Source: an optimization exercise on an open RTL-to-GDS flow (aim: small area and a short achievable clock period). Production flows keep margins and buffers that such runs may drop.
RTL that was checked went through simulation tests only; none was proved equivalent to the original.
Some runs may be left out. An edit can pass the tests and still lose a function that they never use.
Only the layout flow was run in runs 2 to 7; the RTL was not checked for function there.
Power and IR drop assume default switching activity.

`config.mk`:
```
export PLATFORM = sky130hd
export DESIGN_NAME = xcore
export DESIGN_NICKNAME = xcore
export VERILOG_FILES = /design/flow/design.v
export SDC_FILE = /design/flow/constraint.sdc
export NUM_CORES = 4
export LEC_CHECK = 0
export CAP_MARGIN = 20
export CORE_MARGIN = 2
export CORE_UTILIZATION = 40
export SLEW_MARGIN = 20
```
`constraint.sdc`:
```
create_clock -name core_clock -period 8.5 [get_ports {clk}]
set_input_delay 1.7000 -clock core_clock [delete_from_list [all_inputs] [get_ports {clk}]]
set_output_delay 1.7000 -clock core_clock [all_outputs]
set_load 0.01 [all_outputs]
```
`design.v`:
```
`timescale 1ns / 1ps
module xctrl (
	      input                    clk,
	      input                    rst,
	      output reg [10-2:0] pc,
	      input [32-1:0]     instruction,
	      output                   mem_sel,
	      output                   mem_we,
	      output reg [10-1:0] mem_addr,
	      input [32-1:0]      mem_data_from,
	      output [32-1:0]     mem_data_to
	      );
   wire [4-1 :0] 		  opcode;
   wire signed [32-1:0] 		  imm;
   reg [32-1:0] 			  operand;
   reg [32-1:0] 			  regA;
   reg [32-1:0] 			  regB;
   reg [2:0]                              regC;
   reg [32-1:0]                      alu_result;
   reg                                    alu_carry;
   reg                                    alu_overflow;
   reg                                    alu_negative;
   wire                                   load_imm_ops = (opcode == 6 || opcode == 7);
   wire                                   load_mem_ops = (opcode == 8 || opcode == 10);
   wire                                   load_ops = load_imm_ops | load_mem_ops;
   wire                                   store_mem_ops = (opcode == 9 || opcode == 11);
   wire                                   alu_imm_ops = (opcode == 0 || opcode == 3);
   wire                                   alu_arith_ops  = (opcode == 0 || opcode == 1 || opcode == 2);
   wire                                   alu_logic_ops  = (opcode == 4 || opcode == 5);
   wire                                   alu_mem_ops  = (alu_arith_ops && opcode != 0) || alu_logic_ops;
   wire                                   alu_ops  = alu_imm_ops | alu_logic_ops | alu_arith_ops ;
   wire                                   imm_ops = load_imm_ops | alu_imm_ops;
   wire                                   branch_ops = (opcode == 12 || opcode == 14 || opcode == 13 || opcode == 15);
   assign opcode  = instruction[32-1 -: 4];
   assign imm  = (opcode == 7)?                 
                 {instruction[32/2-1:0], regA[32/2-1:0]} :
                 { { (32-28) {instruction[28-1]} }, instruction[28-1:0]};
   assign mem_sel = (store_mem_ops | load_mem_ops | alu_mem_ops) && mem_addr != (512+2**4) && mem_addr != (512+2**4+1);
   assign mem_we = store_mem_ops;
   assign mem_data_to = regA;
   always @ * begin
      if(opcode == 10 || opcode == 11)
        mem_addr = regB[10-1:0];
      else
        mem_addr = imm[10-1:0];
   end
   always @ * begin
      operand = 0;
      if(load_ops || alu_ops) begin
         if (mem_addr == ((512+2**4)))
           operand = regB;
         else if (mem_addr == ((512+2**4+1)))
	   operand = regC | 0;
         else if (imm_ops)
           operand = imm;
         else if (mem_sel)
           operand = mem_data_from;
      end
   end
   always @(posedge clk, posedge rst)
      if(rst)
        pc  <= 0;
      else begin
         pc <= pc + 1'b1;
         if (opcode == 12 && regA == 0) begin 
	    pc <= imm[10-1:0];
         end else if (opcode == 14 && regA != 0) begin
	    pc <= imm[10-1:0];
         end else if (opcode == 13 && regA == 0) begin 
	    pc <= regB[10-1:0];
         end else if (opcode == 15 && regA != 0) begin
	    pc <= regB[10-1:0];
         end
      end
   always @(posedge clk, posedge rst)
      if(rst)
        regA <= 0;
      else if (load_ops)
	regA <= operand;
      else if(alu_ops)
	regA <= alu_result;
      else if(branch_ops)
        regA <= regA-1'b1;
   always @(posedge clk, posedge rst)
     if(rst)
       regB <= 0;
     else if (mem_addr == (512+2**4) && mem_we) 
       regB <= regA;
   always @(posedge clk, posedge rst)
      if(rst)
        regC <= 3'b0;
      else if (alu_ops)
        regC <= {alu_negative, alu_overflow, alu_carry};
   reg [32-1:0] carry_res_n_1;
   reg               carry_res_n;
   reg [32-1:0] adder_res;
   always @*
     if(opcode == 2)
       carry_res_n_1 = {1'b0, regA[32-2:0]} - {1'b0,operand[32-2:0]};
     else
       carry_res_n_1 = {1'b0, regA[32-2:0]} + {1'b0,operand[32-2:0]};
   always @*
     if(opcode == 2)
       carry_res_n = (regA[32-1] & ~operand[32-1]) +  (regA[32-1] ^ ~operand[32-1]) & carry_res_n_1[32-1];
     else
       carry_res_n = (regA[32-1] & operand[32-1]) +  (regA[32-1] ^ operand[32-1]) & carry_res_n_1[32-1];
   always @*
     if(opcode == 2)
       adder_res = carry_res_n_1 + {regA[32-1], {32-1{1'b0}}} - {operand[32-1],{32-1{1'b0}}};
     else
       adder_res = carry_res_n_1 + {regA[32-1], {32-1{1'b0}}} + {operand[32-1],{32-1{1'b0}}};
   wire [32-1:0] and_res = regA & operand;
   wire [32-1:0] xor_res = regA ^ operand;
   always @* begin
      alu_result = 0;
      alu_carry = 0;
      alu_negative = 0;
      alu_overflow = 0;
      if(alu_arith_ops) begin
         alu_result = adder_res[32-1:0];
         alu_carry = carry_res_n;
         alu_overflow = carry_res_n ^ carry_res_n_1[32-1];
         alu_negative = adder_res[32-1];
      end else if(opcode == 3)
        if(operand[32-1]) begin  
           alu_result = regA << 1;
           alu_carry = regA[32-1];
           alu_overflow = regA[32-1] ^ regA[32-2];
           alu_negative = regA[32-2];
        end else begin  
           alu_result = {regA[32-1], regA[32-1:1]};
           alu_carry = 0;
           alu_overflow = 0;
           alu_negative = regA[32-1];
        end
      else if(opcode == 4) begin
         alu_result = and_res;
         alu_carry = 0;
         alu_negative = and_res[32-1];
         alu_overflow = 0;
      end
      else if(opcode == 5) begin
         alu_result = xor_res;
         alu_carry = 0;
         alu_negative = xor_res[32-1];
         alu_overflow = 0;
      end   
   end
endmodule
`timescale 1ns / 1ps
module xregf (
	      input                    clk,
	      input                    sel,
	      input                    we,
	      input [4-1:0] addr,
	      input [32-1:0]      data_in,
	      output [32-1:0]     data_out
	      );
   reg [32-1:0]                   regf [2**4-1:0];
   assign data_out = sel? regf[addr] : 32'h0;
   always @ (posedge clk)
      if (sel && we)
	 regf[addr] <= data_in;
endmodule
`timescale 1ns / 1ps
module xaddr_decoder (
	              input [10-1:0] addr,
                      input               sel,
	              output reg          mem_sel,
                input [31:0]        mem_data_to_rd,
	              output reg          regf_sel,
                input [31:0]        regf_data_to_rd,
                output reg          trap_sel,
                output reg [31:0]   data_to_rd
                     );
   always @* begin
      mem_sel = 1'b0;
      regf_sel = 1'b0;
      trap_sel = 1'b0;
      if ( (addr & {  {10-9{1'b1}}, {9{1'b0}}  }) == 0)
        mem_sel = sel;
      else if ( (addr & {  {10-4{1'b1}}, {4{1'b0}}  }) == 512)
        regf_sel = sel;
      else
          trap_sel = sel;
   end
   always @(*) begin
      data_to_rd = 32'd0;
      if(mem_sel)
        data_to_rd = mem_data_to_rd;
      else if(regf_sel)
        data_to_rd = regf_data_to_rd;
   end
endmodule
`timescale 1ns / 1ps
module xcore (
      input                 clk,
      input                 rst,
      output [10-2:0]  pc,
      input [32-1:0]  instruction,
      output                ram_sel,
      output                ram_we,
      output [10-2:0]  ram_addr,
      output [32-1:0]  ram_wdata,
      input [32-1:0]   ram_rdata,
      output                trap
      );
   wire                   data_sel;
   wire                   data_we;
   wire [10-1:0]     data_addr;
   wire [32-1:0]     data_to_rd;
   wire [32-1:0]     data_to_wr;
   wire                   mem_sel;
   wire                   regf_sel;
   wire [32-1:0]     regf_data_to_rd;
   xctrl controller (
                     .clk(clk),
                     .rst(rst),
                     .pc(pc),
                     .instruction(instruction),
                     .mem_sel(data_sel),
                     .mem_we (data_we),
                     .mem_addr(data_addr),
                     .mem_data_from(data_to_rd),
                     .mem_data_to(data_to_wr)
                     );
   assign ram_sel   = mem_sel;
   assign ram_we    = data_we;
   assign ram_addr  = data_addr[10-2 : 0];
   assign ram_wdata = data_to_wr;
   xregf regf (
               .clk(clk),
               .sel(regf_sel),
               .we(data_we),
               .addr(data_addr[4-1:0]),
               .data_in(data_to_wr),
               .data_out(regf_data_to_rd)
               );
   xaddr_decoder addr_decoder (
                               .sel(data_sel),
                               .addr(data_addr),
                               .mem_sel(mem_sel),
                               .mem_data_to_rd(ram_rdata),
                               .regf_sel(regf_sel),
                               .regf_data_to_rd(regf_data_to_rd),
                               .trap_sel(trap),
                               .data_to_rd(data_to_rd)
                               );
endmodule
```
`run.sh`:
```
#!/bin/bash
# synth_recipe.tcl (not shown) runs the flow's synth.tcl, then flattens the netlist and writes it again
# the make line also repeats each setting of config.mk as NAME=value (left out here)
make -C /OpenROAD-flow-scripts/flow DESIGN_CONFIG=/design/flow/config.mk WORK_HOME=/design/flow/orfs CLKGATE_MAP_FILE= SYNTH_SCRIPT=/design/flow/synth_recipe.tcl finish
```
==> impl_metrics.json, run 1 <==
{
  "outcome": "complete, no violations",
  "path_max_fanout": 10,
  "clkTransAtPathRegs_ns": 0.06,
  "cp_data_arrival_time_ns": 8.53,
  "synth_top_area_cell": "edfxtp_1",
  "leakagePower_nw": 14.74,
  "place_hpwl_um": 85830,
  "synth_top_area_share_pct": 47.03,
  "die_w_um": 289.9,
  "startpoint": "instruction[28]",
  "synth_most_common_cell": "edfxtp_1",
  "min_from": "controller.regB[26]",
  "power_frac_seq_pct": 39.4,
  "hold_viol": 0,
  "p_per_area_nw_per_um2": 225.8,
  "synth.avg_cell_area_um2": 11.74,
  "rsz0062_at_grt": "no",
  "max_slew.worst_pin.slew_ns": 1.078,
  "synth_cell_type_count": 109,
  "fin_area_um2": 40180,
  "place_congestion": 0.9755,
  "syn_area_um2": 32690,
  "tritoncts": "yes",
  "synth-warning-count": 3,
  "startpoint_type": "primary input",
  "root_buffer": "clkbuf_16",
  "max_cap_viol_count": 0,
  "drc": 0,
  "peakVddDrop_v": 0.0001425,
  "grt-ovfl-total": 0,
  "placed_area_um2": 37950,
  "ys_seq_area_share_pct": 52.85,
  "drv_slew": 0,
  "p_int_mw": 6.126,
  "core_region_area_um2": 80680,
  "cts_sinks": 588,
  "power.switching_mw": 2.947,
  "cp_slowest_cell": "a21oi_1",
  "detail-route-antenna-nets": 0,
  "drt_pass1_iterations": 8,
  "combPwrFrac_pct": 30.1,
  "antenna_found_initial": 5,
  "drt_iter0_markers": 3150,
  "cts_buffers": 66,
  "syn_nets": 2920,
  "avgViaCountPerCell": 6.303,
  "synthTopCellsByArea": "edfxtp_1, dfrtp_1, mux4_2",
  "drive_gt1_share_pct": 24.55,
  "hold_buffers": 0,
  "grt_max_degree": 56,
  "grt_pass1_vias": 27130,
  "cpPeakStageDelay_ns": 0.39,
  "crit_top_cell": "buf_4",
  "clock_latency_ns": 0.63,
  "ys_ff_latch": 588,
  "finClkSkew_ns": 0.03218,
  "fp.dieArea_um2": 84030,
  "reg2reg_depth": 32,
  "critPathCapture": "controller.regA[31]",
  "h-tree-depth": 3,
  "async_flop_share_pct": 12.93,
  "reg2reg_to": "controller.regA[31]",
  "top_level_ports": 119,
  "crit_type": "primary input to flip-flop",
  "ys_top_cells_by_count": "edfxtp_1, nand2_1, nor2_1",
  "max_freq_mhz": 124.9,
  "r2r-start": "controller.regA[1]",
  "endpoint_kind": "flip-flop",
  "required_ns": 9.03,
  "final.min_clock_period_ns": 8.006,
  "die_h_um": 289.9,
  "finalCritPeriodShare_pct": 94.19,
  "nets": 3354,
  "sw_frac_of_total_pct": 32.48,
  "cts_resized": 3,
  "setup_violations": 0,
  "fin_total_pwr_mw": 9.073,
  "post_cts_buffers": 0,
  "grt_pass1_wl_um": 180800,
  "r2r_setup_slack_ns": 1.04,
  "hp-class": "flip-flop to flip-flop",
  "portBuffers": 118,
  "final_cell_mix": "edfxtp_1, buf_4, nand2_1, nor2_1, a21oi_1",
  "synthToLayoutAreaGrowth_pct": 22.90,
  "slew_headroom_pct": 28.15,
  "num_rows": 104,
  "synthCells": 2784,
  "final_common_cell": "edfxtp_1",
  "power.share.clock_pct": 30.5,
  "ys.flop_type": "edfxtp_1",
  "ctsLongestPathBuffers": 3,
  "start_util_pct": 40.52,
  "synth-edff-count": 512
}
run 1: worst max-delay path: cells and delay by family:
| kind | cells | cell delay [ns] |
|---|---|---|
| adders and majority gates | 1 | 0.29 |
| AOI/OAI and AO/OA | 16 | 3.16 |
| xor gates and xnor gates | 2 | 0.62 |
| buffers and inverters | 8 | 1.36 |
| and+or+nand+nor | 7 | 1.22 |
| muxes | 1 | 0.14 |
run 1: worst min path at each step:
stage                          endpoint  slack, ns  depth (start not counted)
floorplan           controller.regB[30]       0.45                          2
global placement    controller.regB[30]       0.48                          2
detailed placement  controller.regB[13]       0.50                          1
CTS                 controller.regB[13]       0.51                          1
global route        controller.regB[13]       0.52                          1
finish              controller.regB[26]       0.51                          1
run 1: cell families after synthesis:
family	after synthesis	synth area share, %
AO/OA/AOI/OAI	730	15.61
XOR/XNOR	97	2.664
adder cells (fa/ha/maj)	70	2.702
buffers and inverters	262	4.191
flip-flops	588	52.85
multiplexers	247	10.31
AND/OR/NAND/NOR	790	11.67
run 1: layout make-up:
type / instances / area, µm²
antenna: 1 / 2.502
clock buffer: 81 / 1780
clock inverter: 40 / 297.8
fill: 7161 / 40500
inverter: 48 / 186.4
multi-input combinational: 1934 / 14390
sequential: 588 / 17290
tap: 1060 / 1326
timing repair buffer: 580 / 4910
run 1: per-stage QoR:
stage | hold slack, ns | std cells | setup TNS, ns | worst slack (ns)
6_report | 0.5099 | 4332 | 0 | 0.4939
5_1_grt | 0.5204 | 4331 | 0 | 0.1698
4_1_cts | 0.5090 | 4330 | 0 | 0.04681
3_5_place_dp | 0.4953 | 4209 | -4.249 | -0.8944
3_3_place_gp | 0.4827 | 4207 | -4.329 | -0.8567
2_1_floorplan | 0.4502 | 2784 | 0 | 0.6418
run 1: sequential cells by signal (all words and copies together) (netlist names):
register,flops
controller.regA,32
controller.regB,32
regf.regf,512
controller.pc,9
controller.regC,3
run 1: layer usage:
layer / part of all wire, % / global-route usage [%]
met2: 45 / 45.54
met3: 9.3 / 5.607
met4: 5.4 / 15.12
met1: 40 / 37.89
met5: 0.035 / 0
run 1: power groups by stage:
stage          registers (mW)  clock network [mW]  logic [mW]
2_1_floorplan            3.68                   0        1.29
3_3_place_gp             3.62                   0        2.61
3_5_place_dp             3.63                   0        2.65
4_1_cts                  3.57                2.79        2.67
5_1_grt                  3.58                2.90        2.90
6_report                 3.57                2.77        2.73
run_1/class_map.png
The bar under the picture is 100 µm long. Fill, decap, tap and diode cells in gray.
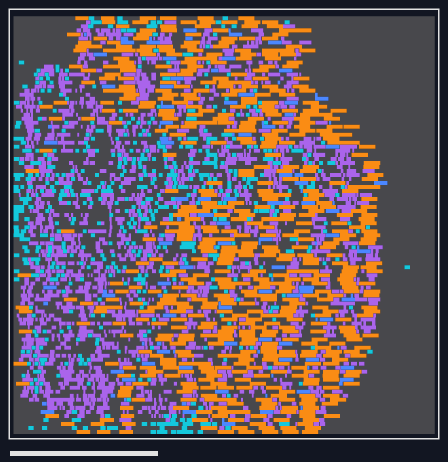
cyan -> remaining buffers and delay cells  # cells 580, share of their area 13%
purple -> remaining logic cells  # cells 1982, share of their area 38%
blue -> clock drivers and dummy loads  # cells 121, share of their area 5.3%
orange -> registers  # cells 588, share of their area 44%
sequential share of cell area: 43.02%
final core occ: 49.80%

run_1/layers.png
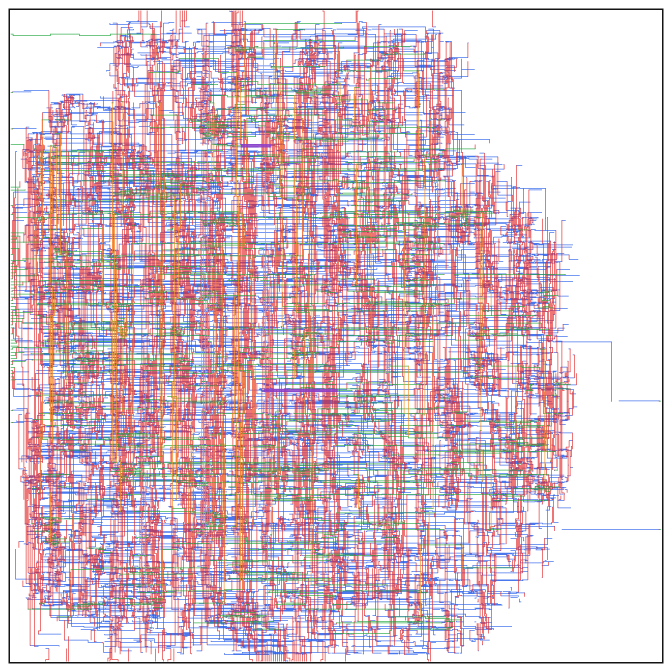
purple -> M5  # wire length 43.2 µm
red -> M2  # wire length 56.4 mm
green -> M3  # wire length 11500 µm
orange -> M4  # wire length 6730 µm
blue -> M1  # wire length 49.4 mm
drt wl/cell: 28.65 µm
Total Routing Usage GR: 28.88%
via count: 27310
Routed WL: 124100 µm

run_1/congestion_map.png
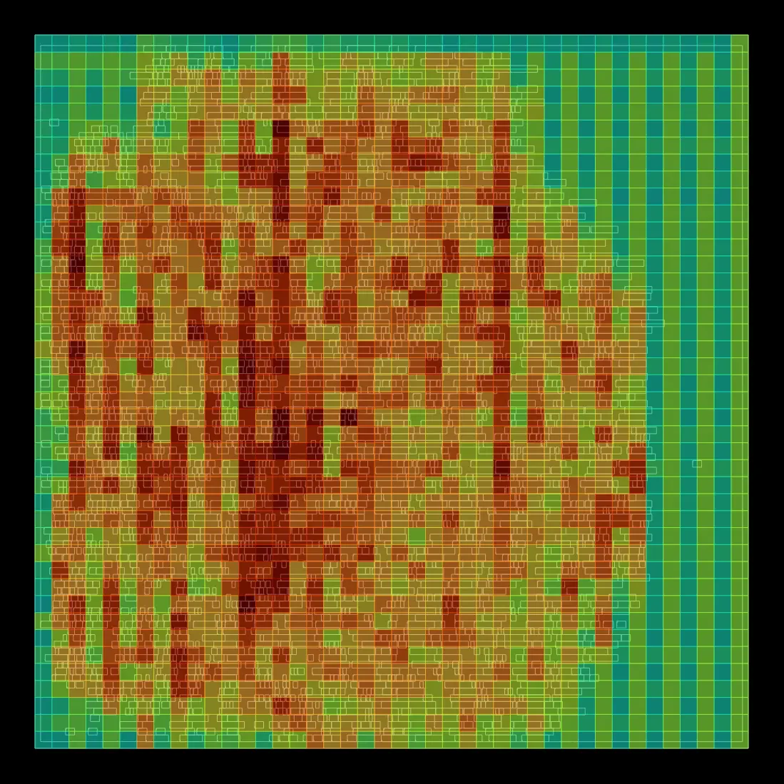
M3 GR Usage: 5.607%
GRT busiest layer: met2
met2 GRT Util: 45.54%

==> run 1 -> run 2 <==
==> design.v (replaced) <==
`timescale 1ns / 1ps
module xcore (
      input             clk,
      input             rst,
      output reg [8:0]  pc,
      input [31:0]      instruction,
      output            ram_sel,
      output            ram_we,
      output [8:0]      ram_addr,
      output [31:0]     ram_wdata,
      input [31:0]      ram_rdata,
      output            trap
      );
   reg [31:0] regA, regB;
   reg [2:0]  regC;
   reg [31:0] regf [0:15];
   wire [3:0] op = instruction[31:28];
   wire op_addi = op == 4'd0;
   wire op_sub  = op == 4'd2;
   wire op_shft = op == 4'd3;
   wire op_and  = op == 4'd4;
   wire op_xor  = op == 4'd5;
   wire op_ldih = op == 4'd7;
   wire arith   = op == 4'd0 || op == 4'd1 || op == 4'd2;
   wire alu     = op[3:1] == 3'b000 || op[3:1] == 3'b001 || op[3:1] == 3'b010;   
   wire load    = op == 4'd6 || op == 4'd7 || op == 4'd8 || op == 4'd10;
   wire store   = op == 4'd9 || op == 4'd11;
   wire branch  = op[3:2] == 2'b11;
   wire immop   = op == 4'd0 || op == 4'd3 || op == 4'd6 || op == 4'd7;
   wire busop   = op == 4'd1 || op == 4'd2 || op == 4'd4 || op == 4'd5 || op[3:2] == 2'b10;
   wire viab    = op[3:1] == 3'b101;   
   wire [9:0] addr = viab ? regB[9:0] : (op_ldih ? regA[9:0] : instruction[9:0]);
   wire hi      = addr[9] && addr[8:5] == 4'd0;
   wire is_rf   = hi && !addr[4];
   wire is_rb   = hi && addr[4:0] == 5'd16;
   wire is_rc   = hi && addr[4:0] == 5'd17;
   wire is_trap = addr[9] && !hi || hi && addr[4] && addr[3:1] != 3'd0;
   assign ram_sel   = busop && !addr[9];
   assign trap      = busop && is_trap;
   assign ram_we    = store;
   assign ram_addr  = addr[8:0];
   assign ram_wdata = regA;
   wire [31:0] imm = op_ldih ? {instruction[15:0], regA[15:0]} : {{4{instruction[27]}}, instruction[27:0]};
   wire [31:0] rf_rd = regf[addr[3:0]];
   reg  [31:0] operand;
   always @* begin
      if (is_rb)
        operand = regB;
      else if (is_rc)
        operand = {29'd0, regC};
      else if (immop)
        operand = imm;
      else if (busop && !addr[9])
        operand = ram_rdata;
      else if (busop && is_rf)
        operand = rf_rd;
      else
        operand = 32'd0;
   end
   wire [31:0] bx = op_sub ? ~operand : operand;
   wire [31:0] sum = regA + bx + {31'd0, op_sub};
   wire k31 = sum[31] ^ regA[31] ^ bx[31];
   wire c31 = k31 ^ op_sub;
   wire ac  = (regA[31] | bx[31]) & c31;
   reg [31:0] res;
   reg [2:0]  flags;
   always @* begin
      if (arith) begin
         res = sum;
         flags = {sum[31], ac ^ c31, ac};
      end else if (op_shft) begin
         if (operand[31]) begin
            res = {regA[30:0], 1'b0};
            flags = {regA[30], regA[31] ^ regA[30], regA[31]};
         end else begin
            res = {regA[31], regA[31:1]};
            flags = {regA[31], 2'b00};
         end
      end else if (op_and) begin
         res = regA & operand;
         flags = {res[31], 2'b00};
      end else begin
         res = regA ^ operand;
         flags = {res[31], 2'b00};
      end
   end
   wire a_zero = regA == 32'd0;
   wire taken = branch && (op[1] ? !a_zero : a_zero);
   always @(posedge clk, posedge rst)
     if (rst) begin
        pc <= 9'd0;
        regA <= 32'd0;
        regB <= 32'd0;
        regC <= 3'd0;
     end else begin
        pc <= taken ? (op[0] ? regB[8:0] : instruction[8:0]) : pc + 9'd1;
        if (load)
          regA <= operand;
        else if (alu)
          regA <= res;
        else if (branch)
          regA <= regA - 32'd1;
        if (alu)
          regC <= flags;
        if (store && is_rb)
          regB <= regA;
     end
   always @(posedge clk)
     if (store && is_rf)
       regf[addr[3:0]] <= regA;
endmodule
==> run 2 against run 1 <==
Compared with the run above: maximum frequency is 3.7% higher; synthesized area is 9.4% lower; via count is 14% lower; combinational power is 13% lower; die area is 9.2% lower; routed wire length is 16% lower; worst hold slack worse by 0.011 ns; critical endpoint is now regA[28]; largest cell class unchanged.
==> impl_metrics.json, run 2 <==
{
  "grt_pass1_wl_um": 151200,
  "rsz0062_at_grt": "no",
  "cp_slowest_cell": "or4_1",
  "path_max_fanout": 25,
  "start_util_pct": 40.48,
  "final.min_clock_period_ns": 7.720,
  "r2r_setup_slack_ns": 2.28,
  "min_from": "regB[19]",
  "synth_cell_type_count": 84,
  "path_delay_family": "compound AO/OA/AOI/OAI gates",
  "ys_seq_area_share_pct": 58.30,
  "worstPathCellList": "clkdlybuf4s50_1 -> buf_4 -> and3b_1 -> and3_1 -> a31oi_4 -> a21oi_1 -> or4_1 -> o21ai_0 -> buf_4 -> xnor2_1 -> inv_1 -> fa_1 -> nor2b_1 -> o21ai_0 -> a21boi_0 -> o31ai_1 -> a21oi_1 -> o41a_1 -> a21oi_1 -> nor2b_1 -> and3b_1 -> o31ai_1 -> a31oi_1 -> a221o_1",
  "dp.cells": 3739,
  "combPwrFrac_pct": 26.6,
  "root_buffer": "clkbuf_16",
  "required_ns": 9.00,
  "largest_reg_flops": 512,
  "endpoint_kind": "flip-flop",
  "cts_sinks": 588,
  "power_frac_seq_pct": 40.7,
  "avgViaCountPerCell": 6.098,
  "cp_data_arrival_time_ns": 8.22,
  "nets": 2981,
  "drt_pass1_iterations": 6,
  "syn_nets": 2850,
  "finalCritPeriodShare_pct": 90.82,
  "final_common_cell": "nand2_1",
  "min_to": "regB[19]",
  "max_slew.worst_pin.slew_ns": 1.164,
  "synth_top_area_cell": "edfxtp_1",
  "cp_num_buf_inv": 4,
  "place_congestion": 0.9919,
  "top_level_ports": 119,
  "power.switching_mw": 2.916,
  "grt_max_degree": 109,
  "ctsLongestPathBuffers": 3,
  "outcome": "complete, no violations",
  "clock_latency_ns": 0.65,
  "ys_top_cells_by_count": "nand2_1, edfxtp_1, a21oi_1",
  "fin_cells": 3855,
  "hold_buffers": 0,
  "ys.flop_type": "edfxtp_1",
  "cts_buffers": 66,
  "slew_headroom_pct": 22.24,
  "crit_top_cell": "a21oi_1",
  "startpoint_type": "primary input",
  "sw_frac_of_total_pct": 32.83,
  "post_cts_buffers": 0,
  "setup_violations": 0,
  "hp-class": "flip-flop to flip-flop",
  "portBuffers": 118,
  "antenna_found_initial": 4,
  "grt_pass1_vias": 22440,
  "crit_type": "primary input to flip-flop",
  "async_flop_share_pct": 12.93,
  "place_hpwl_um": 66750,
  "fin_area_um2": 34810,
  "reg2reg_to": "regA[28]",
  "synth-edff-count": 512,
  "cpPeakStageDelay_ns": 0.60,
  "synthCells": 2717,
  "clkTransAtPathRegs_ns": 0.06,
  "synthTopCellsByArea": "edfxtp_1, nand2_1, dfrtp_1",
  "synthToLayoutAreaGrowth_pct": 17.48,
  "startpoint": "instruction[30]",
  "drv_slew": 0,
  "tritoncts": "yes",
  "grt-ovfl-total": 0,
  "h-tree-depth": 3,
  "synth_top_area_share_pct": 51.89,
  "p_int_mw": 5.966,
  "drt_iter0_markers": 2918,
  "cts_resized": 0,
  "final_cell_mix": "nand2_1, edfxtp_1, a21oi_1, nand3_1, buf_4",
  "synth.avg_cell_area_um2": 10.91,
  "synth_most_common_cell": "nand2_1",
  "p_per_area_nw_per_um2": 255.2,
  "ys_ff_latch": 588,
  "detail-route-antenna-nets": 0,
  "syn_area_um2": 29630,
  "placed_area_um2": 32610,
  "hold_viol": 0,
  "drc": 0,
  "leakagePower_nw": 13.06,
  "antenna_cells": 0,
  "max_freq_mhz": 129.5,
  "cp_num_cells": 24,
  "wl_um": 103900,
  "fin_tns_setup_ns": 0,
  "fp.dieArea_um2": 76270,
  "vias": 23510,
  "reg2reg_depth": 22,
  "r2r-start": "regA[3]",
  "max_cap_viol_count": 0,
  "hold_depth": 1,
  "synth-warning-count": 1,
  "drive_gt1_share_pct": 12.12
}
## run 2: layer usage
layer	track usage (%)	vias to the layer above	wire length [µm]	share of wire, %
li1	-	10240	-	-
met1	37.70	11820	44360	43
met2	41.12	1237	46490	45
met3	4.369	207	9028	8.7
met4	9.808	2	4046	3.9
met5	0	-	14	0.013
## run 2: layout make-up
type / instances / area, µm²
timing repair buffer: 254 / 2310
clock buffer: 79 / 1720
clock inverter: 37 / 481.7
fill: 6541 / 38400
tap: 959 / 1200
multi-input combinational: 1890 / 11630
sequential: 588 / 17280
inverter: 48 / 188.9
## run 2: worst reg2reg max path, delay by kind of cell (launching register included)
kind	cells	cell delay, ns
AOI/OAI and AO/OA	12	3.35
and+or+nand+nor	4	0.94
buffers and inverters	3	0.63
DFF	1	0.48
muxes	1	0.38
adders and majority gates	1	0.22
xor gates and xnor gates	1	0.10
## run 2: cell families (layout without fill, tap and decap cells)
kind of cell / Yosys count / after routing / share of synthesized area [%]
mux: 131 / 131 / 5.396
fa+ha+maj: 67 / 67 / 2.854
simple gates: 1022 / 1022 / 15.40
compound gates: 583 / 583 / 12.12
flops: 588 / 588 / 58.30
buf+inv: 239 / 418 / 3.310
xor+xnor: 87 / 87 / 2.618
## run 2: stage by stage
step                      power, mW  utilization (%)  worst slack (ns)  hold WS [ns]
final                         8.883            47.55            0.7801        0.4991
after detailed placement      5.989            44.54            0.2979        0.4871
after global routing          9.198            47.55            0.5558        0.5160
after CTS                     8.871            47.55            0.8881        0.5000
after global placement        5.943            44.50            0.2837        0.4831
after floorplan               4.993                -             1.411        0.4666
## run 2: worst max path at each step
stage               endpoint  slack, ns
finish              regA[28]       0.78
global route        regA[28]       0.56
CTS                 regA[28]       0.89
detailed placement  regA[28]       0.30
global placement    regA[28]       0.28
floorplan           regA[28]       1.41
## run 2: power groups by stage
| stage | combinational, mW | sequential (mW) | clock (mW) |
|---|---|---|---|
| floorplan | 1.24 | 3.75 | 0 |
| global placement | 2.28 | 3.66 | 0 |
| detailed placement | 2.32 | 3.67 | 0 |
| CTS | 2.33 | 3.61 | 2.93 |
| global route | 2.54 | 3.62 | 3.04 |
| finish | 2.37 | 3.61 | 2.90 |
run_2/congestion_map.png
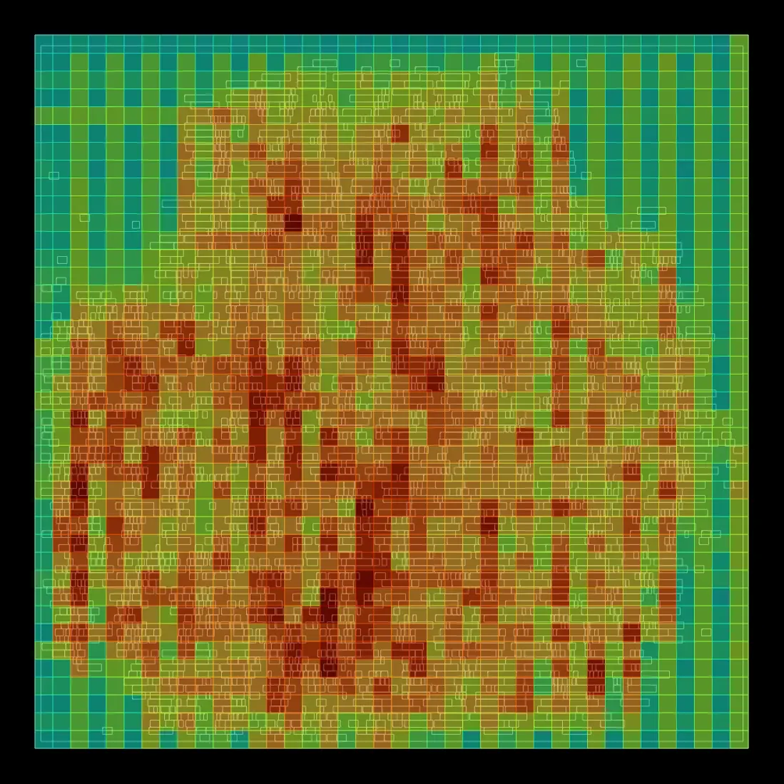
met2 GRT Util: 41.12%
Total Routing Usage GR: 26.57%
met1 GRT Util: 37.70%
drt wl/cell: 26.96 µm

run_2/class_map.png
The bar under the picture is 100 µm long. Fill, decap, tap and diode cells in gray.
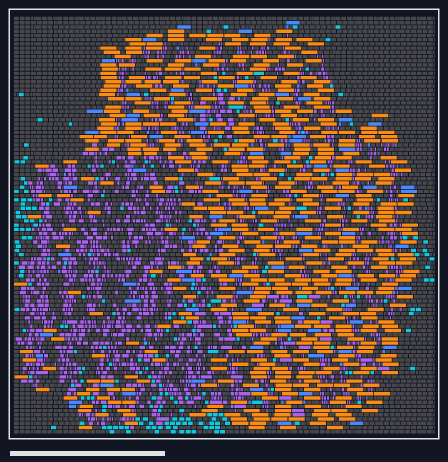
blue -> clock drivers and dummy loads  # cells 116, share of their area 6.6%
purple -> remaining logic cells  # cells 1938, share of their area 35%
cyan -> remaining buffers and delay cells  # cells 254, share of their area 6.9%
orange -> registers  # cells 588, share of their area 51%
sequential share of cell area: 49.64%
Rows: 99

run_2/clock_wires.png
The bar under the picture is 100 µm long.
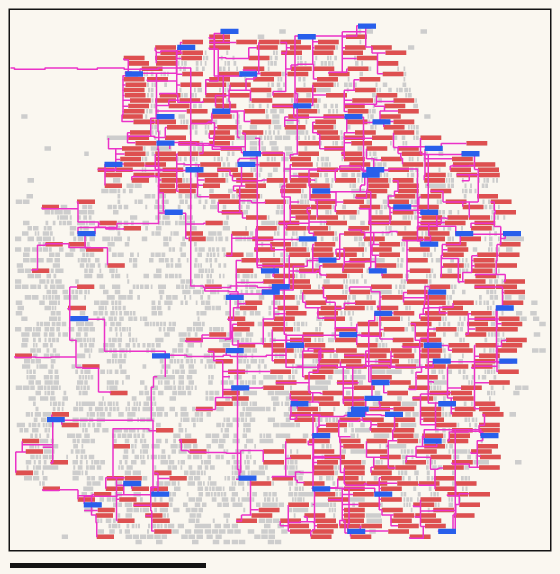
red -> flip-flops  # count 588
blue -> clock-net drivers  # count 66
magenta -> clock wires  # length 7460 µm
routed clock nets = 67
clock power share: 32.7%
Worst Clk Skew: 0.04647 ns
clock network power: 2.90 mW

run_2/floorplan.png
The bar under the picture is 100 µm long. Pins as bars on the die edge. Tap cells in gray.
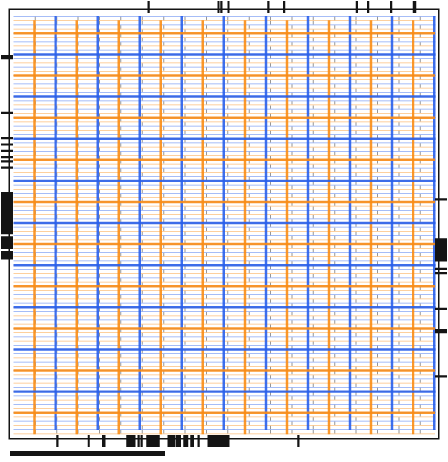
orange -> VSS
blue -> VDD
signal pins = 119
tap cells = 959
met4 straps = 20
met1 rails = 100
met5 straps = 19
die height: 276.2 µm
total core area: 73210 µm²
worst vdd ir: 0.0001988 V
die width: 276.2 µm

==> run 2 -> run 3 <==
--- a/config.mk
+++ b/config.mk
@@ -7,2 +7,3 @@
 export LEC_CHECK = 0
+export ABC_CLOCK_PERIOD_IN_PS = 4000
 export CAP_MARGIN = 20
@@ -10,2 +11,3 @@
 export CORE_UTILIZATION = 40
+export SETUP_SLACK_MARGIN = 4.0
 export SLEW_MARGIN = 20
==> run 3 against run 2 <==
Compared with the run above: cell count rose by 4.7%; critical path type unchanged; synthesized area did not move; worst hold slack improved by 0.0058 ns; setup slack improved by 1.2 ns; global-route usage rose by 2.5 points; still clean; synthesized cell count did not move.
==> impl_metrics.json, run 3 <==
{
  "outcome": "complete, no violations",
  "synth_top_area_cell": "edfxtp_1",
  "drt_iter0_markers": 2904,
  "core_region_area_um2": 73210,
  "dp.cells": 3743,
  "synthTopCellsByArea": "edfxtp_1, nand2_1, dfrtp_1",
  "grt_pass1_wl_um": 163700,
  "finalCritPeriodShare_pct": 76.71,
  "ys_seq_area_share_pct": 58.30,
  "drc": 0,
  "drt_pass1_iterations": 7,
  "synth_cell_type_count": 84,
  "ys_top_cells_by_count": "nand2_1, edfxtp_1, a21oi_1",
  "path_max_fanout": 5,
  "cts_sinks": 588,
  "cpPeakStageDelay_ns": 0.62,
  "worstPathCellList": "buf_8 -> buf_6 -> nand2b_4 -> or3b_4 -> or4_4 -> a2111o_2 -> buf_6 -> a2111oi_4 -> a211oi_2 -> xnor2_1 -> ha_1 -> a21o_1 -> a21o_1 -> a21o_1 -> a211oi_2 -> a21oi_2 -> o41a_1 -> a21oi_2 -> nor2b_1 -> and3b_1 -> o31ai_2 -> a31oi_1 -> a221o_1",
  "place_ws_ns": -0.03586,
  "ys_ff_latch": 588,
  "grt-ovfl-total": 0,
  "crit_top_cell": "a21o_1",
  "drive_gt1_share_pct": 23.46,
  "p_per_area_nw_per_um2": 246.2,
  "num_rows": 99,
  "max_cap_viol_count": 0,
  "async_flop_share_pct": 12.93,
  "place_hpwl_um": 68090,
  "ctsLongestPathBuffers": 3,
  "antenna_found_initial": 4,
  "path_delay_family": "compound AO/OA/AOI/OAI gates",
  "fill_cells": 6266,
  "endpoint_kind": "flip-flop",
  "final_cell_mix": "nand2_1, edfxtp_1, buf_4, a21oi_1, nand3_1",
  "slew_headroom_pct": 21.43,
  "clkTransAtPathRegs_ns": 0.07,
  "syn_area_um2": 29630,
  "detail-route-antenna-nets": 0,
  "synth.avg_cell_area_um2": 10.91,
  "r2r-start": "regB[8]",
  "rsz0062_at_grt": "yes",
  "cp_num_buf_inv": 3,
  "startpoint": "instruction[29]",
  "max_freq_mhz": 153.4,
  "synth_most_common_cell": "nand2_1",
  "ys.flop_type": "edfxtp_1",
  "final.min_clock_period_ns": 6.520,
  "syn_nets": 2850,
  "max_slew.worst_pin.slew_ns": 1.168,
  "drv_slew": 0,
  "hold_viol": 0,
  "top_level_ports": 119,
  "grt_max_degree": 52,
  "hold_buffers": 0,
  "avgViaCountPerCell": 6.142,
  "start_util_pct": 40.48,
  "min_from": "regB[15]",
  "hold_slack_ns": 0.5049,
  "fp.dieArea_um2": 76270,
  "h-tree-depth": 3,
  "grt_pass1_vias": 23440,
  "crit_type": "primary input to flip-flop",
  "synth_top_area_share_pct": 51.89,
  "leakagePower_nw": 14.66,
  "nets": 3158,
  "cts_buffers": 66,
  "setup_violations": 0,
  "largest_reg_flops": 512,
  "required_ns": 8.99,
  "cp_data_arrival_time_ns": 7.01,
  "hp-class": "flip-flop to flip-flop",
  "die_w_um": 276.2,
  "portBuffers": 118,
  "synthCells": 2717,
  "synthToLayoutAreaGrowth_pct": 29.71,
  "root_buffer": "clkbuf_16",
  "place_congestion": 1.011,
  "fin_total_pwr_mw": 9.462,
  "clock_latency_ns": 0.61,
  "synth-warning-count": 1,
  "placed_area_um2": 32940,
  "die_h_um": 276.2,
  "final_common_cell": "nand2_1",
  "fin_tns_setup_ns": 0,
  "cp_slowest_cell": "a2111o_2",
  "setup_slack_ns": 1.980,
  "fin_cells": 4037,
  "wl_um": 115600,
  "synth-edff-count": 512,
  "tritoncts": "yes",
  "startpoint_type": "primary input"
}
run 3: cell counts after synthesis:
Identical to the previous run, type by type.
run 3: per-layer routing:
metal  wire [µm]  share of wire [%]  global-route usage (%)
met5          10             0.0086                       0
met4        4848                4.2                   11.81
met3       10990                9.5                   4.859
met2       53120                 46                   45.61
met1       46650                 40                   40.35
run 3: kinds of logic (layout without fill, tap and decap cells):
kind of cell	Yosys count	after routing	share of synthesized area, %
compound gates	583	583	12.12
xor+xnor	87	87	2.618
buf+inv	239	597	3.310
flops	588	588	58.30
fa+ha+maj	67	67	2.854
mux	131	131	5.396
other cells	0	1	0
simple gates	1022	1024	15.40
run 3: timing repair:
action	in CTS	in global routing
setup endpoints to repair	588	134
buffers inserted	101	43
gates cloned	21	8
pin swaps	65	83
resized for setup	271	124
run 3: final cells by class:
cell class / instances / area [µm²] / area share, %
multi-input combinational: 1892 / 12870 / 33.49
inverter: 48 / 224.0 / 0.5827
sequential: 588 / 17280 / 44.95
timing repair buffer: 427 / 4706 / 12.24
tap: 959 / 1200 / 3.122
timing repair inverter: 2 / 20.02 / 0.05208
clock buffer: 79 / 1763 / 4.587
clock inverter: 41 / 371.6 / 0.9668
antenna: 1 / 2.502 / 0.006510
run 3: path summary, 6_finish.rpt:
check / to / slack (ns) / depth (start not counted)
max in group asynchronous: regB[29] / 5.82 / 3
setup reg to reg: regA[28] / 2.77 / 20
hold reg to reg: regB[15] / 0.50 / 1
hold / removal: regB[15] / 0.50 / 1
setup / recovery: regA[28] / 1.98 / 23
min in group asynchronous: regA[17] / 1.47 / 2
run 3: power breakdown:
part / switching, mW / leakage, nW / internal, mW
logic: 1.78 / 8.01 / 1.20
clock network: 1.20 / 1.05 / 1.65
registers: 0.184 / 5.61 / 3.45
run_3/layers.png
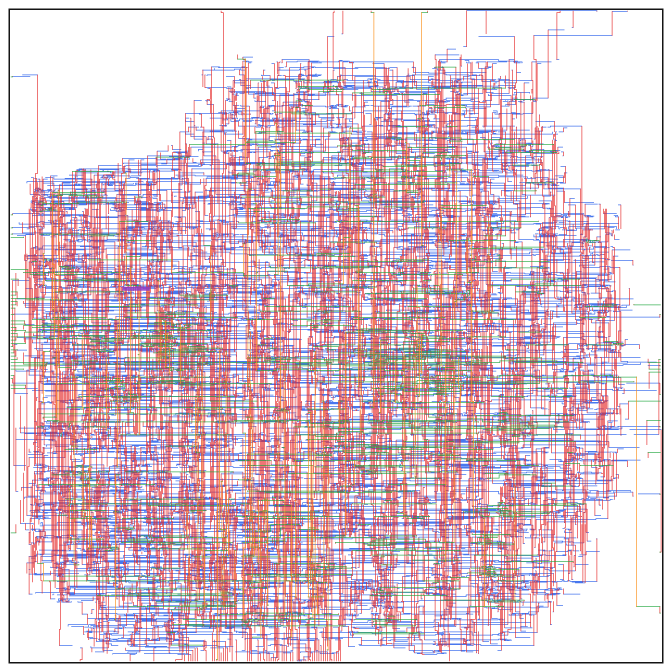
purple -> M5  # wire length 10.1 µm
green -> M3  # wire length 11000 µm
red -> M2  # wire length 53.1 mm
orange -> M4  # wire length 4850 µm
blue -> M1  # wire length 46.7 mm
Total Routing Usage GR: 29.12%
via count: 24790
drt wl/cell: 28.64 µm

run_3/class_map.png
The bar under the picture is 100 µm long. Fill, decap, tap and diode cells in gray.
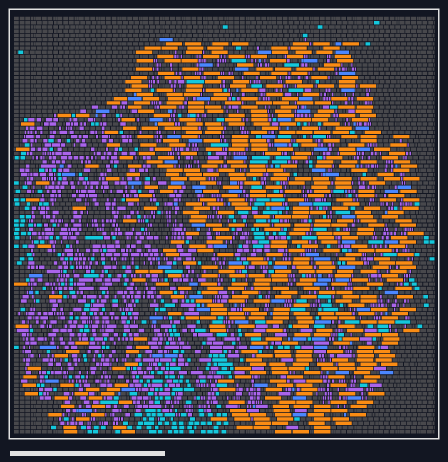
cyan -> remaining buffers and delay cells  # cells 427, share of their area 13%
blue -> clock drivers and dummy loads  # cells 120, share of their area 5.7%
purple -> remaining logic cells  # cells 1942, share of their area 35%
orange -> registers  # cells 588, share of their area 46%
sequential share of cell area: 44.95%
final instance area: 38440 µm²
final core occ: 52.50%

run_3/floorplan.png
The bar under the picture is 100 µm long. Pins as bars on the die edge. Tap cells in gray.
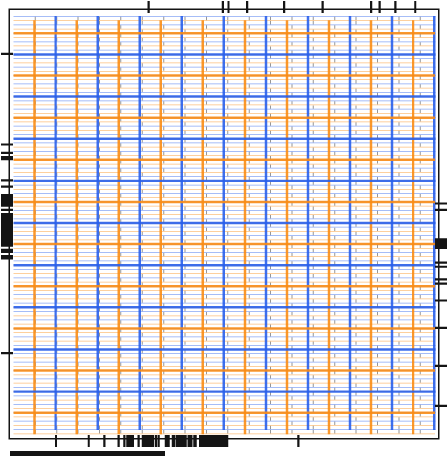
blue -> VDD
orange -> VSS
signal pins = 119
rows = 99
met5 straps = 19
worst vdd ir: 0.0002182 V

run_3/clock_wires.png
The bar under the picture is 100 µm long.
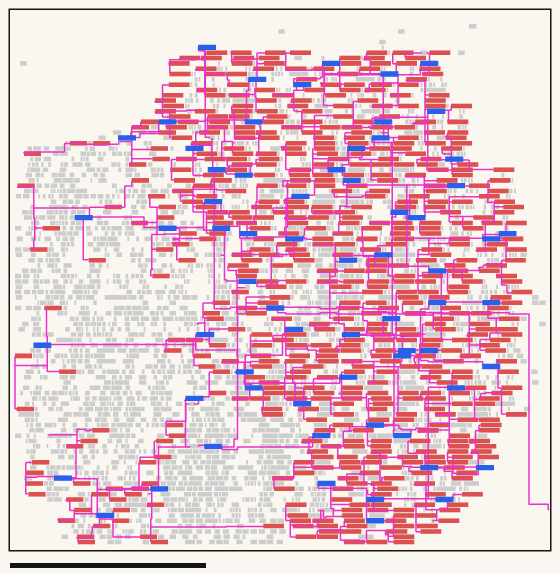
magenta -> clock wires  # length 7370 µm
red -> flip-flops  # count 588
blue -> clock-net drivers  # count 66
routed clock nets = 67
clock network power: 2.85 mW
Worst Clk Skew: 0.02363 ns

==> run 3 -> run 4 <==
==> design.v (replaced) <==
`timescale 1ns / 1ps
module xcore (
      input             clk,
      input             rst,
      output reg [8:0]  pc,
      input [31:0]      instruction,
      output            ram_sel,
      output            ram_we,
      output [8:0]      ram_addr,
      output [31:0]     ram_wdata,
      input [31:0]      ram_rdata,
      output            trap
      );
   reg [31:0] regA, regB;
   reg [2:0]  regC;
   reg [31:0] regf [0:15];
   wire [3:0] op = instruction[31:28];
   wire op_add  = op == 4'd0 || op == 4'd1;
   wire op_sub  = op == 4'd2;
   wire op_shft = op == 4'd3;
   wire op_and  = op == 4'd4;
   wire op_xor  = op == 4'd5;
   wire op_ldih = op == 4'd7;
   wire alu     = op[3:1] == 3'b000 || op[3:1] == 3'b001 || op[3:1] == 3'b010;   
   wire load    = op == 4'd6 || op == 4'd7 || op == 4'd8 || op == 4'd10;
   wire store   = op == 4'd9 || op == 4'd11;
   wire branch  = op[3:2] == 2'b11;
   wire immop   = op == 4'd0 || op == 4'd3 || op == 4'd6 || op == 4'd7;
   wire busop   = op == 4'd1 || op == 4'd2 || op == 4'd4 || op == 4'd5 || op[3:2] == 2'b10;
   wire viab    = op[3:1] == 3'b101;   
   wire [9:0] ai = op_ldih ? regA[9:0] : instruction[9:0];
   wire [9:0] ab = regB[9:0];
   wire ai_hi = ai[9] && ai[8:5] == 4'd0;
   wire ab_hi = ab[9] && ab[8:5] == 4'd0;
   wire ai_rf = ai_hi && !ai[4];
   wire ab_rf = ab_hi && !ab[4];
   wire ai_rb = ai_hi && ai[4:0] == 5'd16;
   wire ab_rb = ab_hi && ab[4:0] == 5'd16;
   wire ai_rc = ai_hi && ai[4:0] == 5'd17;
   wire ab_rc = ab_hi && ab[4:0] == 5'd17;
   wire ai_tr = ai[9] && !ai_hi || ai_hi && ai[4] && ai[3:1] != 3'd0;
   wire ab_tr = ab[9] && !ab_hi || ab_hi && ab[4] && ab[3:1] != 3'd0;
   wire is_rf  = viab ? ab_rf : ai_rf;
   wire is_rb  = viab ? ab_rb : ai_rb;
   wire is_rc  = viab ? ab_rc : ai_rc;
   wire is_ram = viab ? !ab[9] : !instruction[9];
   assign ram_sel   = busop && is_ram;
   assign trap      = busop && (viab ? ab_tr : ai_tr);
   assign ram_we    = store;
   assign ram_addr  = viab ? ab[8:0] : instruction[8:0];
   assign ram_wdata = regA;
   wire [31:0] imm = op_ldih ? {instruction[15:0], regA[15:0]} : {{4{instruction[27]}}, instruction[27:0]};
   wire [3:0]  ra = viab ? regB[3:0] : instruction[3:0];
   wire [31:0] rf_rd = regf[ra];
   wire s_rb  = is_rb;
   wire s_rc  = is_rc;
   wire s_imm = immop && !is_rb && !is_rc;
   wire s_ram = busop && is_ram;
   wire s_rf  = busop && is_rf;
   wire [31:0] operand = ({32{s_rb}} & regB) | ({32{s_rc}} & {29'd0, regC}) |
                         ({32{s_imm}} & imm) | ({32{s_ram}} & ram_rdata) |
                         ({32{s_rf}} & rf_rd) | {32{branch}};
   wire [31:0] aa  = load ? 32'd0 : (op_sub ? ~regA : regA);
   wire [31:0] s   = aa + operand;
   wire c31 = s[31] ^ aa[31] ^ operand[31];    
   wire ac  = (op_sub ? ~(aa[31] & operand[31]) : (aa[31] | operand[31])) & c31;
   reg [31:0] nA;
   reg [2:0]  flags;
   always @* begin
      flags = {s[31] ^ op_sub, ac ^ c31, ac};
      if (op_shft) begin
         if (operand[31]) begin
            nA = {regA[30:0], 1'b0};
            flags = {regA[30], regA[31] ^ regA[30], regA[31]};
         end else begin
            nA = {regA[31], regA[31:1]};
            flags = {regA[31], 2'b00};
         end
      end else if (op_and) begin
         nA = regA & operand;
         flags = {nA[31], 2'b00};
      end else if (op_xor) begin
         nA = regA ^ operand;
         flags = {nA[31], 2'b00};
      end else if (store)
         nA = regA;
      else if (op_sub)
         nA = ~s;
      else
         nA = s;
   end
   wire a_zero = regA == 32'd0;
   wire taken = branch && (op[1] ? !a_zero : a_zero);
   always @(posedge clk, posedge rst)
     if (rst) begin
        pc <= 9'd0;
        regA <= 32'd0;
        regB <= 32'd0;
        regC <= 3'd0;
     end else begin
        pc <= taken ? (op[0] ? regB[8:0] : instruction[8:0]) : pc + 9'd1;
        regA <= nA;
        if (alu)
          regC <= flags;
        if (store && is_rb)
          regB <= regA;
     end
   always @(posedge clk)
     if (store && is_rf)
       regf[ra] <= regA;
endmodule
--- a/config.mk
+++ b/config.mk
@@ -7,3 +7,3 @@
 export LEC_CHECK = 0
-export ABC_CLOCK_PERIOD_IN_PS = 4000
+export ABC_AREA = 1
 export CAP_MARGIN = 20
==> run 4 against run 3 <==
Compared with the run above: still clean; power grew 10%; register-to-register slack improved by 0.76 ns; clock power shrank 3%; critical endpoint is now regA[18]; largest cell class unchanged; largest power group unchanged; highest routed layer unchanged.
==> impl_metrics.json, run 4 <==
{
  "synthToLayoutAreaGrowth_pct": 34.55,
  "synth.avg_cell_area_um2": 10.16,
  "cp_slowest_cell": "fa_2",
  "reg2reg_depth": 25,
  "min_from": "regB[16]",
  "endpoint_kind": "flip-flop",
  "synth_top_area_cell": "edfxtp_1",
  "hold_viol": 0,
  "drv_slew": 0,
  "fin_tns_setup_ns": 0,
  "max_slew.worst_pin.slew_ns": 1.149,
  "final.min_clock_period_ns": 5.359,
  "placed_area_um2": 31890,
  "synth_cell_type_count": 57,
  "place_congestion": 0.9653,
  "final_cell_mix": "edfxtp_1, nand2_1, buf_4, nor3_1, inv_1",
  "hold_buffers": 0,
  "grt_pass1_wl_um": 169300,
  "cts_buffers": 66,
  "cpPeakStageDelay_ns": 0.38,
  "min_to": "regB[16]",
  "r2r-start": "regA[4]",
  "final_common_cell": "edfxtp_1",
  "fill_cells": 6077,
  "slew_headroom_pct": 23.37,
  "synthCells": 2838,
  "fin_cells": 4226,
  "tritoncts": "yes",
  "async_flop_share_pct": 12.93,
  "required_ns": 8.98,
  "start_util_pct": 40.35,
  "rsz0062_at_grt": "yes",
  "portBuffers": 118,
  "nets": 3360,
  "max_cap_viol_count": 0,
  "path_max_fanout": 7,
  "met2_length_um": 55420,
  "syn_area_um2": 28850,
  "drive_gt1_share_pct": 26.88,
  "ctsLongestPathBuffers": 3,
  "wl_per_cell_um": 28.43,
  "avgViaCountPerCell": 6.093,
  "antenna_found_initial": 4,
  "top_layer": "met5",
  "root_buffer": "clkbuf_16",
  "ys_top_cells_by_count": "edfxtp_1, nand2_1, nor3_1",
  "ys_seq_area_share_pct": 59.89,
  "drt_pass1_iterations": 8,
  "drt_iter0_markers": 3351,
  "startpoint_type": "primary input",
  "top_level_ports": 119,
  "syn_nets": 2972,
  "met3_length_um": 11870,
  "finalCritPeriodShare_pct": 63.05,
  "synth-warning-count": 1,
  "cp_data_arrival_time_ns": 5.84,
  "place_ws_ns": 0.8047,
  "grt_max_degree": 68,
  "r2r_setup_slack_ns": 3.53,
  "fp.dieArea_um2": 74280,
  "clkTransAtPathRegs_ns": 0.07,
  "synth_most_common_cell": "edfxtp_1",
  "grt_pass1_vias": 24540,
  "largest_reg_flops": 512,
  "setup_violations": 0,
  "outcome": "complete, no violations",
  "wirelength_met1_um": 45490,
  "synth_top_area_share_pct": 53.30,
  "crit_type": "primary input to flip-flop",
  "synthTopCellsByArea": "edfxtp_1, dfrtp_1, nand2_1",
  "grt-ovfl-total": 0,
  "setup_slack_ns": 3.141,
  "drc": 0,
  "ys.flop_type": "edfxtp_1",
  "leakagePower_nw": 14.75,
  "synth-edff-count": 512,
  "max_freq_mhz": 186.6,
  "reg2reg_to": "regA[16]",
  "p_per_area_nw_per_um2": 269.0,
  "detail-route-antenna-nets": 0,
  "cts_sinks": 588,
  "hp-class": "flip-flop to flip-flop",
  "hold_depth": 2,
  "dp.cells": 3847,
  "ys_ff_latch": 588,
  "place_hpwl_um": 69780,
  "h-tree-depth": 3
}
## run 4: cell type report
type	count	area, µm²	share of cell area [%]
clock buffer	84	1760	4.536
inverter	206	838.3	2.160
timing repair inverter	4	40.04	0.1032
sequential	588	17280	44.51
clock inverter	32	304.0	0.7834
tap	950	1189	3.063
multi-input combinational	1893	12470	32.13
timing repair buffer	467	4928	12.70
antenna	2	5.005	0.01289
## run 4: kinds of logic (layout without fill, tap and decap cells)
logic type | Yosys count | in the layout | synth area share [%]
AOI/OAI and AO/OA | 591 | 591 | 12.22
adders and majority gates | 68 | 68 | 2.976
buffers and inverters | 368 | 793 | 5.153
xor gates and xnor gates | 48 | 48 | 1.457
other | 0 | 2 | 0
DFF | 588 | 588 | 59.89
and+or+nand+nor | 1173 | 1184 | 18.22
muxes | 2 | 2 | 0.07807
## run 4: timing repair
action | CTS | global route
endpoints found under the setup margin | 589 | 50
gates resized for setup | 418 | 165
gates cloned | 32 | 6
buffers inserted | 161 | 62
pin swaps | 194 | 139
## run 4: per-layer routing
layer	up-vias	global-route usage [%]
met4	2	15.88
met5	-	0
li1	11050	-
met1	12690	41.26
met3	381	5.492
met2	1624	50.32
## run 4: how the worst max path moves through the flow
stage / from / slack (ns) / endpoint / cells past startpoint
floorplan: instruction[31] / 3.41 / regA[30] / 29
finish: instruction[30] / 3.14 / regA[18] / 31
CTS: instruction[30] / 3.32 / regC[2] / 34
global placement: instruction[31] / 0.91 / regC[2] / 29
detailed placement: instruction[31] / 0.80 / regC[2] / 29
global route: instruction[30] / 3.02 / regA[24] / 27
## run 4: metrics by stage
| step | hold slack, ns | total power, mW |
|---|---|---|
| 2_1_floorplan | 0.4530 | 5.516 |
| 3_3_place_gp | 0.4680 | 6.794 |
| 3_5_place_dp | 0.4814 | 6.826 |
| 4_1_cts | 0.4961 | 10.13 |
| 5_1_grt | 0.5233 | 10.83 |
| 6_report | 0.4947 | 10.44 |
## run 4: power breakdown
group          total [mW]  internal [mW]  switching, mW
sequential           3.84           3.62          0.220
combinational        3.84           1.46           2.39
clock                2.76           1.55           1.21
## run 4: critical path: cells and delay by family
| kind | cells | cell delay (ns) |
|---|---|---|
| AOI/OAI and AO/OA | 7 | 0.97 |
| and+or+nand+nor | 13 | 1.63 |
| adders and majority gates | 2 | 0.53 |
| buffers and inverters | 9 | 0.99 |
run_4/layers.png
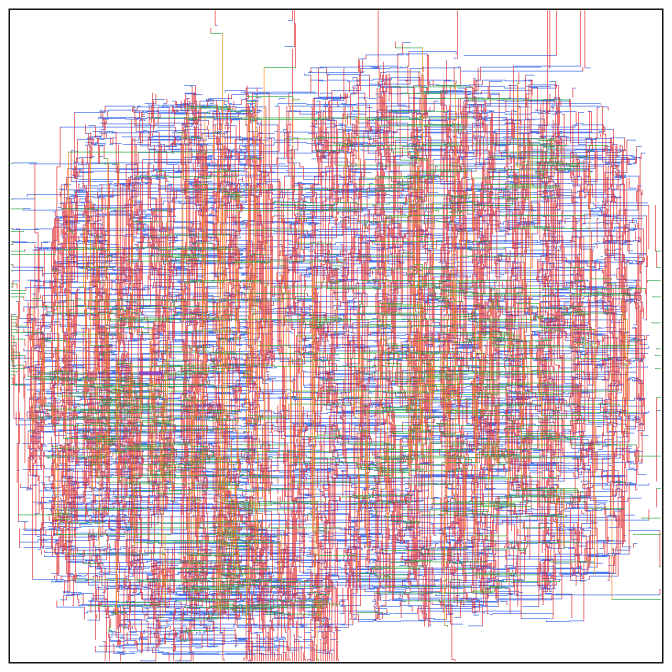
orange -> M4  # wire length 7350 µm
green -> M3  # wire length 11900 µm
blue -> M1  # wire length 45.5 mm
red -> M2  # wire length 55.4 mm
purple -> M5  # wire length 8.30 µm
via count: 25750
Routed WL: 120100 µm
Total Routing Usage GR: 31.44%

run_4/class_map.png
The bar under the picture is 100 µm long. Fill, decap, tap and diode cells in gray.
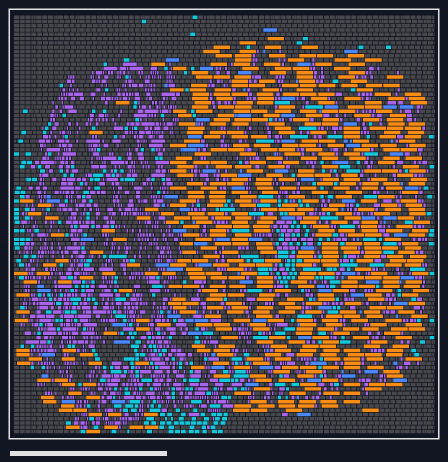
orange -> registers  # cells 588, share of their area 46%
cyan -> remaining buffers and delay cells  # cells 467, share of their area 13%
blue -> clock drivers and dummy loads  # cells 116, share of their area 5.5%
purple -> remaining logic cells  # cells 2103, share of their area 35%
sequential share of cell area: 44.51%
final core occ: 54.29%
final instance area: 38810 µm²
total core area: 71490 µm²
Rows: 98

run_4/clock_wires.png
The bar under the picture is 100 µm long.
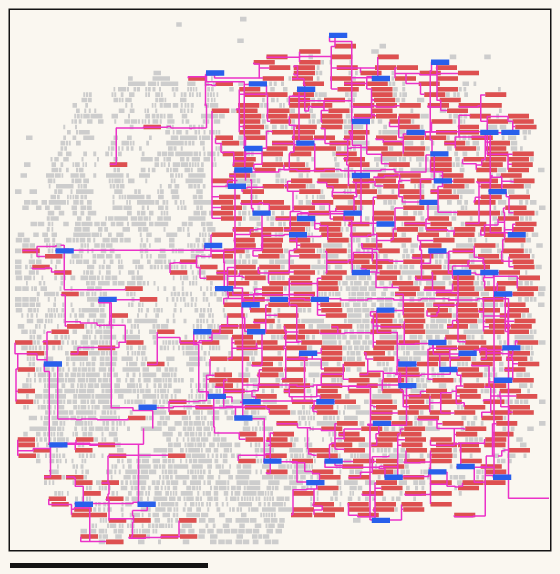
red -> flip-flops  # count 588
magenta -> clock wires  # length 7480 µm
blue -> clock-net drivers  # count 66
routed clock nets = 67
Worst Clk Skew: 0.03979 ns
clock network power: 2.76 mW
clock latency (worst-skew pair): 0.63 ns
clock power share: 26.4%

run_4/floorplan.png
The bar under the picture is 100 µm long. Pins as bars on the die edge. Tap cells in gray.
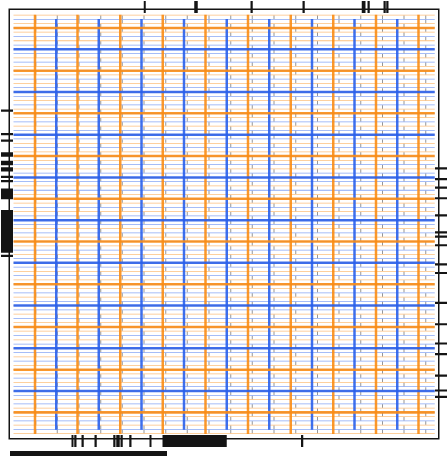
blue -> VDD
orange -> VSS
met5 straps = 19
rows = 98
die height: 272.5 µm
die width: 272.5 µm
worst vdd ir: 0.0002479 V

==> run 4 -> run 5 <==
--- a/config.mk
+++ b/config.mk
@@ -7,3 +7,2 @@
 export LEC_CHECK = 0
-export ABC_AREA = 1
 export CAP_MARGIN = 20
==> run 5 against run 4 <==
Compared with the run above: combinational power shrank 13%; clock skew shrank 0.013 ns; register-to-register slack lost 0.44 ns; worst hold slack gained 0.015 ns; setup slack lost 0.71 ns; clock power grew 5%; sequential power is essentially flat; first-iteration DRC count shrank 4.1%; cell count shrank 8.3%; critical endpoint is now regA[31]; largest cell class unchanged; largest power group unchanged.
==> impl_metrics.json, run 5 <==
{
  "outcome": "complete, no violations",
  "async_flop_share_pct": 12.93,
  "grt_util_all_layers_pct": 30.54,
  "ctsLongestPathBuffers": 3,
  "start_util_pct": 40.22,
  "grt_pass1_wl_um": 165500,
  "finalCritPeriodShare_pct": 71.42,
  "leakagePower_nw": 13.87,
  "fp.dieArea_um2": 75170,
  "crit_type": "primary input to flip-flop",
  "clkTransAtPathRegs_ns": 0.06,
  "synth_top_area_cell": "edfxtp_1",
  "post_cts_buffers": 123,
  "synth_cell_type_count": 82,
  "path_max_fanout": 20,
  "ys.flop_type": "edfxtp_1",
  "ys_top_cells_by_count": "nand2_1, edfxtp_1, clkbuf_1",
  "ys_seq_area_share_pct": 59.17,
  "p_per_area_nw_per_um2": 270.7,
  "worstPathCellList": "clkdlybuf4s15_2 -> nor4_2 -> mux2_2 -> o21ai_2 -> o2bb2ai_2 -> buf_4 -> nand2b_4 -> buf_12 -> nor3_2 -> buf_4 -> nand4b_1 -> ha_1 -> a21o_1 -> a2111o_1 -> a41oi_2 -> o211ai_1 -> a41oi_2 -> xnor3_1 -> a221o_1 -> mux2_4",
  "largest_reg_flops": 512,
  "drv_slew": 0,
  "drive_gt1_share_pct": 21.30,
  "endpoint_kind": "flip-flop",
  "syn_nets": 2712,
  "grt_pass1_vias": 23060,
  "required_ns": 9.00,
  "root_buffer": "clkbuf_16",
  "hold_viol": 0,
  "setup_violations": 0,
  "ys_ff_latch": 588,
  "wl_um": 117900,
  "synthTopCellsByArea": "edfxtp_1, nand2_1, dfrtp_1",
  "antenna_cells": 0,
  "cp_num_buf_inv": 4,
  "hold_buffers": 0,
  "nets": 2998,
  "synth-edff-count": 512,
  "max_freq_mhz": 164.7,
  "synthToLayoutAreaGrowth_pct": 27.38,
  "path_delay_family": "compound AO/OA/AOI/OAI gates",
  "drt_iter0_markers": 3213,
  "synth_most_common_cell": "nand2_1",
  "hp-class": "flip-flop to flip-flop",
  "clock_latency_ns": 0.63,
  "slew_headroom_pct": 25.04,
  "cp_slowest_cell": "a2111o_1",
  "final_common_cell": "nand2_1",
  "tritoncts": "yes",
  "cts_buffers": 68,
  "portBuffers": 118,
  "synthCells": 2578,
  "startpoint_type": "primary input",
  "h-tree-depth": 3,
  "place_congestion": 0.9736,
  "grt_max_degree": 50,
  "rsz0062_at_grt": "yes",
  "avgViaCountPerCell": 6.333,
  "top_level_ports": 119,
  "synth-warning-count": 1,
  "place_hpwl_um": 63570,
  "vias": 24540,
  "cpPeakStageDelay_ns": 0.47,
  "cts_sinks": 588,
  "synth.avg_cell_area_um2": 11.33,
  "grt-ovfl-total": 0,
  "synth_top_area_share_pct": 52.66,
  "final_cell_mix": "nand2_1, edfxtp_1, buf_4, and3_1, a311oi_1",
  "drt_pass1_iterations": 6,
  "detail-route-antenna-nets": 0,
  "max_slew.worst_pin.slew_ns": 1.123,
  "max_cap_viol_count": 0,
  "syn_area_um2": 29200,
  "cp_data_arrival_time_ns": 6.57,
  "fin_tns_setup_ns": 0,
  "final.min_clock_period_ns": 6.070,
  "drc": 0,
  "cts_resized": 267,
  "antenna_found_initial": 5
}
-- run 5: cell count changes after synthesis, moves of 68 or more --
| cell | previous run | this run |
|---|---|---|
| inv_1 | 193 | 31 |
| nor3_1 | 262 | 69 |
| o21ai_0 | 158 | 36 |
| and3_1 | 2 | 135 |
| o31ai_1 | 90 | 6 |
| nor2_1 | 197 | 125 |
| o22ai_1 | 126 | 12 |
| nand2_1 | 494 | 562 |
| a311oi_1 | 0 | 128 |
| nand3_1 | 133 | 14 |
-- run 5: final cells by class --
cell class              count  area (µm²)
fillers                  6343       35400
clock inverters            35       347.8
clock buffers              87        1804
multi-input cells        1776       12030
well taps                 959        1200
flip-flops and latches    588       17280
inverters                  35       182.7
repair buffers            387        4198
repair inverters            8       150.1
-- run 5: path summary, 6_finish.rpt --
kind	to	slack, ns	cells after the start	start
worst min register to register	regB[18]	0.51	1	regB[18]
worst max-delay path	regA[31]	2.43	20	instruction[7]
min in group asynchronous	pc[8]	1.44	2	rst
worst min-delay path	regB[18]	0.51	1	regB[18]
worst max register to register	regA[31]	3.09	16	regA[1]
max in group asynchronous	regA[16]	5.83	3	rst
-- run 5: where the power goes --
| part | switching [mW] | total [mW] | internal, mW |
|---|---|---|---|
| clock | 1.27 | 2.89 | 1.62 |
| sequential | 0.208 | 3.83 | 3.62 |
| combinational | 1.99 | 3.35 | 1.36 |
| total | 3.46 | 10.1 | 6.60 |
-- run 5: metrics by stage --
step	cells	power, mW	worst slack, ns	hold slack (ns)	cell area [µm²]
floorplan	2578	5.526	2.550	0.4592	29590
global placement	3566	6.688	0.6440	0.4896	31870
detailed placement	3566	6.726	0.6238	0.4982	31870
CTS	3847	9.845	2.467	0.5099	36430
global route	3875	10.41	2.443	0.5209	37190
finish	3875	10.07	2.430	0.5094	37190
-- run 5: routing by layer --
metal  global-route usage [%]  vias to the layer above  wire (µm)
li1                         -                    10270          -
met1                    41.55                    12330      46580
met2                    47.39                     1588      53090
met3                    5.675                      345      12130
met4                    14.12                        4       6089
met5                        0                        -         27
-- run 5: logic make-up after synthesis --
logic type,share of synthesized area [%]
xor+xnor,3.004
fa+ha+maj,2.940
buf+inv,3.077
compound gates,12.05
flops,59.17
simple gates,16.14
mux,3.617
run_5/class_map.png
The bar under the picture is 100 µm long. Fill, decap, tap and diode cells in gray.
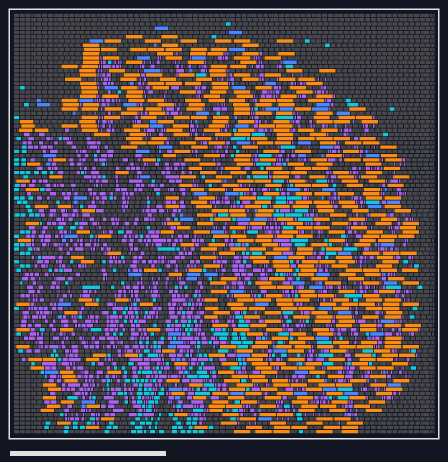
blue -> clock drivers and dummy loads  # cells 122, share of their area 6.0%
cyan -> remaining buffers and delay cells  # cells 387, share of their area 12%
purple -> remaining logic cells  # cells 1819, share of their area 34%
orange -> registers  # cells 588, share of their area 48%
final core occ: 51.23%
total core area: 72590 µm²
final instance area: 37190 µm²
Rows: 99
sequential share of cell area: 46.46%

run_5/congestion_map.png
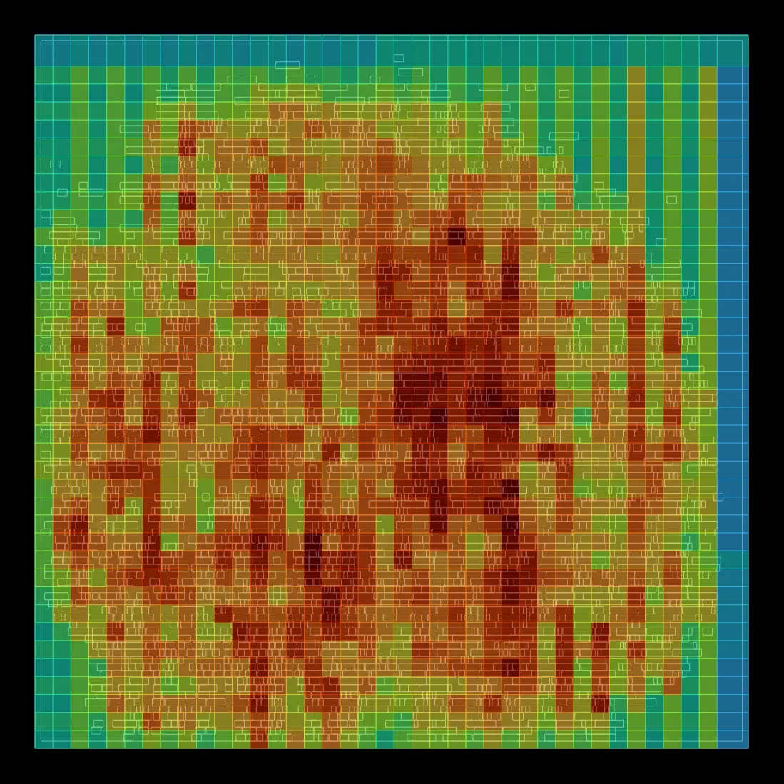
met1 GRT Util: 41.55%
met2 GRT Util: 47.39%
drt wl/cell: 30.43 µm

run_5/floorplan.png
The bar under the picture is 100 µm long. Pins as bars on the die edge. Tap cells in gray.
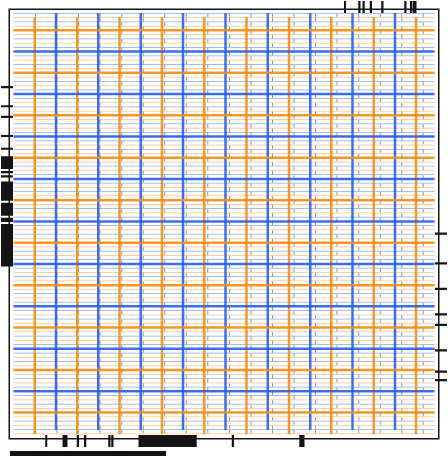
orange -> VSS
blue -> VDD
signal pins = 119
met5 straps = 19
die height: 274.2 µm
die width: 274.2 µm
worst vdd ir: 0.0001713 V

run_5/clock_wires.png
The bar under the picture is 100 µm long.
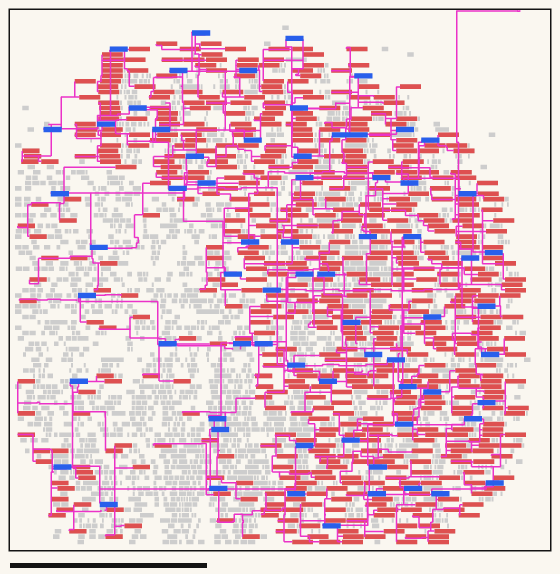
red -> flip-flops  # count 588
magenta -> clock wires  # length 7880 µm
blue -> clock-net drivers  # count 68
flops lie = spread over the die
clock network power: 2.89 mW
Worst Clk Skew: 0.02682 ns
clock power share: 28.7%

==> run 5 -> run 6 <==
--- a/design.v
+++ b/design.v
@@ -63,4 +63,18 @@
    wire [31:0] aa  = load ? 32'd0 : (op_sub ? ~regA : regA);
-   wire [31:0] s   = aa + operand;
-   wire c31 = s[31] ^ aa[31] ^ operand[31];    
+   wire [31:0] pg_p = aa ^ operand;
+   wire [31:0] pg_g = aa & operand;
+   reg  [31:0] gk, pk;
+   integer l, j;
+   always @* begin
+      gk = pg_g;
+      pk = pg_p;
+      for (l = 1; l < 32; l = l * 2)
+        for (j = 31; j >= l; j = j - 1) begin
+           gk[j] = gk[j] | (pk[j] & gk[j-l]);
+           pk[j] = pk[j] & pk[j-l];
+        end
+   end
+   wire [31:0] cin_v = {gk[30:0], 1'b0};    
+   wire [31:0] s   = pg_p ^ cin_v;
+   wire c31 = cin_v[31];    
    wire ac  = (op_sub ? ~(aa[31] & operand[31]) : (aa[31] | operand[31])) & c31;
--- a/config.mk
+++ b/config.mk
@@ -7,5 +7,6 @@
 export LEC_CHECK = 0
+export ABC_AREA = 1
 export CAP_MARGIN = 20
 export CORE_MARGIN = 2
-export CORE_UTILIZATION = 40
+export CORE_UTILIZATION = 60
 export SETUP_SLACK_MARGIN = 4.0
==> run 6 against run 5 <==
Compared with the run above: via count up 10%; clock skew rose by 0.044 ns; count of clock-buffer cells in the layout decreased by 17; global-route usage increased by 16 points; utilization grew 29 points; synthesized cell count up 2.1%; maximum frequency is 13% higher; critical path type unchanged.
==> impl_metrics.json, run 6 <==
{
  "wl_um": 125500,
  "ys_top_cells_by_count": "edfxtp_1, nand2_1, nor2_1",
  "ys_seq_area_share_pct": 61.33,
  "place_congestion": 1.048,
  "fp.dieArea_um2": 48700,
  "cp_data_arrival_time_ns": 5.89,
  "startpoint_type": "primary input",
  "drc": 0,
  "setup_slack_ns": 3.110,
  "placed_area_um2": 30470,
  "fill_cells": 2575,
  "antenna_found_initial": 6,
  "tritoncts": "yes",
  "met3_length_um": 20450,
  "synth_cell_type_count": 51,
  "fin_total_pwr_mw": 10.03,
  "use_met1_pct": 57.51,
  "final_cell_mix": "edfxtp_1, nand2_1, buf_4, nor2_1",
  "syn_area_um2": 28170,
  "max_slew.worst_pin.slew_ns": 1.292,
  "portBuffers": 118,
  "grt_pass1_vias": 24430,
  "ctsLongestPathBuffers": 3,
  "place_ws_ns": 1.159,
  "place_hpwl_um": 63420,
  "grt_max_degree": 77,
  "path_max_fanout": 13,
  "synthToLayoutAreaGrowth_pct": 32.25,
  "rsz0062_at_grt": "yes",
  "grt-ovfl-total": 0,
  "dp.cells": 3292,
  "drt_iter0_markers": 5365,
  "cts_buffers": 57,
  "use_met3_pct": 12.87,
  "peakVddDrop_v": 0.0002780,
  "num_rows": 79,
  "largest_reg_flops": 512,
  "hold_viol": 0,
  "ys_ff_latch": 588,
  "setup_violations": 0,
  "syn_nets": 2773,
  "hp-class": "flip-flop to flip-flop",
  "outcome": "complete, no violations",
  "synth-warning-count": 1,
  "top_level_ports": 119,
  "final.min_clock_period_ns": 5.390,
  "synth-edff-count": 512,
  "wirelength_met1_um": 38800,
  "grt_most_used_layer": "met2",
  "vias": 27040,
  "h-tree-depth": 2,
  "slew_headroom_pct": 13.46,
  "met2_length_um": 53140,
  "grt_pass1_wl_um": 161100,
  "fin_cells": 3670,
  "drv_slew": 0,
  "max_cap_viol_count": 0,
  "p_per_area_nw_per_um2": 269.3,
  "fin_tns_setup_ns": 0,
  "synthTopCellsByArea": "edfxtp_1, dfrtp_1, nand2_1",
  "crit_type": "primary input to flip-flop",
  "synth.avg_cell_area_um2": 10.70,
  "hold_slack_ns": 0.4878,
  "clkTransAtPathRegs_ns": 0.06,
  "hold_buffers": 0,
  "max_freq_mhz": 185.5,
  "synth_most_common_cell": "edfxtp_1",
  "synth_top_area_share_pct": 54.58,
  "endpoint_kind": "flip-flop",
  "top_layer": "met5",
  "ys.flop_type": "edfxtp_1",
  "avgViaCountPerCell": 7.366,
  "synth_top_area_cell": "edfxtp_1",
  "grt_use_met2_pct": 70.58,
  "detail-route-antenna-nets": 0,
  "final_common_cell": "edfxtp_1",
  "cts_sinks": 588,
  "start_util_pct": 60.64,
  "required_ns": 9.00,
  "async_flop_share_pct": 12.93,
  "drt_pass1_iterations": 9,
  "nets": 3154,
  "synthCells": 2632,
  "finalCritPeriodShare_pct": 63.41,
  "root_buffer": "clkbuf_16",
  "drive_gt1_share_pct": 26.73,
  "leakagePower_nw": 13.96
}
## run 6: cell type report
type	instances	area [µm²]	area share, %
Tap cell	607	759.5	2.038
Clock buffer	70	1506	4.043
Antenna cell	3	7.507	0.02015
Multi-Input combinational cell	1748	11710	31.42
Timing Repair Buffer	459	5009	13.44
Inverter	158	646.9	1.736
Timing Repair inverter	1	6.256	0.01679
Clock inverter	36	340.3	0.9135
Sequential cell	588	17280	46.37
## run 6: power by group
| part | leakage (nW) | internal (mW) | switching, mW | total [mW] |
|---|---|---|---|---|
| combinational | 7.51 | 1.31 | 2.12 | 3.43 |
| clock | 0.887 | 1.42 | 1.20 | 2.62 |
| sequential | 5.57 | 3.61 | 0.373 | 3.99 |
| total | 14.0 | 6.34 | 3.70 | 10.0 |
## run 6: cells by family (layout without fill, tap and decap cells)
| family | count (synthesis) | in the layout | synth area share (%) |
|---|---|---|---|
| XOR/XNOR | 48 | 48 | 1.492 |
| buffers and inverters | 311 | 724 | 4.384 |
| other | 0 | 3 | 0 |
| multiplexers | 1 | 1 | 0.03553 |
| AND/OR/NAND/NOR | 985 | 1000 | 15.35 |
| AO/OA/AOI/OAI | 624 | 624 | 14.06 |
| adder cells (fa/ha/maj) | 75 | 75 | 3.358 |
| flip-flops | 588 | 588 | 61.33 |
## run 6: path summary, 6_finish.rpt
kind | from | to | slack, ns | cells past startpoint
max in group asynchronous | rst | regB[23] | 6.27 | 3
setup reg to reg | regA[4] | regA[21] | 3.51 | 20
hold reg to reg | regB[16] | regB[16] | 0.49 | 2
setup / recovery | instruction[30] | regA[21] | 3.11 | 25
min in group asynchronous | rst | regB[8] | 1.54 | 3
hold / removal | regB[16] | regB[16] | 0.49 | 2
## run 6: worst max-delay path, cell delays in order
cell	delay, ns
buf_12	0.12
inv_8	0.06
nand3_4	0.15
o21ai_4	0.29
buf_12	0.19
buf_12	0.16
buf_12	0.12
buf_16	0.15
nor3_1	0.08
o31ai_1	0.26
nand2_1	0.09
inv_1	0.06
nand4_1	0.47
nand4_1	0.25
buf_4	0.18
ha_4	0.22
a21oi_2	0.14
nand2_2	0.12
a21oi_4	0.20
buf_4	0.15
nand3b_1	0.13
a31o_2	0.17
nand3_1	0.15
a21oi_2	0.17
a21oi_1	0.08
## run 6: repair_timing
item / CTS / global route
resized for setup: 347 / 197
cloned: 31 / 8
pin swaps: 135 / 140
setup endpoints to repair: 591 / 273
setup buffers: 133 / 97
run_6/layers.png
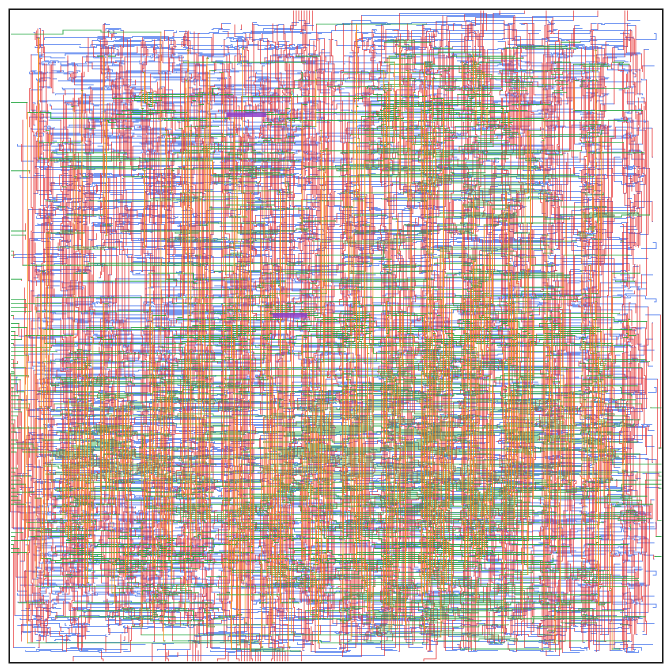
orange -> M4  # wire length 13100 µm
purple -> M5  # wire length 22.1 µm
green -> M3  # wire length 20.5 mm
blue -> M1  # wire length 38.8 mm
red -> M2  # wire length 53.1 mm
drt wl/cell: 34.20 µm
Total Routing Usage GR: 46.37%

run_6/floorplan.png
The bar under the picture is 50 µm long. Pins as bars on the die edge. Tap cells in gray.
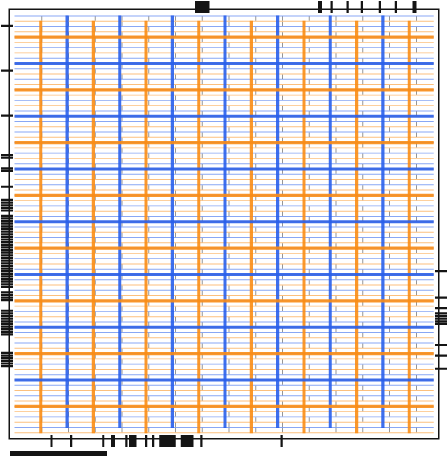
orange -> VSS
blue -> VDD
met5 straps = 15
rows = 79
met1 rails = 80
total core area: 46460 µm²
die height: 220.7 µm
die width: 220.7 µm

run_6/class_map.png
The bar under the picture is 50 µm long. Fill, decap, tap and diode cells in gray.
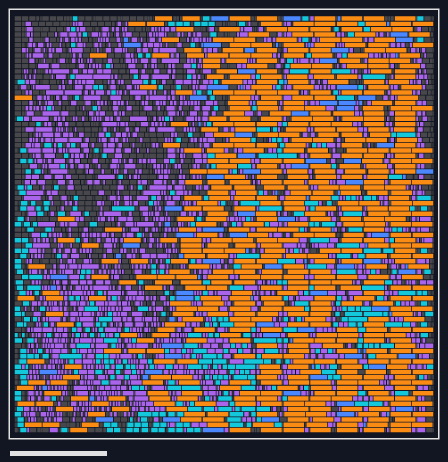
purple -> remaining logic cells  # cells 1907, share of their area 34%
blue -> clock drivers and dummy loads  # cells 106, share of their area 5.1%
cyan -> remaining buffers and delay cells  # cells 459, share of their area 14%
orange -> registers  # cells 588, share of their area 47%
final instance area: 37260 µm²
final core occ: 80.20%

run_6/clock_wires.png
The bar under the picture is 50 µm long.
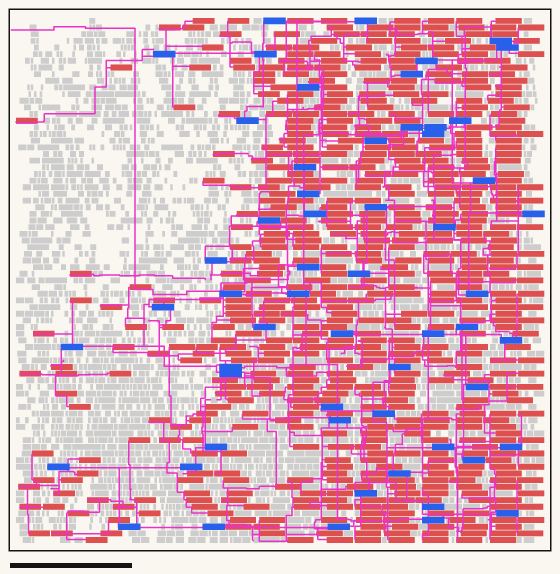
magenta -> clock wires  # length 7450 µm
red -> flip-flops  # count 588
blue -> clock-net drivers  # count 57
routed clock nets = 58
clock latency (worst-skew pair): 0.68 ns
clock power share: 26.1%
clock network power: 2.62 mW
Worst Clk Skew: 0.07043 ns

==> run 6 -> run 7 <==
--- a/config.mk
+++ b/config.mk
@@ -10,3 +10,3 @@
 export CORE_MARGIN = 2
-export CORE_UTILIZATION = 60
+export CORE_UTILIZATION = 40
 export SETUP_SLACK_MARGIN = 4.0
==> run 7 against run 6 <==
Compared with the run above: highest routed layer unchanged; sequential power about the same; critical endpoint is now regA[17]; via count decreased by 7.3%; routed wire length decreased by 4.4%; still clean.
==> impl_metrics.json, run 7 <==
{
  "outcome": "complete, no violations",
  "finClkSkew_ns": 0.03977,
  "leakagePower_nw": 14.71,
  "placed_area_um2": 30940,
  "cts_buffers": 66,
  "synth_top_area_cell": "edfxtp_1",
  "combPwrFrac_pct": 34.9,
  "ys.flop_type": "edfxtp_1",
  "rsz0062_at_grt": "yes",
  "largest_reg_flops": 512,
  "required_ns": 8.99,
  "ys_ff_latch": 588,
  "synth_cell_type_count": 51,
  "synth_most_common_cell": "edfxtp_1",
  "clkTransAtPathRegs_ns": 0.06,
  "synthToLayoutAreaGrowth_pct": 39.51,
  "max_freq_mhz": 194.9,
  "drive_gt1_share_pct": 30.34,
  "fp.dieArea_um2": 72570,
  "cp_data_arrival_time_ns": 5.62,
  "antenna_cells": 0,
  "syn_nets": 2773,
  "drt_iter0_markers": 3708,
  "grt_pass1_vias": 23690,
  "p_per_area_nw_per_um2": 269.8,
  "place_hpwl_um": 67820,
  "drv_slew": 0,
  "place_congestion": 0.9986,
  "antenna_found_initial": 3,
  "synth.avg_cell_area_um2": 10.70,
  "hold_slack_ns": 0.4919,
  "final_cell_mix": "edfxtp_1, nand2_1, buf_4, nor2_1, nor3_1",
  "avgViaCountPerCell": 6.168,
  "hold_viol": 0,
  "synth_top_area_share_pct": 54.58,
  "final_common_cell": "edfxtp_1",
  "startpoint_type": "primary input",
  "endpoint_kind": "flip-flop",
  "nets": 3212,
  "ys_seq_area_share_pct": 61.33,
  "synthCells": 2632,
  "drt_pass1_iterations": 6,
  "wirelength_met1_um": 46430,
  "ctsLongestPathBuffers": 3,
  "power.share.clock_pct": 27.3,
  "max_cap_viol_count": 0,
  "max_slew.worst_pin.slew_ns": 1.332,
  "grt_pass1_wl_um": 167300,
  "fin_tns_setup_ns": 0,
  "crit_type": "primary input to flip-flop",
  "sw_frac_of_total_pct": 35.78,
  "synth-warning-count": 1,
  "ys_top_cells_by_count": "edfxtp_1, nand2_1, nor2_1",
  "num_rows": 97,
  "fin_cells": 4061,
  "clock_latency_ns": 0.63,
  "h-tree-depth": 3,
  "root_buffer": "clkbuf_16",
  "synthTopCellsByArea": "edfxtp_1, dfrtp_1, nand2_1",
  "hp-class": "flip-flop to flip-flop",
  "met3_length_um": 12020,
  "start_util_pct": 40.30,
  "synth-edff-count": 512,
  "top_layer": "met5",
  "cp_slowest_cell": "a221oi_4",
  "power_frac_seq_pct": 37.8,
  "final.min_clock_period_ns": 5.130,
  "hold_buffers": 0,
  "finalCritPeriodShare_pct": 60.36,
  "slew_headroom_pct": 11.12,
  "portBuffers": 118,
  "async_flop_share_pct": 12.93,
  "cpPeakStageDelay_ns": 0.33,
  "tritoncts": "yes",
  "power.switching_mw": 3.793,
  "drc": 0,
  "path_max_fanout": 9,
  "grt_max_degree": 65,
  "syn_area_um2": 28170,
  "vias": 25050,
  "r2r_setup_slack_ns": 3.62,
  "setup_violations": 0,
  "dp.cells": 3626,
  "top_level_ports": 119,
  "cts_sinks": 588,
  "p_int_mw": 6.809,
  "grt-ovfl-total": 0,
  "met2_length_um": 55570,
  "detail-route-antenna-nets": 0
}
==> run 7: cell counts after synthesis <==
No cell type changed its count.
==> run 7: kinds of logic after synthesis <==
logic type                 synth area share, %
xor gates and xnor gates                 1.492
AOI/OAI and AO/OA                        14.06
DFF                                      61.33
muxes                                  0.03553
and+or+nand+nor                          15.35
buffers and inverters                    4.384
adders and majority gates                3.358
==> run 7: worst max-delay path, delay by kind of cell <==
kind | cells | cell delay, ns
XOR/XNOR | 1 | 0.16
buffers and inverters | 10 | 1.15
AND/OR/NAND/NOR | 7 | 0.90
AO/OA/AOI/OAI | 7 | 1.37
adder cells (fa/ha/maj) | 1 | 0.30
==> run 7: area by class of cell <==
class / count / area, µm²
timing repair inverter: 2 / 13.76
sequential: 588 / 17280
clock buffer: 84 / 1803
timing repair buffer: 509 / 5667
multi-input combinational: 1746 / 12360
inverter: 158 / 635.6
tap: 940 / 1176
clock inverter: 34 / 366.6
fill: 5802 / 30610
==> run 7: what timing repair did <==
item | 4_1_cts | 5_1_grt
setup buffers | 197 | 77
cloned | 32 | 10
pin swaps | 202 | 187
resized for setup | 512 | 195
endpoints found under the setup margin | 589 | 185
==> run 7: per-layer routing <==
metal / global-route usage (%) / vias to the layer above
met5: 0 / -
met4: 13.13 / 2
met3: 5.156 / 333
met2: 50.16 / 1639
met1: 42.71 / 12440
li1: - / 10640
==> run 7: stage by stage <==
stage               total power [mW]  utilization (%)  worst slack [ns]
finish                         10.60            56.22             3.370
global route                   10.93            56.22             3.265
CTS                            10.20            53.78             3.512
detailed placement             6.538            44.26            0.7439
global placement               6.511            44.22            0.8288
floorplan                      5.306                -             3.680
==> run 7: path summary, 6_finish.rpt <==
check	from	end	cells past startpoint
min in group asynchronous	rst	regA[27]	2
worst max-delay path	instruction[30]	regA[17]	26
worst min register to register	regB[26]	regB[26]	2
worst min-delay path	regB[26]	regB[26]	2
worst max register to register	regA[4]	regA[19]	25
max in group asynchronous	rst	regB[27]	3
==> run 7: power groups by stage <==
stage               clock [mW]  sequential [mW]  combinational, mW
floorplan                    0             4.01               1.30
global placement             0             4.03               2.48
detailed placement           0             4.04               2.49
CTS                       2.91             3.99               3.30
global route              3.03             4.02               3.88
finish                    2.90             4.01               3.70
run_7/congestion_map.png
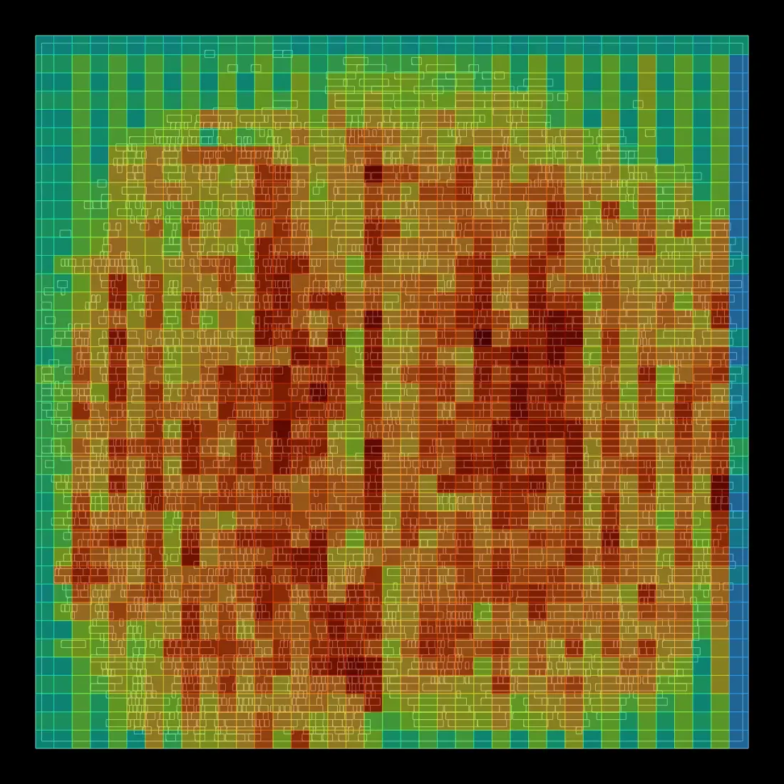
met2 GRT Util: 50.16%
drt wl/cell: 29.53 µm
final core occ: 56.22%
M3 GR Usage: 5.156%

run_7/layers.png
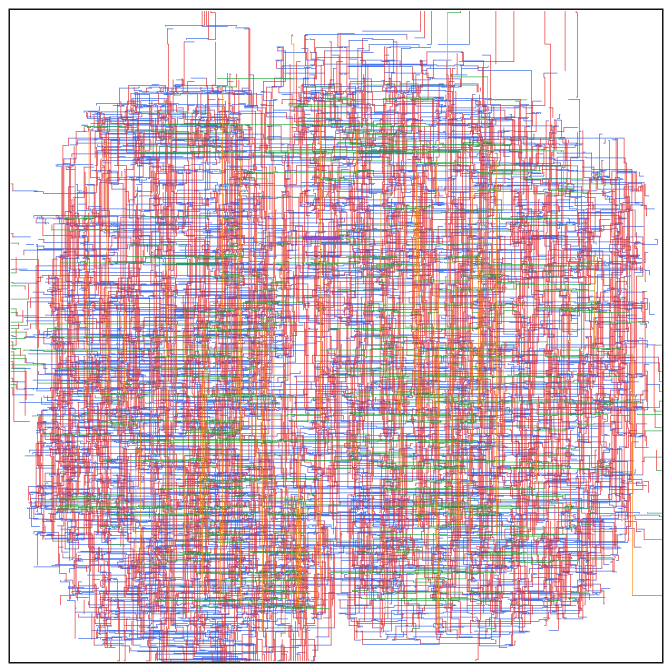
blue -> M1  # wire length 46.4 mm
green -> M3  # wire length 12000 µm
red -> M2  # wire length 55.6 mm
purple -> M5  # wire length 13.8 µm
orange -> M4  # wire length 5920 µm
Routed WL: 119900 µm
Total Routing Usage GR: 31.44%

run_7/class_map.png
The bar under the picture is 100 µm long. Fill, decap, tap and diode cells in gray.
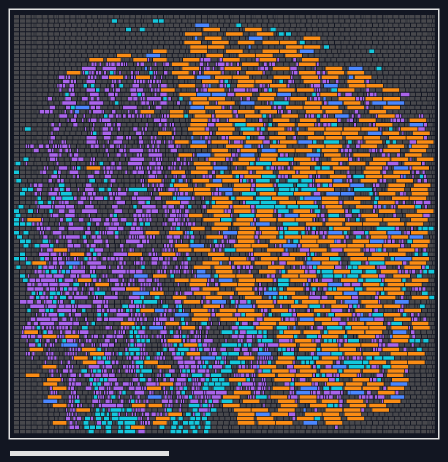
orange -> registers  # cells 588, share of their area 45%
cyan -> remaining buffers and delay cells  # cells 509, share of their area 15%
blue -> clock drivers and dummy loads  # cells 118, share of their area 5.7%
purple -> remaining logic cells  # cells 1906, share of their area 34%
final instance area: 39300 µm²
sequential share of cell area: 43.96%

run_7/floorplan.png
The bar under the picture is 100 µm long. Pins as bars on the die edge. Tap cells in gray.
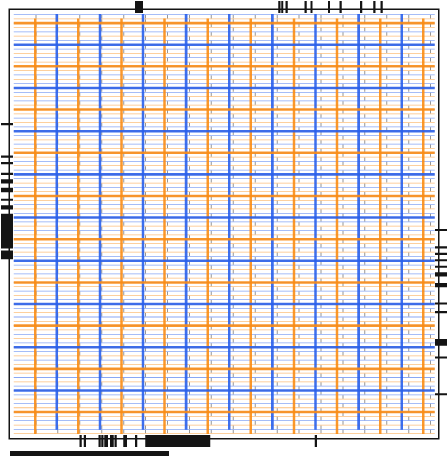
orange -> VSS
blue -> VDD
tap cells = 940
met1 rails = 98
signal pins = 119
rows = 97
die width: 269.4 µm
worst vdd ir: 0.0001666 V
total core area: 69910 µm²
die height: 269.4 µm

--- run 8 (changed files replaced; the others as in run 7) ---
==> design.v <==
`timescale 1ns / 1ps
module xcore (
      input             clk,
      input             rst,
      output reg [8:0]  pc,
      input [31:0]      instruction,
      output            ram_sel,
      output            ram_we,
      output [8:0]      ram_addr,
      output [31:0]     ram_wdata,
      input [31:0]      ram_rdata,
      output            trap
      );
   reg [31:0] regA, regB;
   reg [2:0]  regC;
   reg [31:0] regf [0:15];
   wire [3:0] op = instruction[31:28];
   wire op_sub  = op == 4'd2;
   wire op_shft = op == 4'd3;
   wire op_and  = op == 4'd4;
   wire op_xor  = op == 4'd5;
   wire op_ldih = op == 4'd7;
   wire alu     = op[3:1] == 3'b000 || op[3:1] == 3'b001 || op[3:1] == 3'b010;   
   wire load    = op == 4'd6 || op == 4'd7 || op == 4'd8 || op == 4'd10;
   wire store   = op == 4'd9 || op == 4'd11;
   wire branch  = op[3:2] == 2'b11;
   wire immop   = op == 4'd0 || op == 4'd3 || op == 4'd6 || op == 4'd7;
   wire busop   = op == 4'd1 || op == 4'd2 || op == 4'd4 || op == 4'd5 || op[3:2] == 2'b10;
   wire viab    = op[3:1] == 3'b101;   
   wire sumop   = !(op_shft || op_and || op_xor || store);   
   function [4:0] dec;    
      input [9:0] a;
      reg hi;
      begin
         hi = a[9] && a[8:5] == 4'd0;
         dec = {a[9] && !hi || hi && a[4] && a[3:1] != 3'd0,
                hi && !a[4], hi && a[4:0] == 5'd16, hi && a[4:0] == 5'd17, hi};
      end
   endfunction
   wire [4:0] di = dec(instruction[9:0]);
   wire [4:0] dh = dec(regA[9:0]);
   wire [4:0] db = dec(regB[9:0]);
   assign ram_sel   = viab ? !regB[9] : busop && !instruction[9];
   assign trap      = viab ? db[4] : busop && di[4];
   assign ram_we    = store;
   assign ram_addr  = viab ? regB[8:0] : instruction[8:0];
   assign ram_wdata = regA;
   wire is_rf = viab ? db[3] : di[3];
   wire is_rb = viab ? db[2] : op_ldih ? dh[2] : di[2];
   wire is_rc = viab ? db[1] : op_ldih ? dh[1] : di[1];
   wire [31:0] imm = op_ldih ? {instruction[15:0], regA[15:0]} : {{4{instruction[27]}}, instruction[27:0]};
   wire [3:0]  ra = viab ? regB[3:0] : instruction[3:0];
   wire [31:0] m0 = ra[3] ? (ra[2] ? regf[12] : regf[8]) : (ra[2] ? regf[4] : regf[0]);
   wire [31:0] m1 = ra[3] ? (ra[2] ? regf[13] : regf[9]) : (ra[2] ? regf[5] : regf[1]);
   wire [31:0] m2 = ra[3] ? (ra[2] ? regf[14] : regf[10]) : (ra[2] ? regf[6] : regf[2]);
   wire [31:0] m3 = ra[3] ? (ra[2] ? regf[15] : regf[11]) : (ra[2] ? regf[7] : regf[3]);
   wire [31:0] rf_rd = ra[1] ? (ra[0] ? m3 : m2) : (ra[0] ? m1 : m0);
   wire s_imm = immop && !is_rb && !is_rc;
   wire s_ram = ram_sel;
   wire s_rf  = busop && is_rf;
   wire [31:0] operand = ({32{is_rb}} & regB) | ({32{is_rc}} & {29'd0, regC}) |
                         ({32{s_imm}} & imm) | ({32{s_ram}} & ram_rdata) |
                         ({32{s_rf}} & rf_rd) | {32{branch}};
   wire [31:0] aa = load ? 32'd0 : (op_sub ? ~regA : regA);
   wire [31:0] p  = aa ^ operand;
   wire [31:0] g  = aa & operand;
   reg  [31:0] gk, pk;
   integer l, j;
   always @* begin
      gk = g;
      pk = p;
      for (l = 1; l < 32; l = l * 2)
        for (j = 31; j >= l; j = j - 1) begin
           gk[j] = gk[j] | (pk[j] & gk[j-l]);
           pk[j] = pk[j] & pk[j-l];
        end
   end
   wire [31:0] c = {gk[30:0], 1'b0};    
   wire [31:0] ps = p ^ {32{op_sub}};
   wire shl = is_rb ? regB[31] : !is_rc && instruction[27];    
   reg [31:0] e;
   always @* begin
      if (op_shft)
        e = shl ? {regA[30:0], 1'b0} : {regA[31], regA[31:1]};
      else if (op_and)
        e = g;
      else if (op_xor)
        e = p;
      else
        e = regA;
   end
   wire [31:0] x0 = sumop ? ps : e;
   wire [31:0] x1 = sumop ? ~ps : e;
   wire [31:0] nA;
   genvar k;
   generate for (k = 0; k < 32; k = k + 1) begin : sel
      assign nA[k] = c[k] ? x1[k] : x0[k];
   end endgenerate
   wire fx = op_sub ? ~(aa[31] & operand[31]) : (aa[31] | operand[31]);
   wire [2:0] fa0 = {ps[31], 2'b00};
   wire [2:0] fa1 = {~ps[31], ~fx, fx};
   wire [2:0] farith = c[31] ? fa1 : fa0;
   reg  [2:0] flags;
   always @* begin
      if (op_shft)
        flags = shl ? {regA[30], regA[31] ^ regA[30], regA[31]} : {regA[31], 2'b00};
      else if (op_and)
        flags = {g[31], 2'b00};
      else if (op_xor)
        flags = {p[31], 2'b00};
      else
        flags = farith;
   end
   wire a_zero = regA == 32'd0;
   wire taken = branch && (op[1] ? !a_zero : a_zero);
   always @(posedge clk, posedge rst)
     if (rst) begin
        pc <= 9'd0;
        regA <= 32'd0;
        regB <= 32'd0;
        regC <= 3'd0;
     end else begin
        pc <= taken ? (op[0] ? regB[8:0] : instruction[8:0]) : pc + 9'd1;
        regA <= nA;
        if (alu)
          regC <= flags;
        if (store && is_rb)
          regB <= regA;
     end
   always @(posedge clk)
     if (store && is_rf)
       regf[ra] <= regA;
endmodule
==> config.mk <==
export PLATFORM = sky130hd
export DESIGN_NAME = xcore
export DESIGN_NICKNAME = xcore
export VERILOG_FILES = /design/flow/design.v
export SDC_FILE = /design/flow/constraint.sdc
export NUM_CORES = 4
export LEC_CHECK = 0
export ABC_AREA = 1
export CAP_MARGIN = 20
export CORE_MARGIN = 2
export CORE_UTILIZATION = 55
export SETUP_SLACK_MARGIN = 4.0
export SLEW_MARGIN = 20
export TNS_END_PERCENT = 5
==> run 8 against run 7 <==
Compared with the run above: via count down 5.3%; die area decreased by 28%; maximum frequency increased by 6.3%; synthesized cell count is 2.4% higher; critical path type unchanged; power shrank 5.2%; critical endpoint is now regA[23]; setup slack improved by 0.31 ns; utilization rose by 14 points; largest power group unchanged; still clean.
==> impl_metrics.json, run 8 <==
{
  "outcome": "complete, no violations",
  "max_freq_mhz": 207.3,
  "fin_area_um2": 35110,
  "fin_cells": 3656,
  "final.min_clock_period_ns": 4.824,
  "antenna_cells": 0,
  "place_ws_ns": 1.395,
  "async_flop_share_pct": 12.93,
  "max_slew.worst_pin.slew_ns": 1.171,
  "finalCritPeriodShare_pct": 56.75,
  "drt_pass1_iterations": 6,
  "die_w_um": 228.8,
  "startpoint_type": "primary input",
  "grt-ovfl-total": 0,
  "synthToLayoutAreaGrowth_pct": 26.28,
  "synthXorXnorAreaFrac_pct": 1.512,
  "hold_viol": 0,
  "drc": 0,
  "hold_buffers": 0,
  "start_util_pct": 55.53,
  "drt_iter0_markers": 3424,
  "synth_cell_type_count": 56,
  "synth.avg_cell_area_um2": 10.32,
  "antenna_found_initial": 2,
  "avgViaCountPerCell": 6.486,
  "synth-warning-count": 1,
  "die_h_um": 228.8,
  "slew_headroom_pct": 21.76,
  "startpoint": "instruction[30]",
  "fin_tns_setup_ns": 0,
  "fp.dieArea_um2": 52360,
  "synth_adder_area_share_pct": 1.620,
  "detail-route-antenna-nets": 0,
  "h-tree-depth": 2,
  "required_ns": 9.06,
  "clkTransAtPathRegs_ns": 0.06,
  "ys.flop_type": "edfxtp_1",
  "syn_area_um2": 27800,
  "yosys.area_share.simple_pct": 17.24,
  "fill_cells": 3690,
  "max_cap_viol_count": 0,
  "wirelength_met1_um": 39220,
  "grt_max_degree": 68,
  "grt_pass1_vias": 22780,
  "dp.cells": 3405,
  "cp_data_arrival_time_ns": 5.38,
  "synth_top_area_share_pct": 55.30,
  "nets": 3036,
  "ys_ff_latch": 588,
  "synthTopCellsByArea": "edfxtp_1, nand2_1, dfrtp_1",
  "r2r-start": "regA[4]",
  "syn_nets": 2797,
  "placed_area_um2": 29740,
  "synth_compound_area_share_pct": 12.84,
  "ctsLongestPathBuffers": 3,
  "place_congestion": 0.9878,
  "rsz0062_at_grt": "yes",
  "drive_gt1_share_pct": 20.17,
  "top_level_ports": 119,
  "synth_top_area_cell": "edfxtp_1",
  "synthMuxAreaShare_pct": 0.03600,
  "crit_type": "primary input to flip-flop",
  "met3_length_um": 12980,
  "p_per_area_nw_per_um2": 286.5,
  "met2_length_um": 48870,
  "hp-class": "flip-flop to flip-flop",
  "hold_slack_ns": 0.4899,
  "setup_violations": 0,
  "synthCells": 2695,
  "synth-edff-count": 512,
  "place_hpwl_um": 62380,
  "top_layer": "met4",
  "cts_sinks": 588,
  "endpoint_kind": "flip-flop",
  "fin_total_pwr_mw": 10.06,
  "portBuffers": 118,
  "setup_slack_ns": 3.676,
  "min_from": "regB[12]",
  "largest_reg_flops": 512,
  "ys_top_cells_by_count": "nand2_1, edfxtp_1, nor2_1",
  "grt_pass1_wl_um": 154100,
  "tritoncts": "yes",
  "drv_slew": 0,
  "final_common_cell": "edfxtp_1",
  "synth_top_family_by_area": "simple AND/OR/NAND/NOR gates",
  "final_cell_mix": "edfxtp_1, nand2_1, nor2_1, o22ai_1",
  "synth_most_common_cell": "nand2_1",
  "leakagePower_nw": 12.98,
  "peakVddDrop_v": 0.0001971,
  "path_max_fanout": 8,
  "ys_seq_area_share_pct": 62.14,
  "cts_buffers": 59,
  "root_buffer": "clkbuf_16"
}
[run 8: changes by cell type after synthesis, sizes merged, moves of 29 or more]
cell	previous run	this run
ha	74	36
xor2	13	42
nor3	134	35
nor2	269	422
o22ai	124	153
o31ai	124	4
buf	52	88
nand2	353	523
o22a	0	52
clkbuf	101	50
xnor2	35	6
o21ai	128	161
[run 8: report_power, final]
group | total [mW] | switching (mW) | internal [mW]
sequential | 4.24 | 0.565 | 3.67
clock | 2.64 | 1.15 | 1.49
combinational | 3.18 | 1.95 | 1.24
[run 8: final timing paths]
check	slack (ns)	end	cells after the start
min in group asynchronous	1.28	pc[5]	2
min reg2reg	0.49	regB[12]	2
min	0.49	regB[12]	2
max reg2reg	4.13	regC[2]	22
max	3.68	regA[23]	26
max in group asynchronous	6.27	regA[23]	3
[run 8: area by class of cell]
| cell class | count | area, µm² | share of cell area [%] |
|---|---|---|---|
| Clock buffer | 71 | 1593 | 4.537 |
| Tap cell | 672 | 840.8 | 2.395 |
| Sequential cell | 588 | 17280 | 49.21 |
| Clock inverter | 40 | 371.6 | 1.058 |
| Timing Repair inverter | 7 | 70.07 | 0.1996 |
| Timing Repair Buffer | 302 | 3304 | 9.412 |
| Inverter | 147 | 659.4 | 1.878 |
| Multi-Input combinational cell | 1829 | 10990 | 31.31 |
[run 8: timing repair]
item / 4_1_cts / 5_1_grt
gates resized for setup: 473 / 48
setup endpoints to repair: 548 / 97
buffers inserted: 95 / 16
pin swaps: 125 / 39
gates cloned: 26 / 2
[run 8: layer usage]
layer	GRT usage (%)	vias up
li1	-	10100
met4	21.45	0
met2	63.39	1735
met3	8.209	355
met5	0	-
met1	53.93	11520
[run 8: worst max-delay path, stage by stage]
cell	delay [ns]
buf_12	0.11
inv_8	0.06
nand3_4	0.20
buf_4	0.21
buf_6	0.11
nor2_2	0.14
a21oi_4	0.08
inv_2	0.13
nor2_4	0.05
buf_4	0.16
buf_6	0.15
a21oi_1	0.14
nand4_1	0.35
nand2_1	0.24
ha_4	0.25
a21o_1	0.24
a21oi_2	0.14
nand2_2	0.13
nand2_2	0.12
nand2_4	0.08
buf_4	0.14
nand2_2	0.05
nand2_2	0.05
o21ai_1	0.13
a21oi_1	0.05
a21oi_1	0.12
run_8/clock_wires.png
The bar under the picture is 50 µm long.
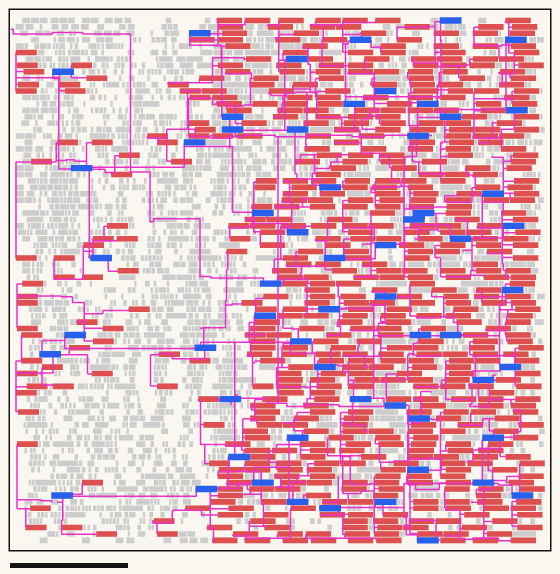
red -> flip-flops  # count 588
blue -> clock-net drivers  # count 59
magenta -> clock wires  # length 6650 µm
routed clock nets = 60
clock latency (worst-skew pair): 0.64 ns
Worst Clk Skew: 0.01143 ns
clock power share: 26.2%

run_8/congestion_map.png
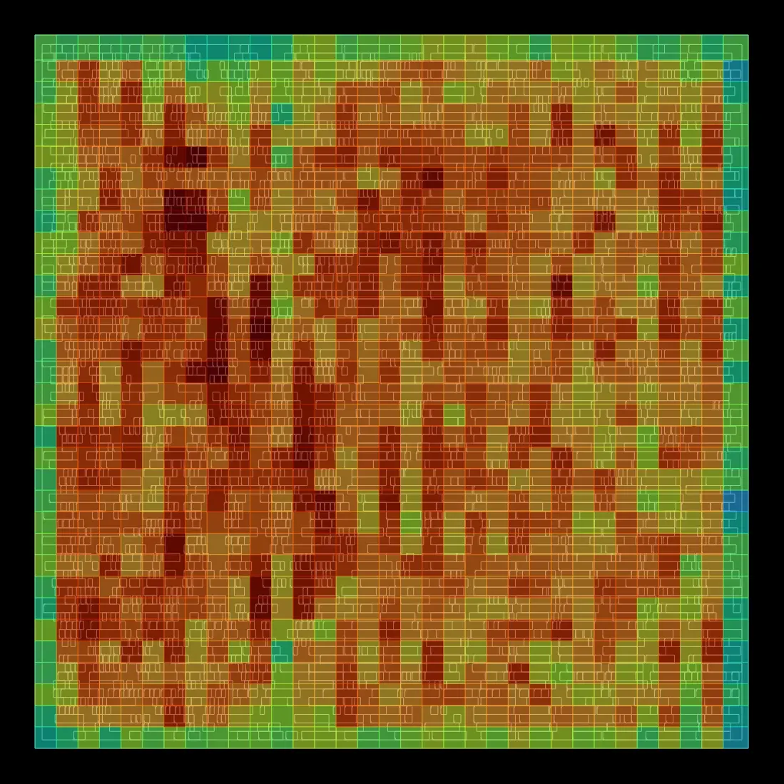
met2 GRT Util: 63.39%
drt wl/cell: 29.47 µm

run_8/layers.png
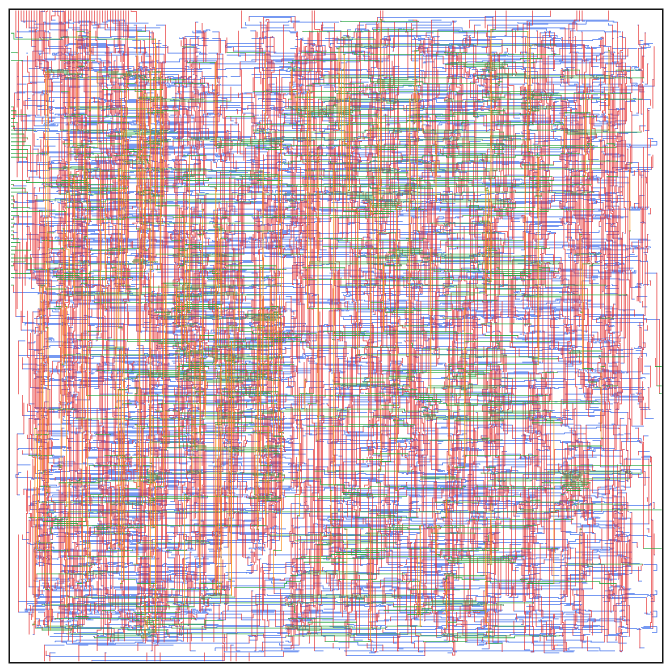
green -> M3  # wire length 13000 µm
red -> M2  # wire length 48.9 mm
orange -> M4  # wire length 6690 µm
blue -> M1  # wire length 39.2 mm
via count: 23710
Routed WL: 107800 µm
Total Routing Usage GR: 40.58%

run_8/class_map.png
The bar under the picture is 50 µm long. Fill, decap, tap and diode cells in gray.
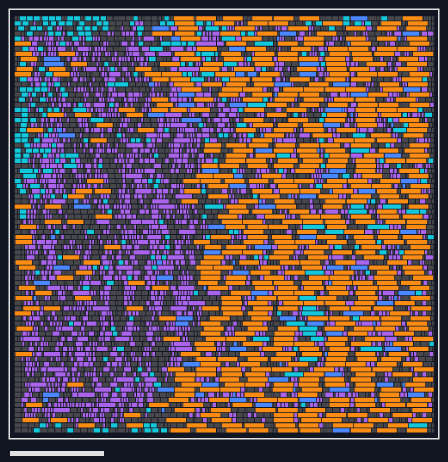
cyan -> remaining buffers and delay cells  # cells 302, share of their area 9.6%
blue -> clock drivers and dummy loads  # cells 111, share of their area 5.7%
purple -> remaining logic cells  # cells 1983, share of their area 34%
orange -> registers  # cells 588, share of their area 50%
sequential share of cell area: 49.21%
Rows: 82
total core area: 50070 µm²
final core occ: 70.12%

==> run 8 -> run 9 <==
--- a/config.mk
+++ b/config.mk
@@ -11,3 +11,3 @@
 export CORE_UTILIZATION = 55
-export SETUP_SLACK_MARGIN = 4.0
+export SETUP_SLACK_MARGIN = 3.0
 export SLEW_MARGIN = 20
==> run 9 against run 8 <==
Compared with the run above: sequential cell count did not move; synthesized cell count unchanged; routed wire length is 5.5% lower; critical path type is now primary input to primary output; largest cell class unchanged; highest routed layer is now met5.
==> impl_metrics.json, run 9 <==
{
  "outcome": "complete, no violations",
  "fin_tns_setup_ns": 0,
  "max_freq_mhz": 185.8,
  "synth_top_area_share_pct": 55.30,
  "p_per_area_nw_per_um2": 288.3,
  "place_ws_ns": 1.395,
  "crit_type": "primary input to primary output",
  "core_region_area_um2": 50070,
  "syn_nets": 2797,
  "slew_headroom_pct": 24.76,
  "rsz0062_at_grt": "no",
  "h-tree-depth": 2,
  "drt_pass1_iterations": 6,
  "top_level_ports": 119,
  "antenna_cells": 0,
  "grt_pass1_wl_um": 143900,
  "placed_area_um2": 29740,
  "max_cap_viol_count": 0,
  "finalCritPeriodShare_pct": 63.31,
  "endpoint_kind": "primary output",
  "ctsLongestPathBuffers": 3,
  "cts_sinks": 588,
  "final_util_pct": 65.41,
  "ys_top_cells_by_count": "nand2_1, edfxtp_1, nor2_1",
  "avgViaCountPerCell": 6.402,
  "startpoint_type": "primary input",
  "final_common_cell": "edfxtp_1",
  "synth_top_area_cell": "edfxtp_1",
  "required_ns": 6.80,
  "async_flop_share_pct": 12.93,
  "synth.avg_cell_area_um2": 10.32,
  "cts_buffers": 59,
  "clock_latency_ns": 0.64,
  "synth-warning-count": 1,
  "drt_iter0_markers": 2973,
  "drc": 0,
  "nets": 2945,
  "hp-class": "flip-flop to flip-flop",
  "detail-route-antenna-nets": 0,
  "ys_ff_latch": 588,
  "clkTransAtPathRegs_ns": 0.06,
  "place_hpwl_um": 62380,
  "synth_most_common_cell": "nand2_1",
  "drv_slew": 0,
  "ys_seq_area_share_pct": 62.14,
  "finClkSkew_ns": 0.01752,
  "syn_area_um2": 27800,
  "fp.dieArea_um2": 52360,
  "place_congestion": 0.9878,
  "cp_data_arrival_time_ns": 3.68,
  "hold_slack_ns": 0.4896,
  "synth-edff-count": 512,
  "largest_reg_flops": 512,
  "setup_slack_ns": 3.119,
  "synthTopCellsByArea": "edfxtp_1, nand2_1, dfrtp_1",
  "root_buffer": "clkbuf_16",
  "leakagePower_nw": 12.14,
  "dp.cells": 3405,
  "final_cell_mix": "edfxtp_1, nand2_1, nor2_1, o22ai_1, o21ai_0",
  "drive_gt1_share_pct": 11.27,
  "start_util_pct": 55.53,
  "grt_pass1_vias": 21740,
  "synth_cell_type_count": 56,
  "num_rows": 82,
  "antenna_found_initial": 4,
  "synthToLayoutAreaGrowth_pct": 17.79,
  "fin_cells": 3565,
  "max_slew.worst_pin.slew_ns": 1.126,
  "grt_max_degree": 68,
  "final.min_clock_period_ns": 5.381,
  "grt-ovfl-total": 0,
  "synthCells": 2695,
  "hold_viol": 0,
  "tritoncts": "yes",
  "path_max_fanout": 15,
  "portBuffers": 118,
  "fin_total_pwr_mw": 9.441,
  "ys.flop_type": "edfxtp_1",
  "setup_violations": 0
}
==> run 9: cells by family (layout without fill, tap and decap cells) <==
| family | count (synthesis) | after routing | synth area share (%) |
|---|---|---|---|
| simple gates | 1154 | 1159 | 17.24 |
| xor+xnor | 48 | 48 | 1.512 |
| flops | 588 | 588 | 62.14 |
| fa+ha+maj | 36 | 36 | 1.620 |
| buf+inv | 285 | 478 | 4.608 |
| mux | 1 | 1 | 0.03601 |
| compound gates | 583 | 583 | 12.84 |
==> run 9: layout make-up <==
class | count | area, µm²
inverters | 147 | 640.6
clock inverters | 40 | 371.6
well taps | 672 | 840.8
repair buffers | 217 | 2252
flip-flops and latches | 588 | 17280
clock buffers | 71 | 1593
fillers | 3977 | 17320
repair inverters | 3 | 25.02
multi-input cells | 1827 | 9749
==> run 9: what timing repair did <==
item | in CTS | in global routing
hold buffers | 0 | 0
pin swaps | 7 | 22
gates resized for setup | 50 | 82
buffers inserted | 18 | 15
gates cloned | 6 | 8
setup endpoints to repair | 67 | 30
==> run 9: path summary, 6_finish.rpt <==
kind                                  from  endpoint  slack [ns]  cells after the start
max reg2reg                        regA[4]  regA[26]        3.77                     21
min                               regB[25]  regB[25]        0.49                      2
min reg2reg                       regB[25]  regB[25]        0.49                      2
min in group asynchronous              rst     pc[5]        1.28                      2
max in group asynchronous              rst  regA[17]        6.30                      4
max                        instruction[31]   ram_sel        3.12                     12
==> run 9: where the power goes <==
part           internal, mW  switching [mW]  total (mW)
clock                  1.49            1.14        2.64
combinational         0.903            1.67        2.58
sequential             3.67           0.558        4.23
total                  6.07            3.37        9.44
==> run 9: critical path: stages <==
cell	delay [ns]
clkbuf_4	0.21
inv_1	0.07
nand2_2	0.10
nor2_4	0.05
buf_12	0.13
inv_6	0.14
nand2_2	0.12
o21ai_1	0.14
nand3_2	0.18
nand3_4	0.17
clkinvlp_4	0.16
clkdlybuf4s50_1	0.51
==> run 9: per-layer routing <==
layer	global-route usage [%]	up-vias	part of all wire, %
met3	7.772	287	11
li1	-	9906	-
met2	60.04	1527	46
met5	0	-	0.031
met4	18.12	6	5.3
met1	49.47	11100	38
run_9/class_map.png
The bar under the picture is 50 µm long. Fill, decap, tap and diode cells in gray.
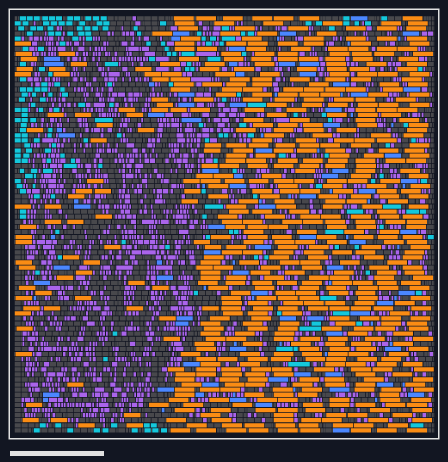
orange -> registers  # cells 588, share of their area 54%
blue -> clock drivers and dummy loads  # cells 111, share of their area 6.2%
purple -> remaining logic cells  # cells 1977, share of their area 33%
cyan -> remaining buffers and delay cells  # cells 217, share of their area 7.1%
sequential share of cell area: 52.75%
final instance area: 32750 µm²

run_9/congestion_map.png
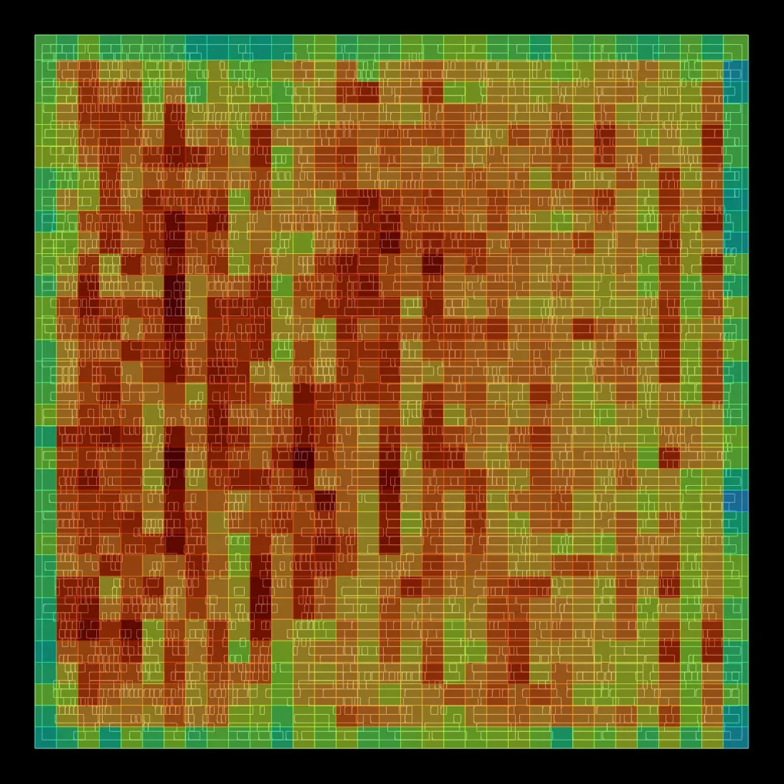
Total Routing Usage GR: 37.61%
met1 GRT Util: 49.47%

run_9/floorplan.png
The bar under the picture is 50 µm long. Pins as bars on the die edge. Tap cells in gray.
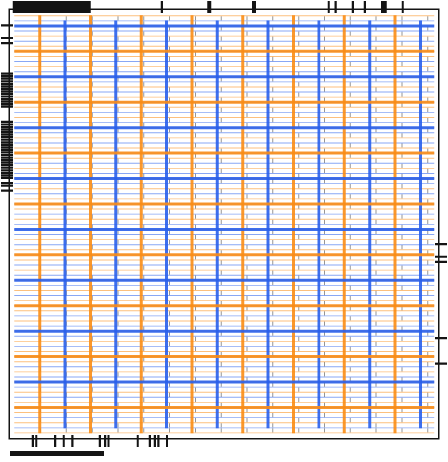
blue -> VDD
orange -> VSS
rows = 82
met1 rails = 83
signal pins = 119
met5 straps = 16
met4 straps = 16
die width: 228.8 µm
worst vdd ir: 0.0001928 V
die height: 228.8 µm

run_9/layers.png
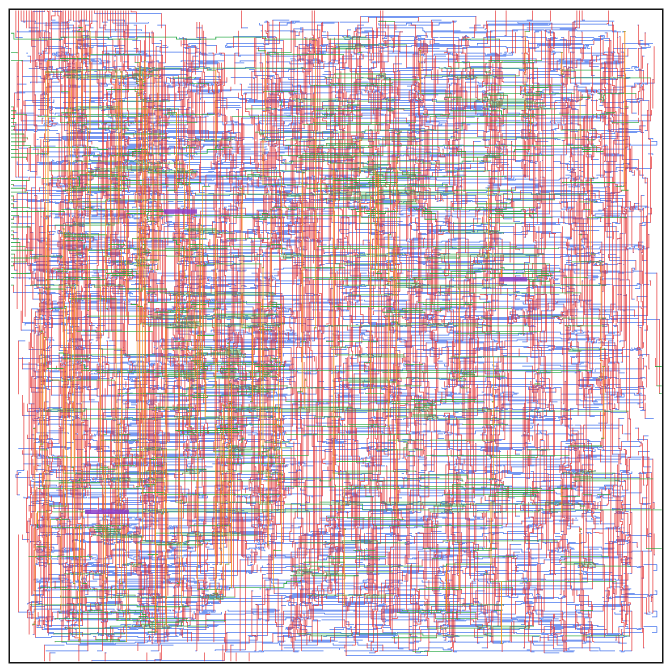
purple -> M5  # wire length 32.2 µm
blue -> M1  # wire length 38.3 mm
red -> M2  # wire length 46.8 mm
orange -> M4  # wire length 5420 µm
green -> M3  # wire length 11200 µm
drt wl/cell: 28.55 µm
Routed WL: 101800 µm
via count: 22820


## Gallery

Clock distribution.
(a)
The bar under the picture is 100 µm long.
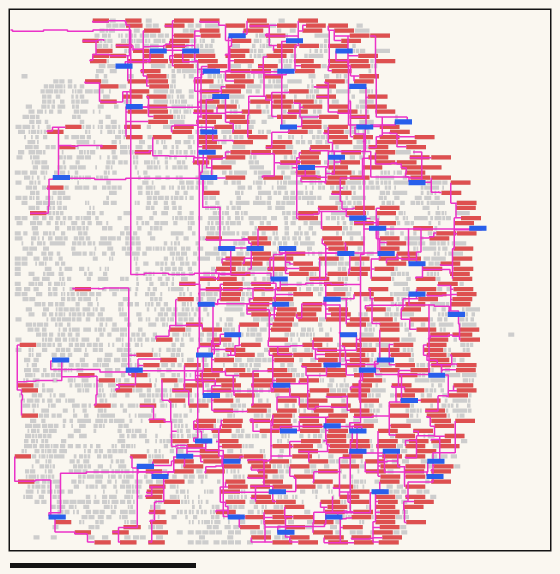
(b)
The bar under the picture is 50 µm long.
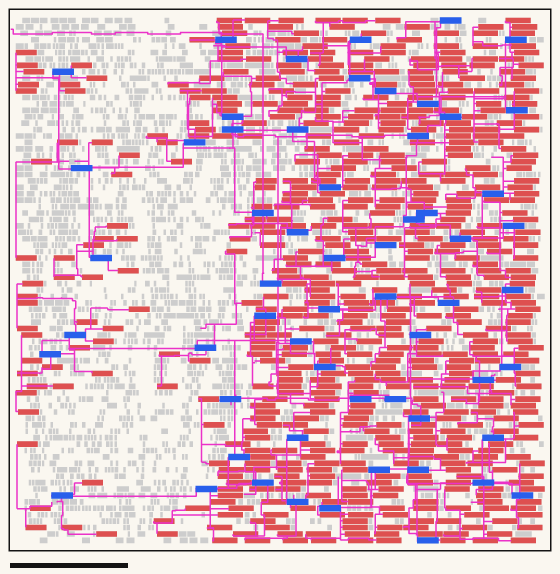
(c)
The bar under the picture is 100 µm long.
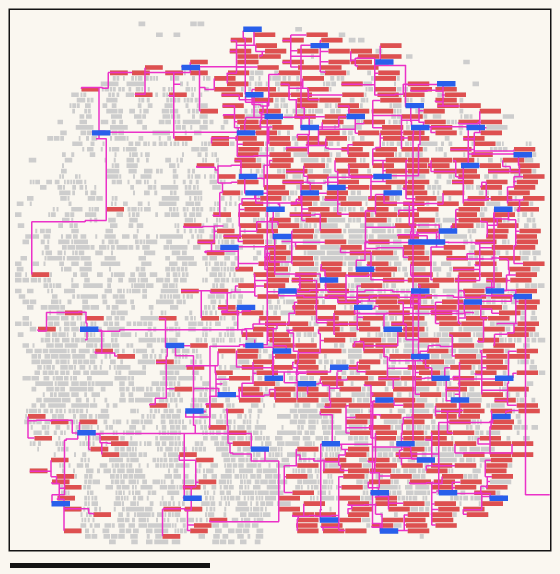
(c) -> run 7
(a) -> run 1
(b) -> run 9
- largest die: (a)

Key to (b):
blue -> clock-net drivers  # count 59
magenta -> clock wires  # length 6620 µm
red -> flip-flops  # count 588
routed clock nets = 60


## Gallery

Congestion heat map.
shot_01.png
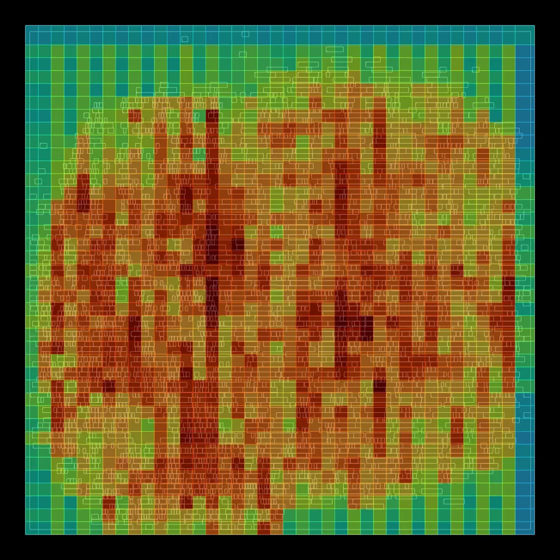
shot_02.png
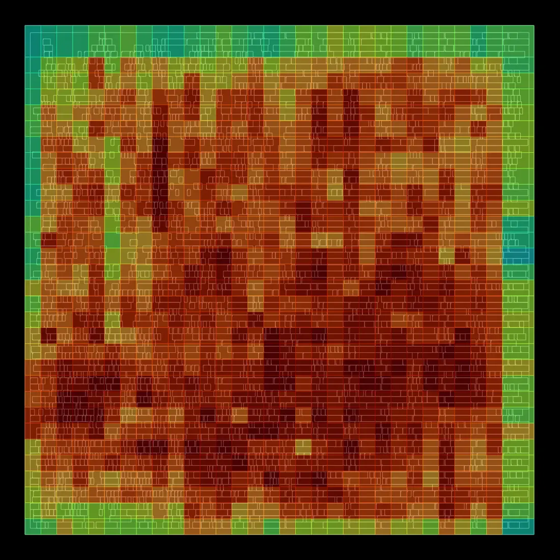
- highest track usage: shot_02.png
- highest utilization: shot_02.png
shot_01.png -> run 4
shot_02.png -> run 6

static timing again, ports no longer ideal:
In the flow no input, the clock included, has a driving cell. The finished layouts below were timed again as built, in two steps. Step 1 (the two cells are an assumption about what drives the block):
set clk [get_ports {clk}]
set_driving_cell -lib_cell sky130_fd_sc_hd__clkbuf_16 $clk
set_driving_cell -lib_cell sky130_fd_sc_hd__buf_2 [delete_from_list [all_inputs] $clk]
Step 2 adds t to the input delays and takes it off the output delays; t is the mean of the earliest and latest rising clock arrival at the registers after step 1. Input paths then give back, and output paths get back, about the clock's delay inside the block. a / b / c = ideal ports / drivers / drivers and shift; a / b = the first two.
run | t (ns) | setup WS [ns] | worst setup path at the end | pins driven straight from the clock port
run 1 | 0.682 | 0.494 / 0.538 / -0.144 | input to register | 1
run 2 | 0.690 | 0.780 / 0.820 / 0.130 | input to register | 1
run 3 | 0.665 | 1.980 / 1.994 / 1.329 | input to register | 1
run 4 | 0.675 | 3.141 / 3.153 / 2.478 | input to register | 1
run 5 | 0.682 | 2.430 / 2.476 / 1.794 | input to register | 1
run 6 | 0.706 | 3.110 / 3.103 / 2.397 | input to register | 1
run 7 | 0.672 | 3.370 / 3.389 / 2.717 | input to register | 1
run 8 | 0.696 | 3.676 / 3.692 / 2.996 | input to register | 1
run 9 | 0.688 | 3.119 / 3.092 / 2.529 | input to register | 1
With both steps, setup timing fails in run 1, where it was met with ideal ports. For run 6, which loses most, drivers alone change the setup slack by -0.007 ns; drivers and shift together by -0.713 ns.
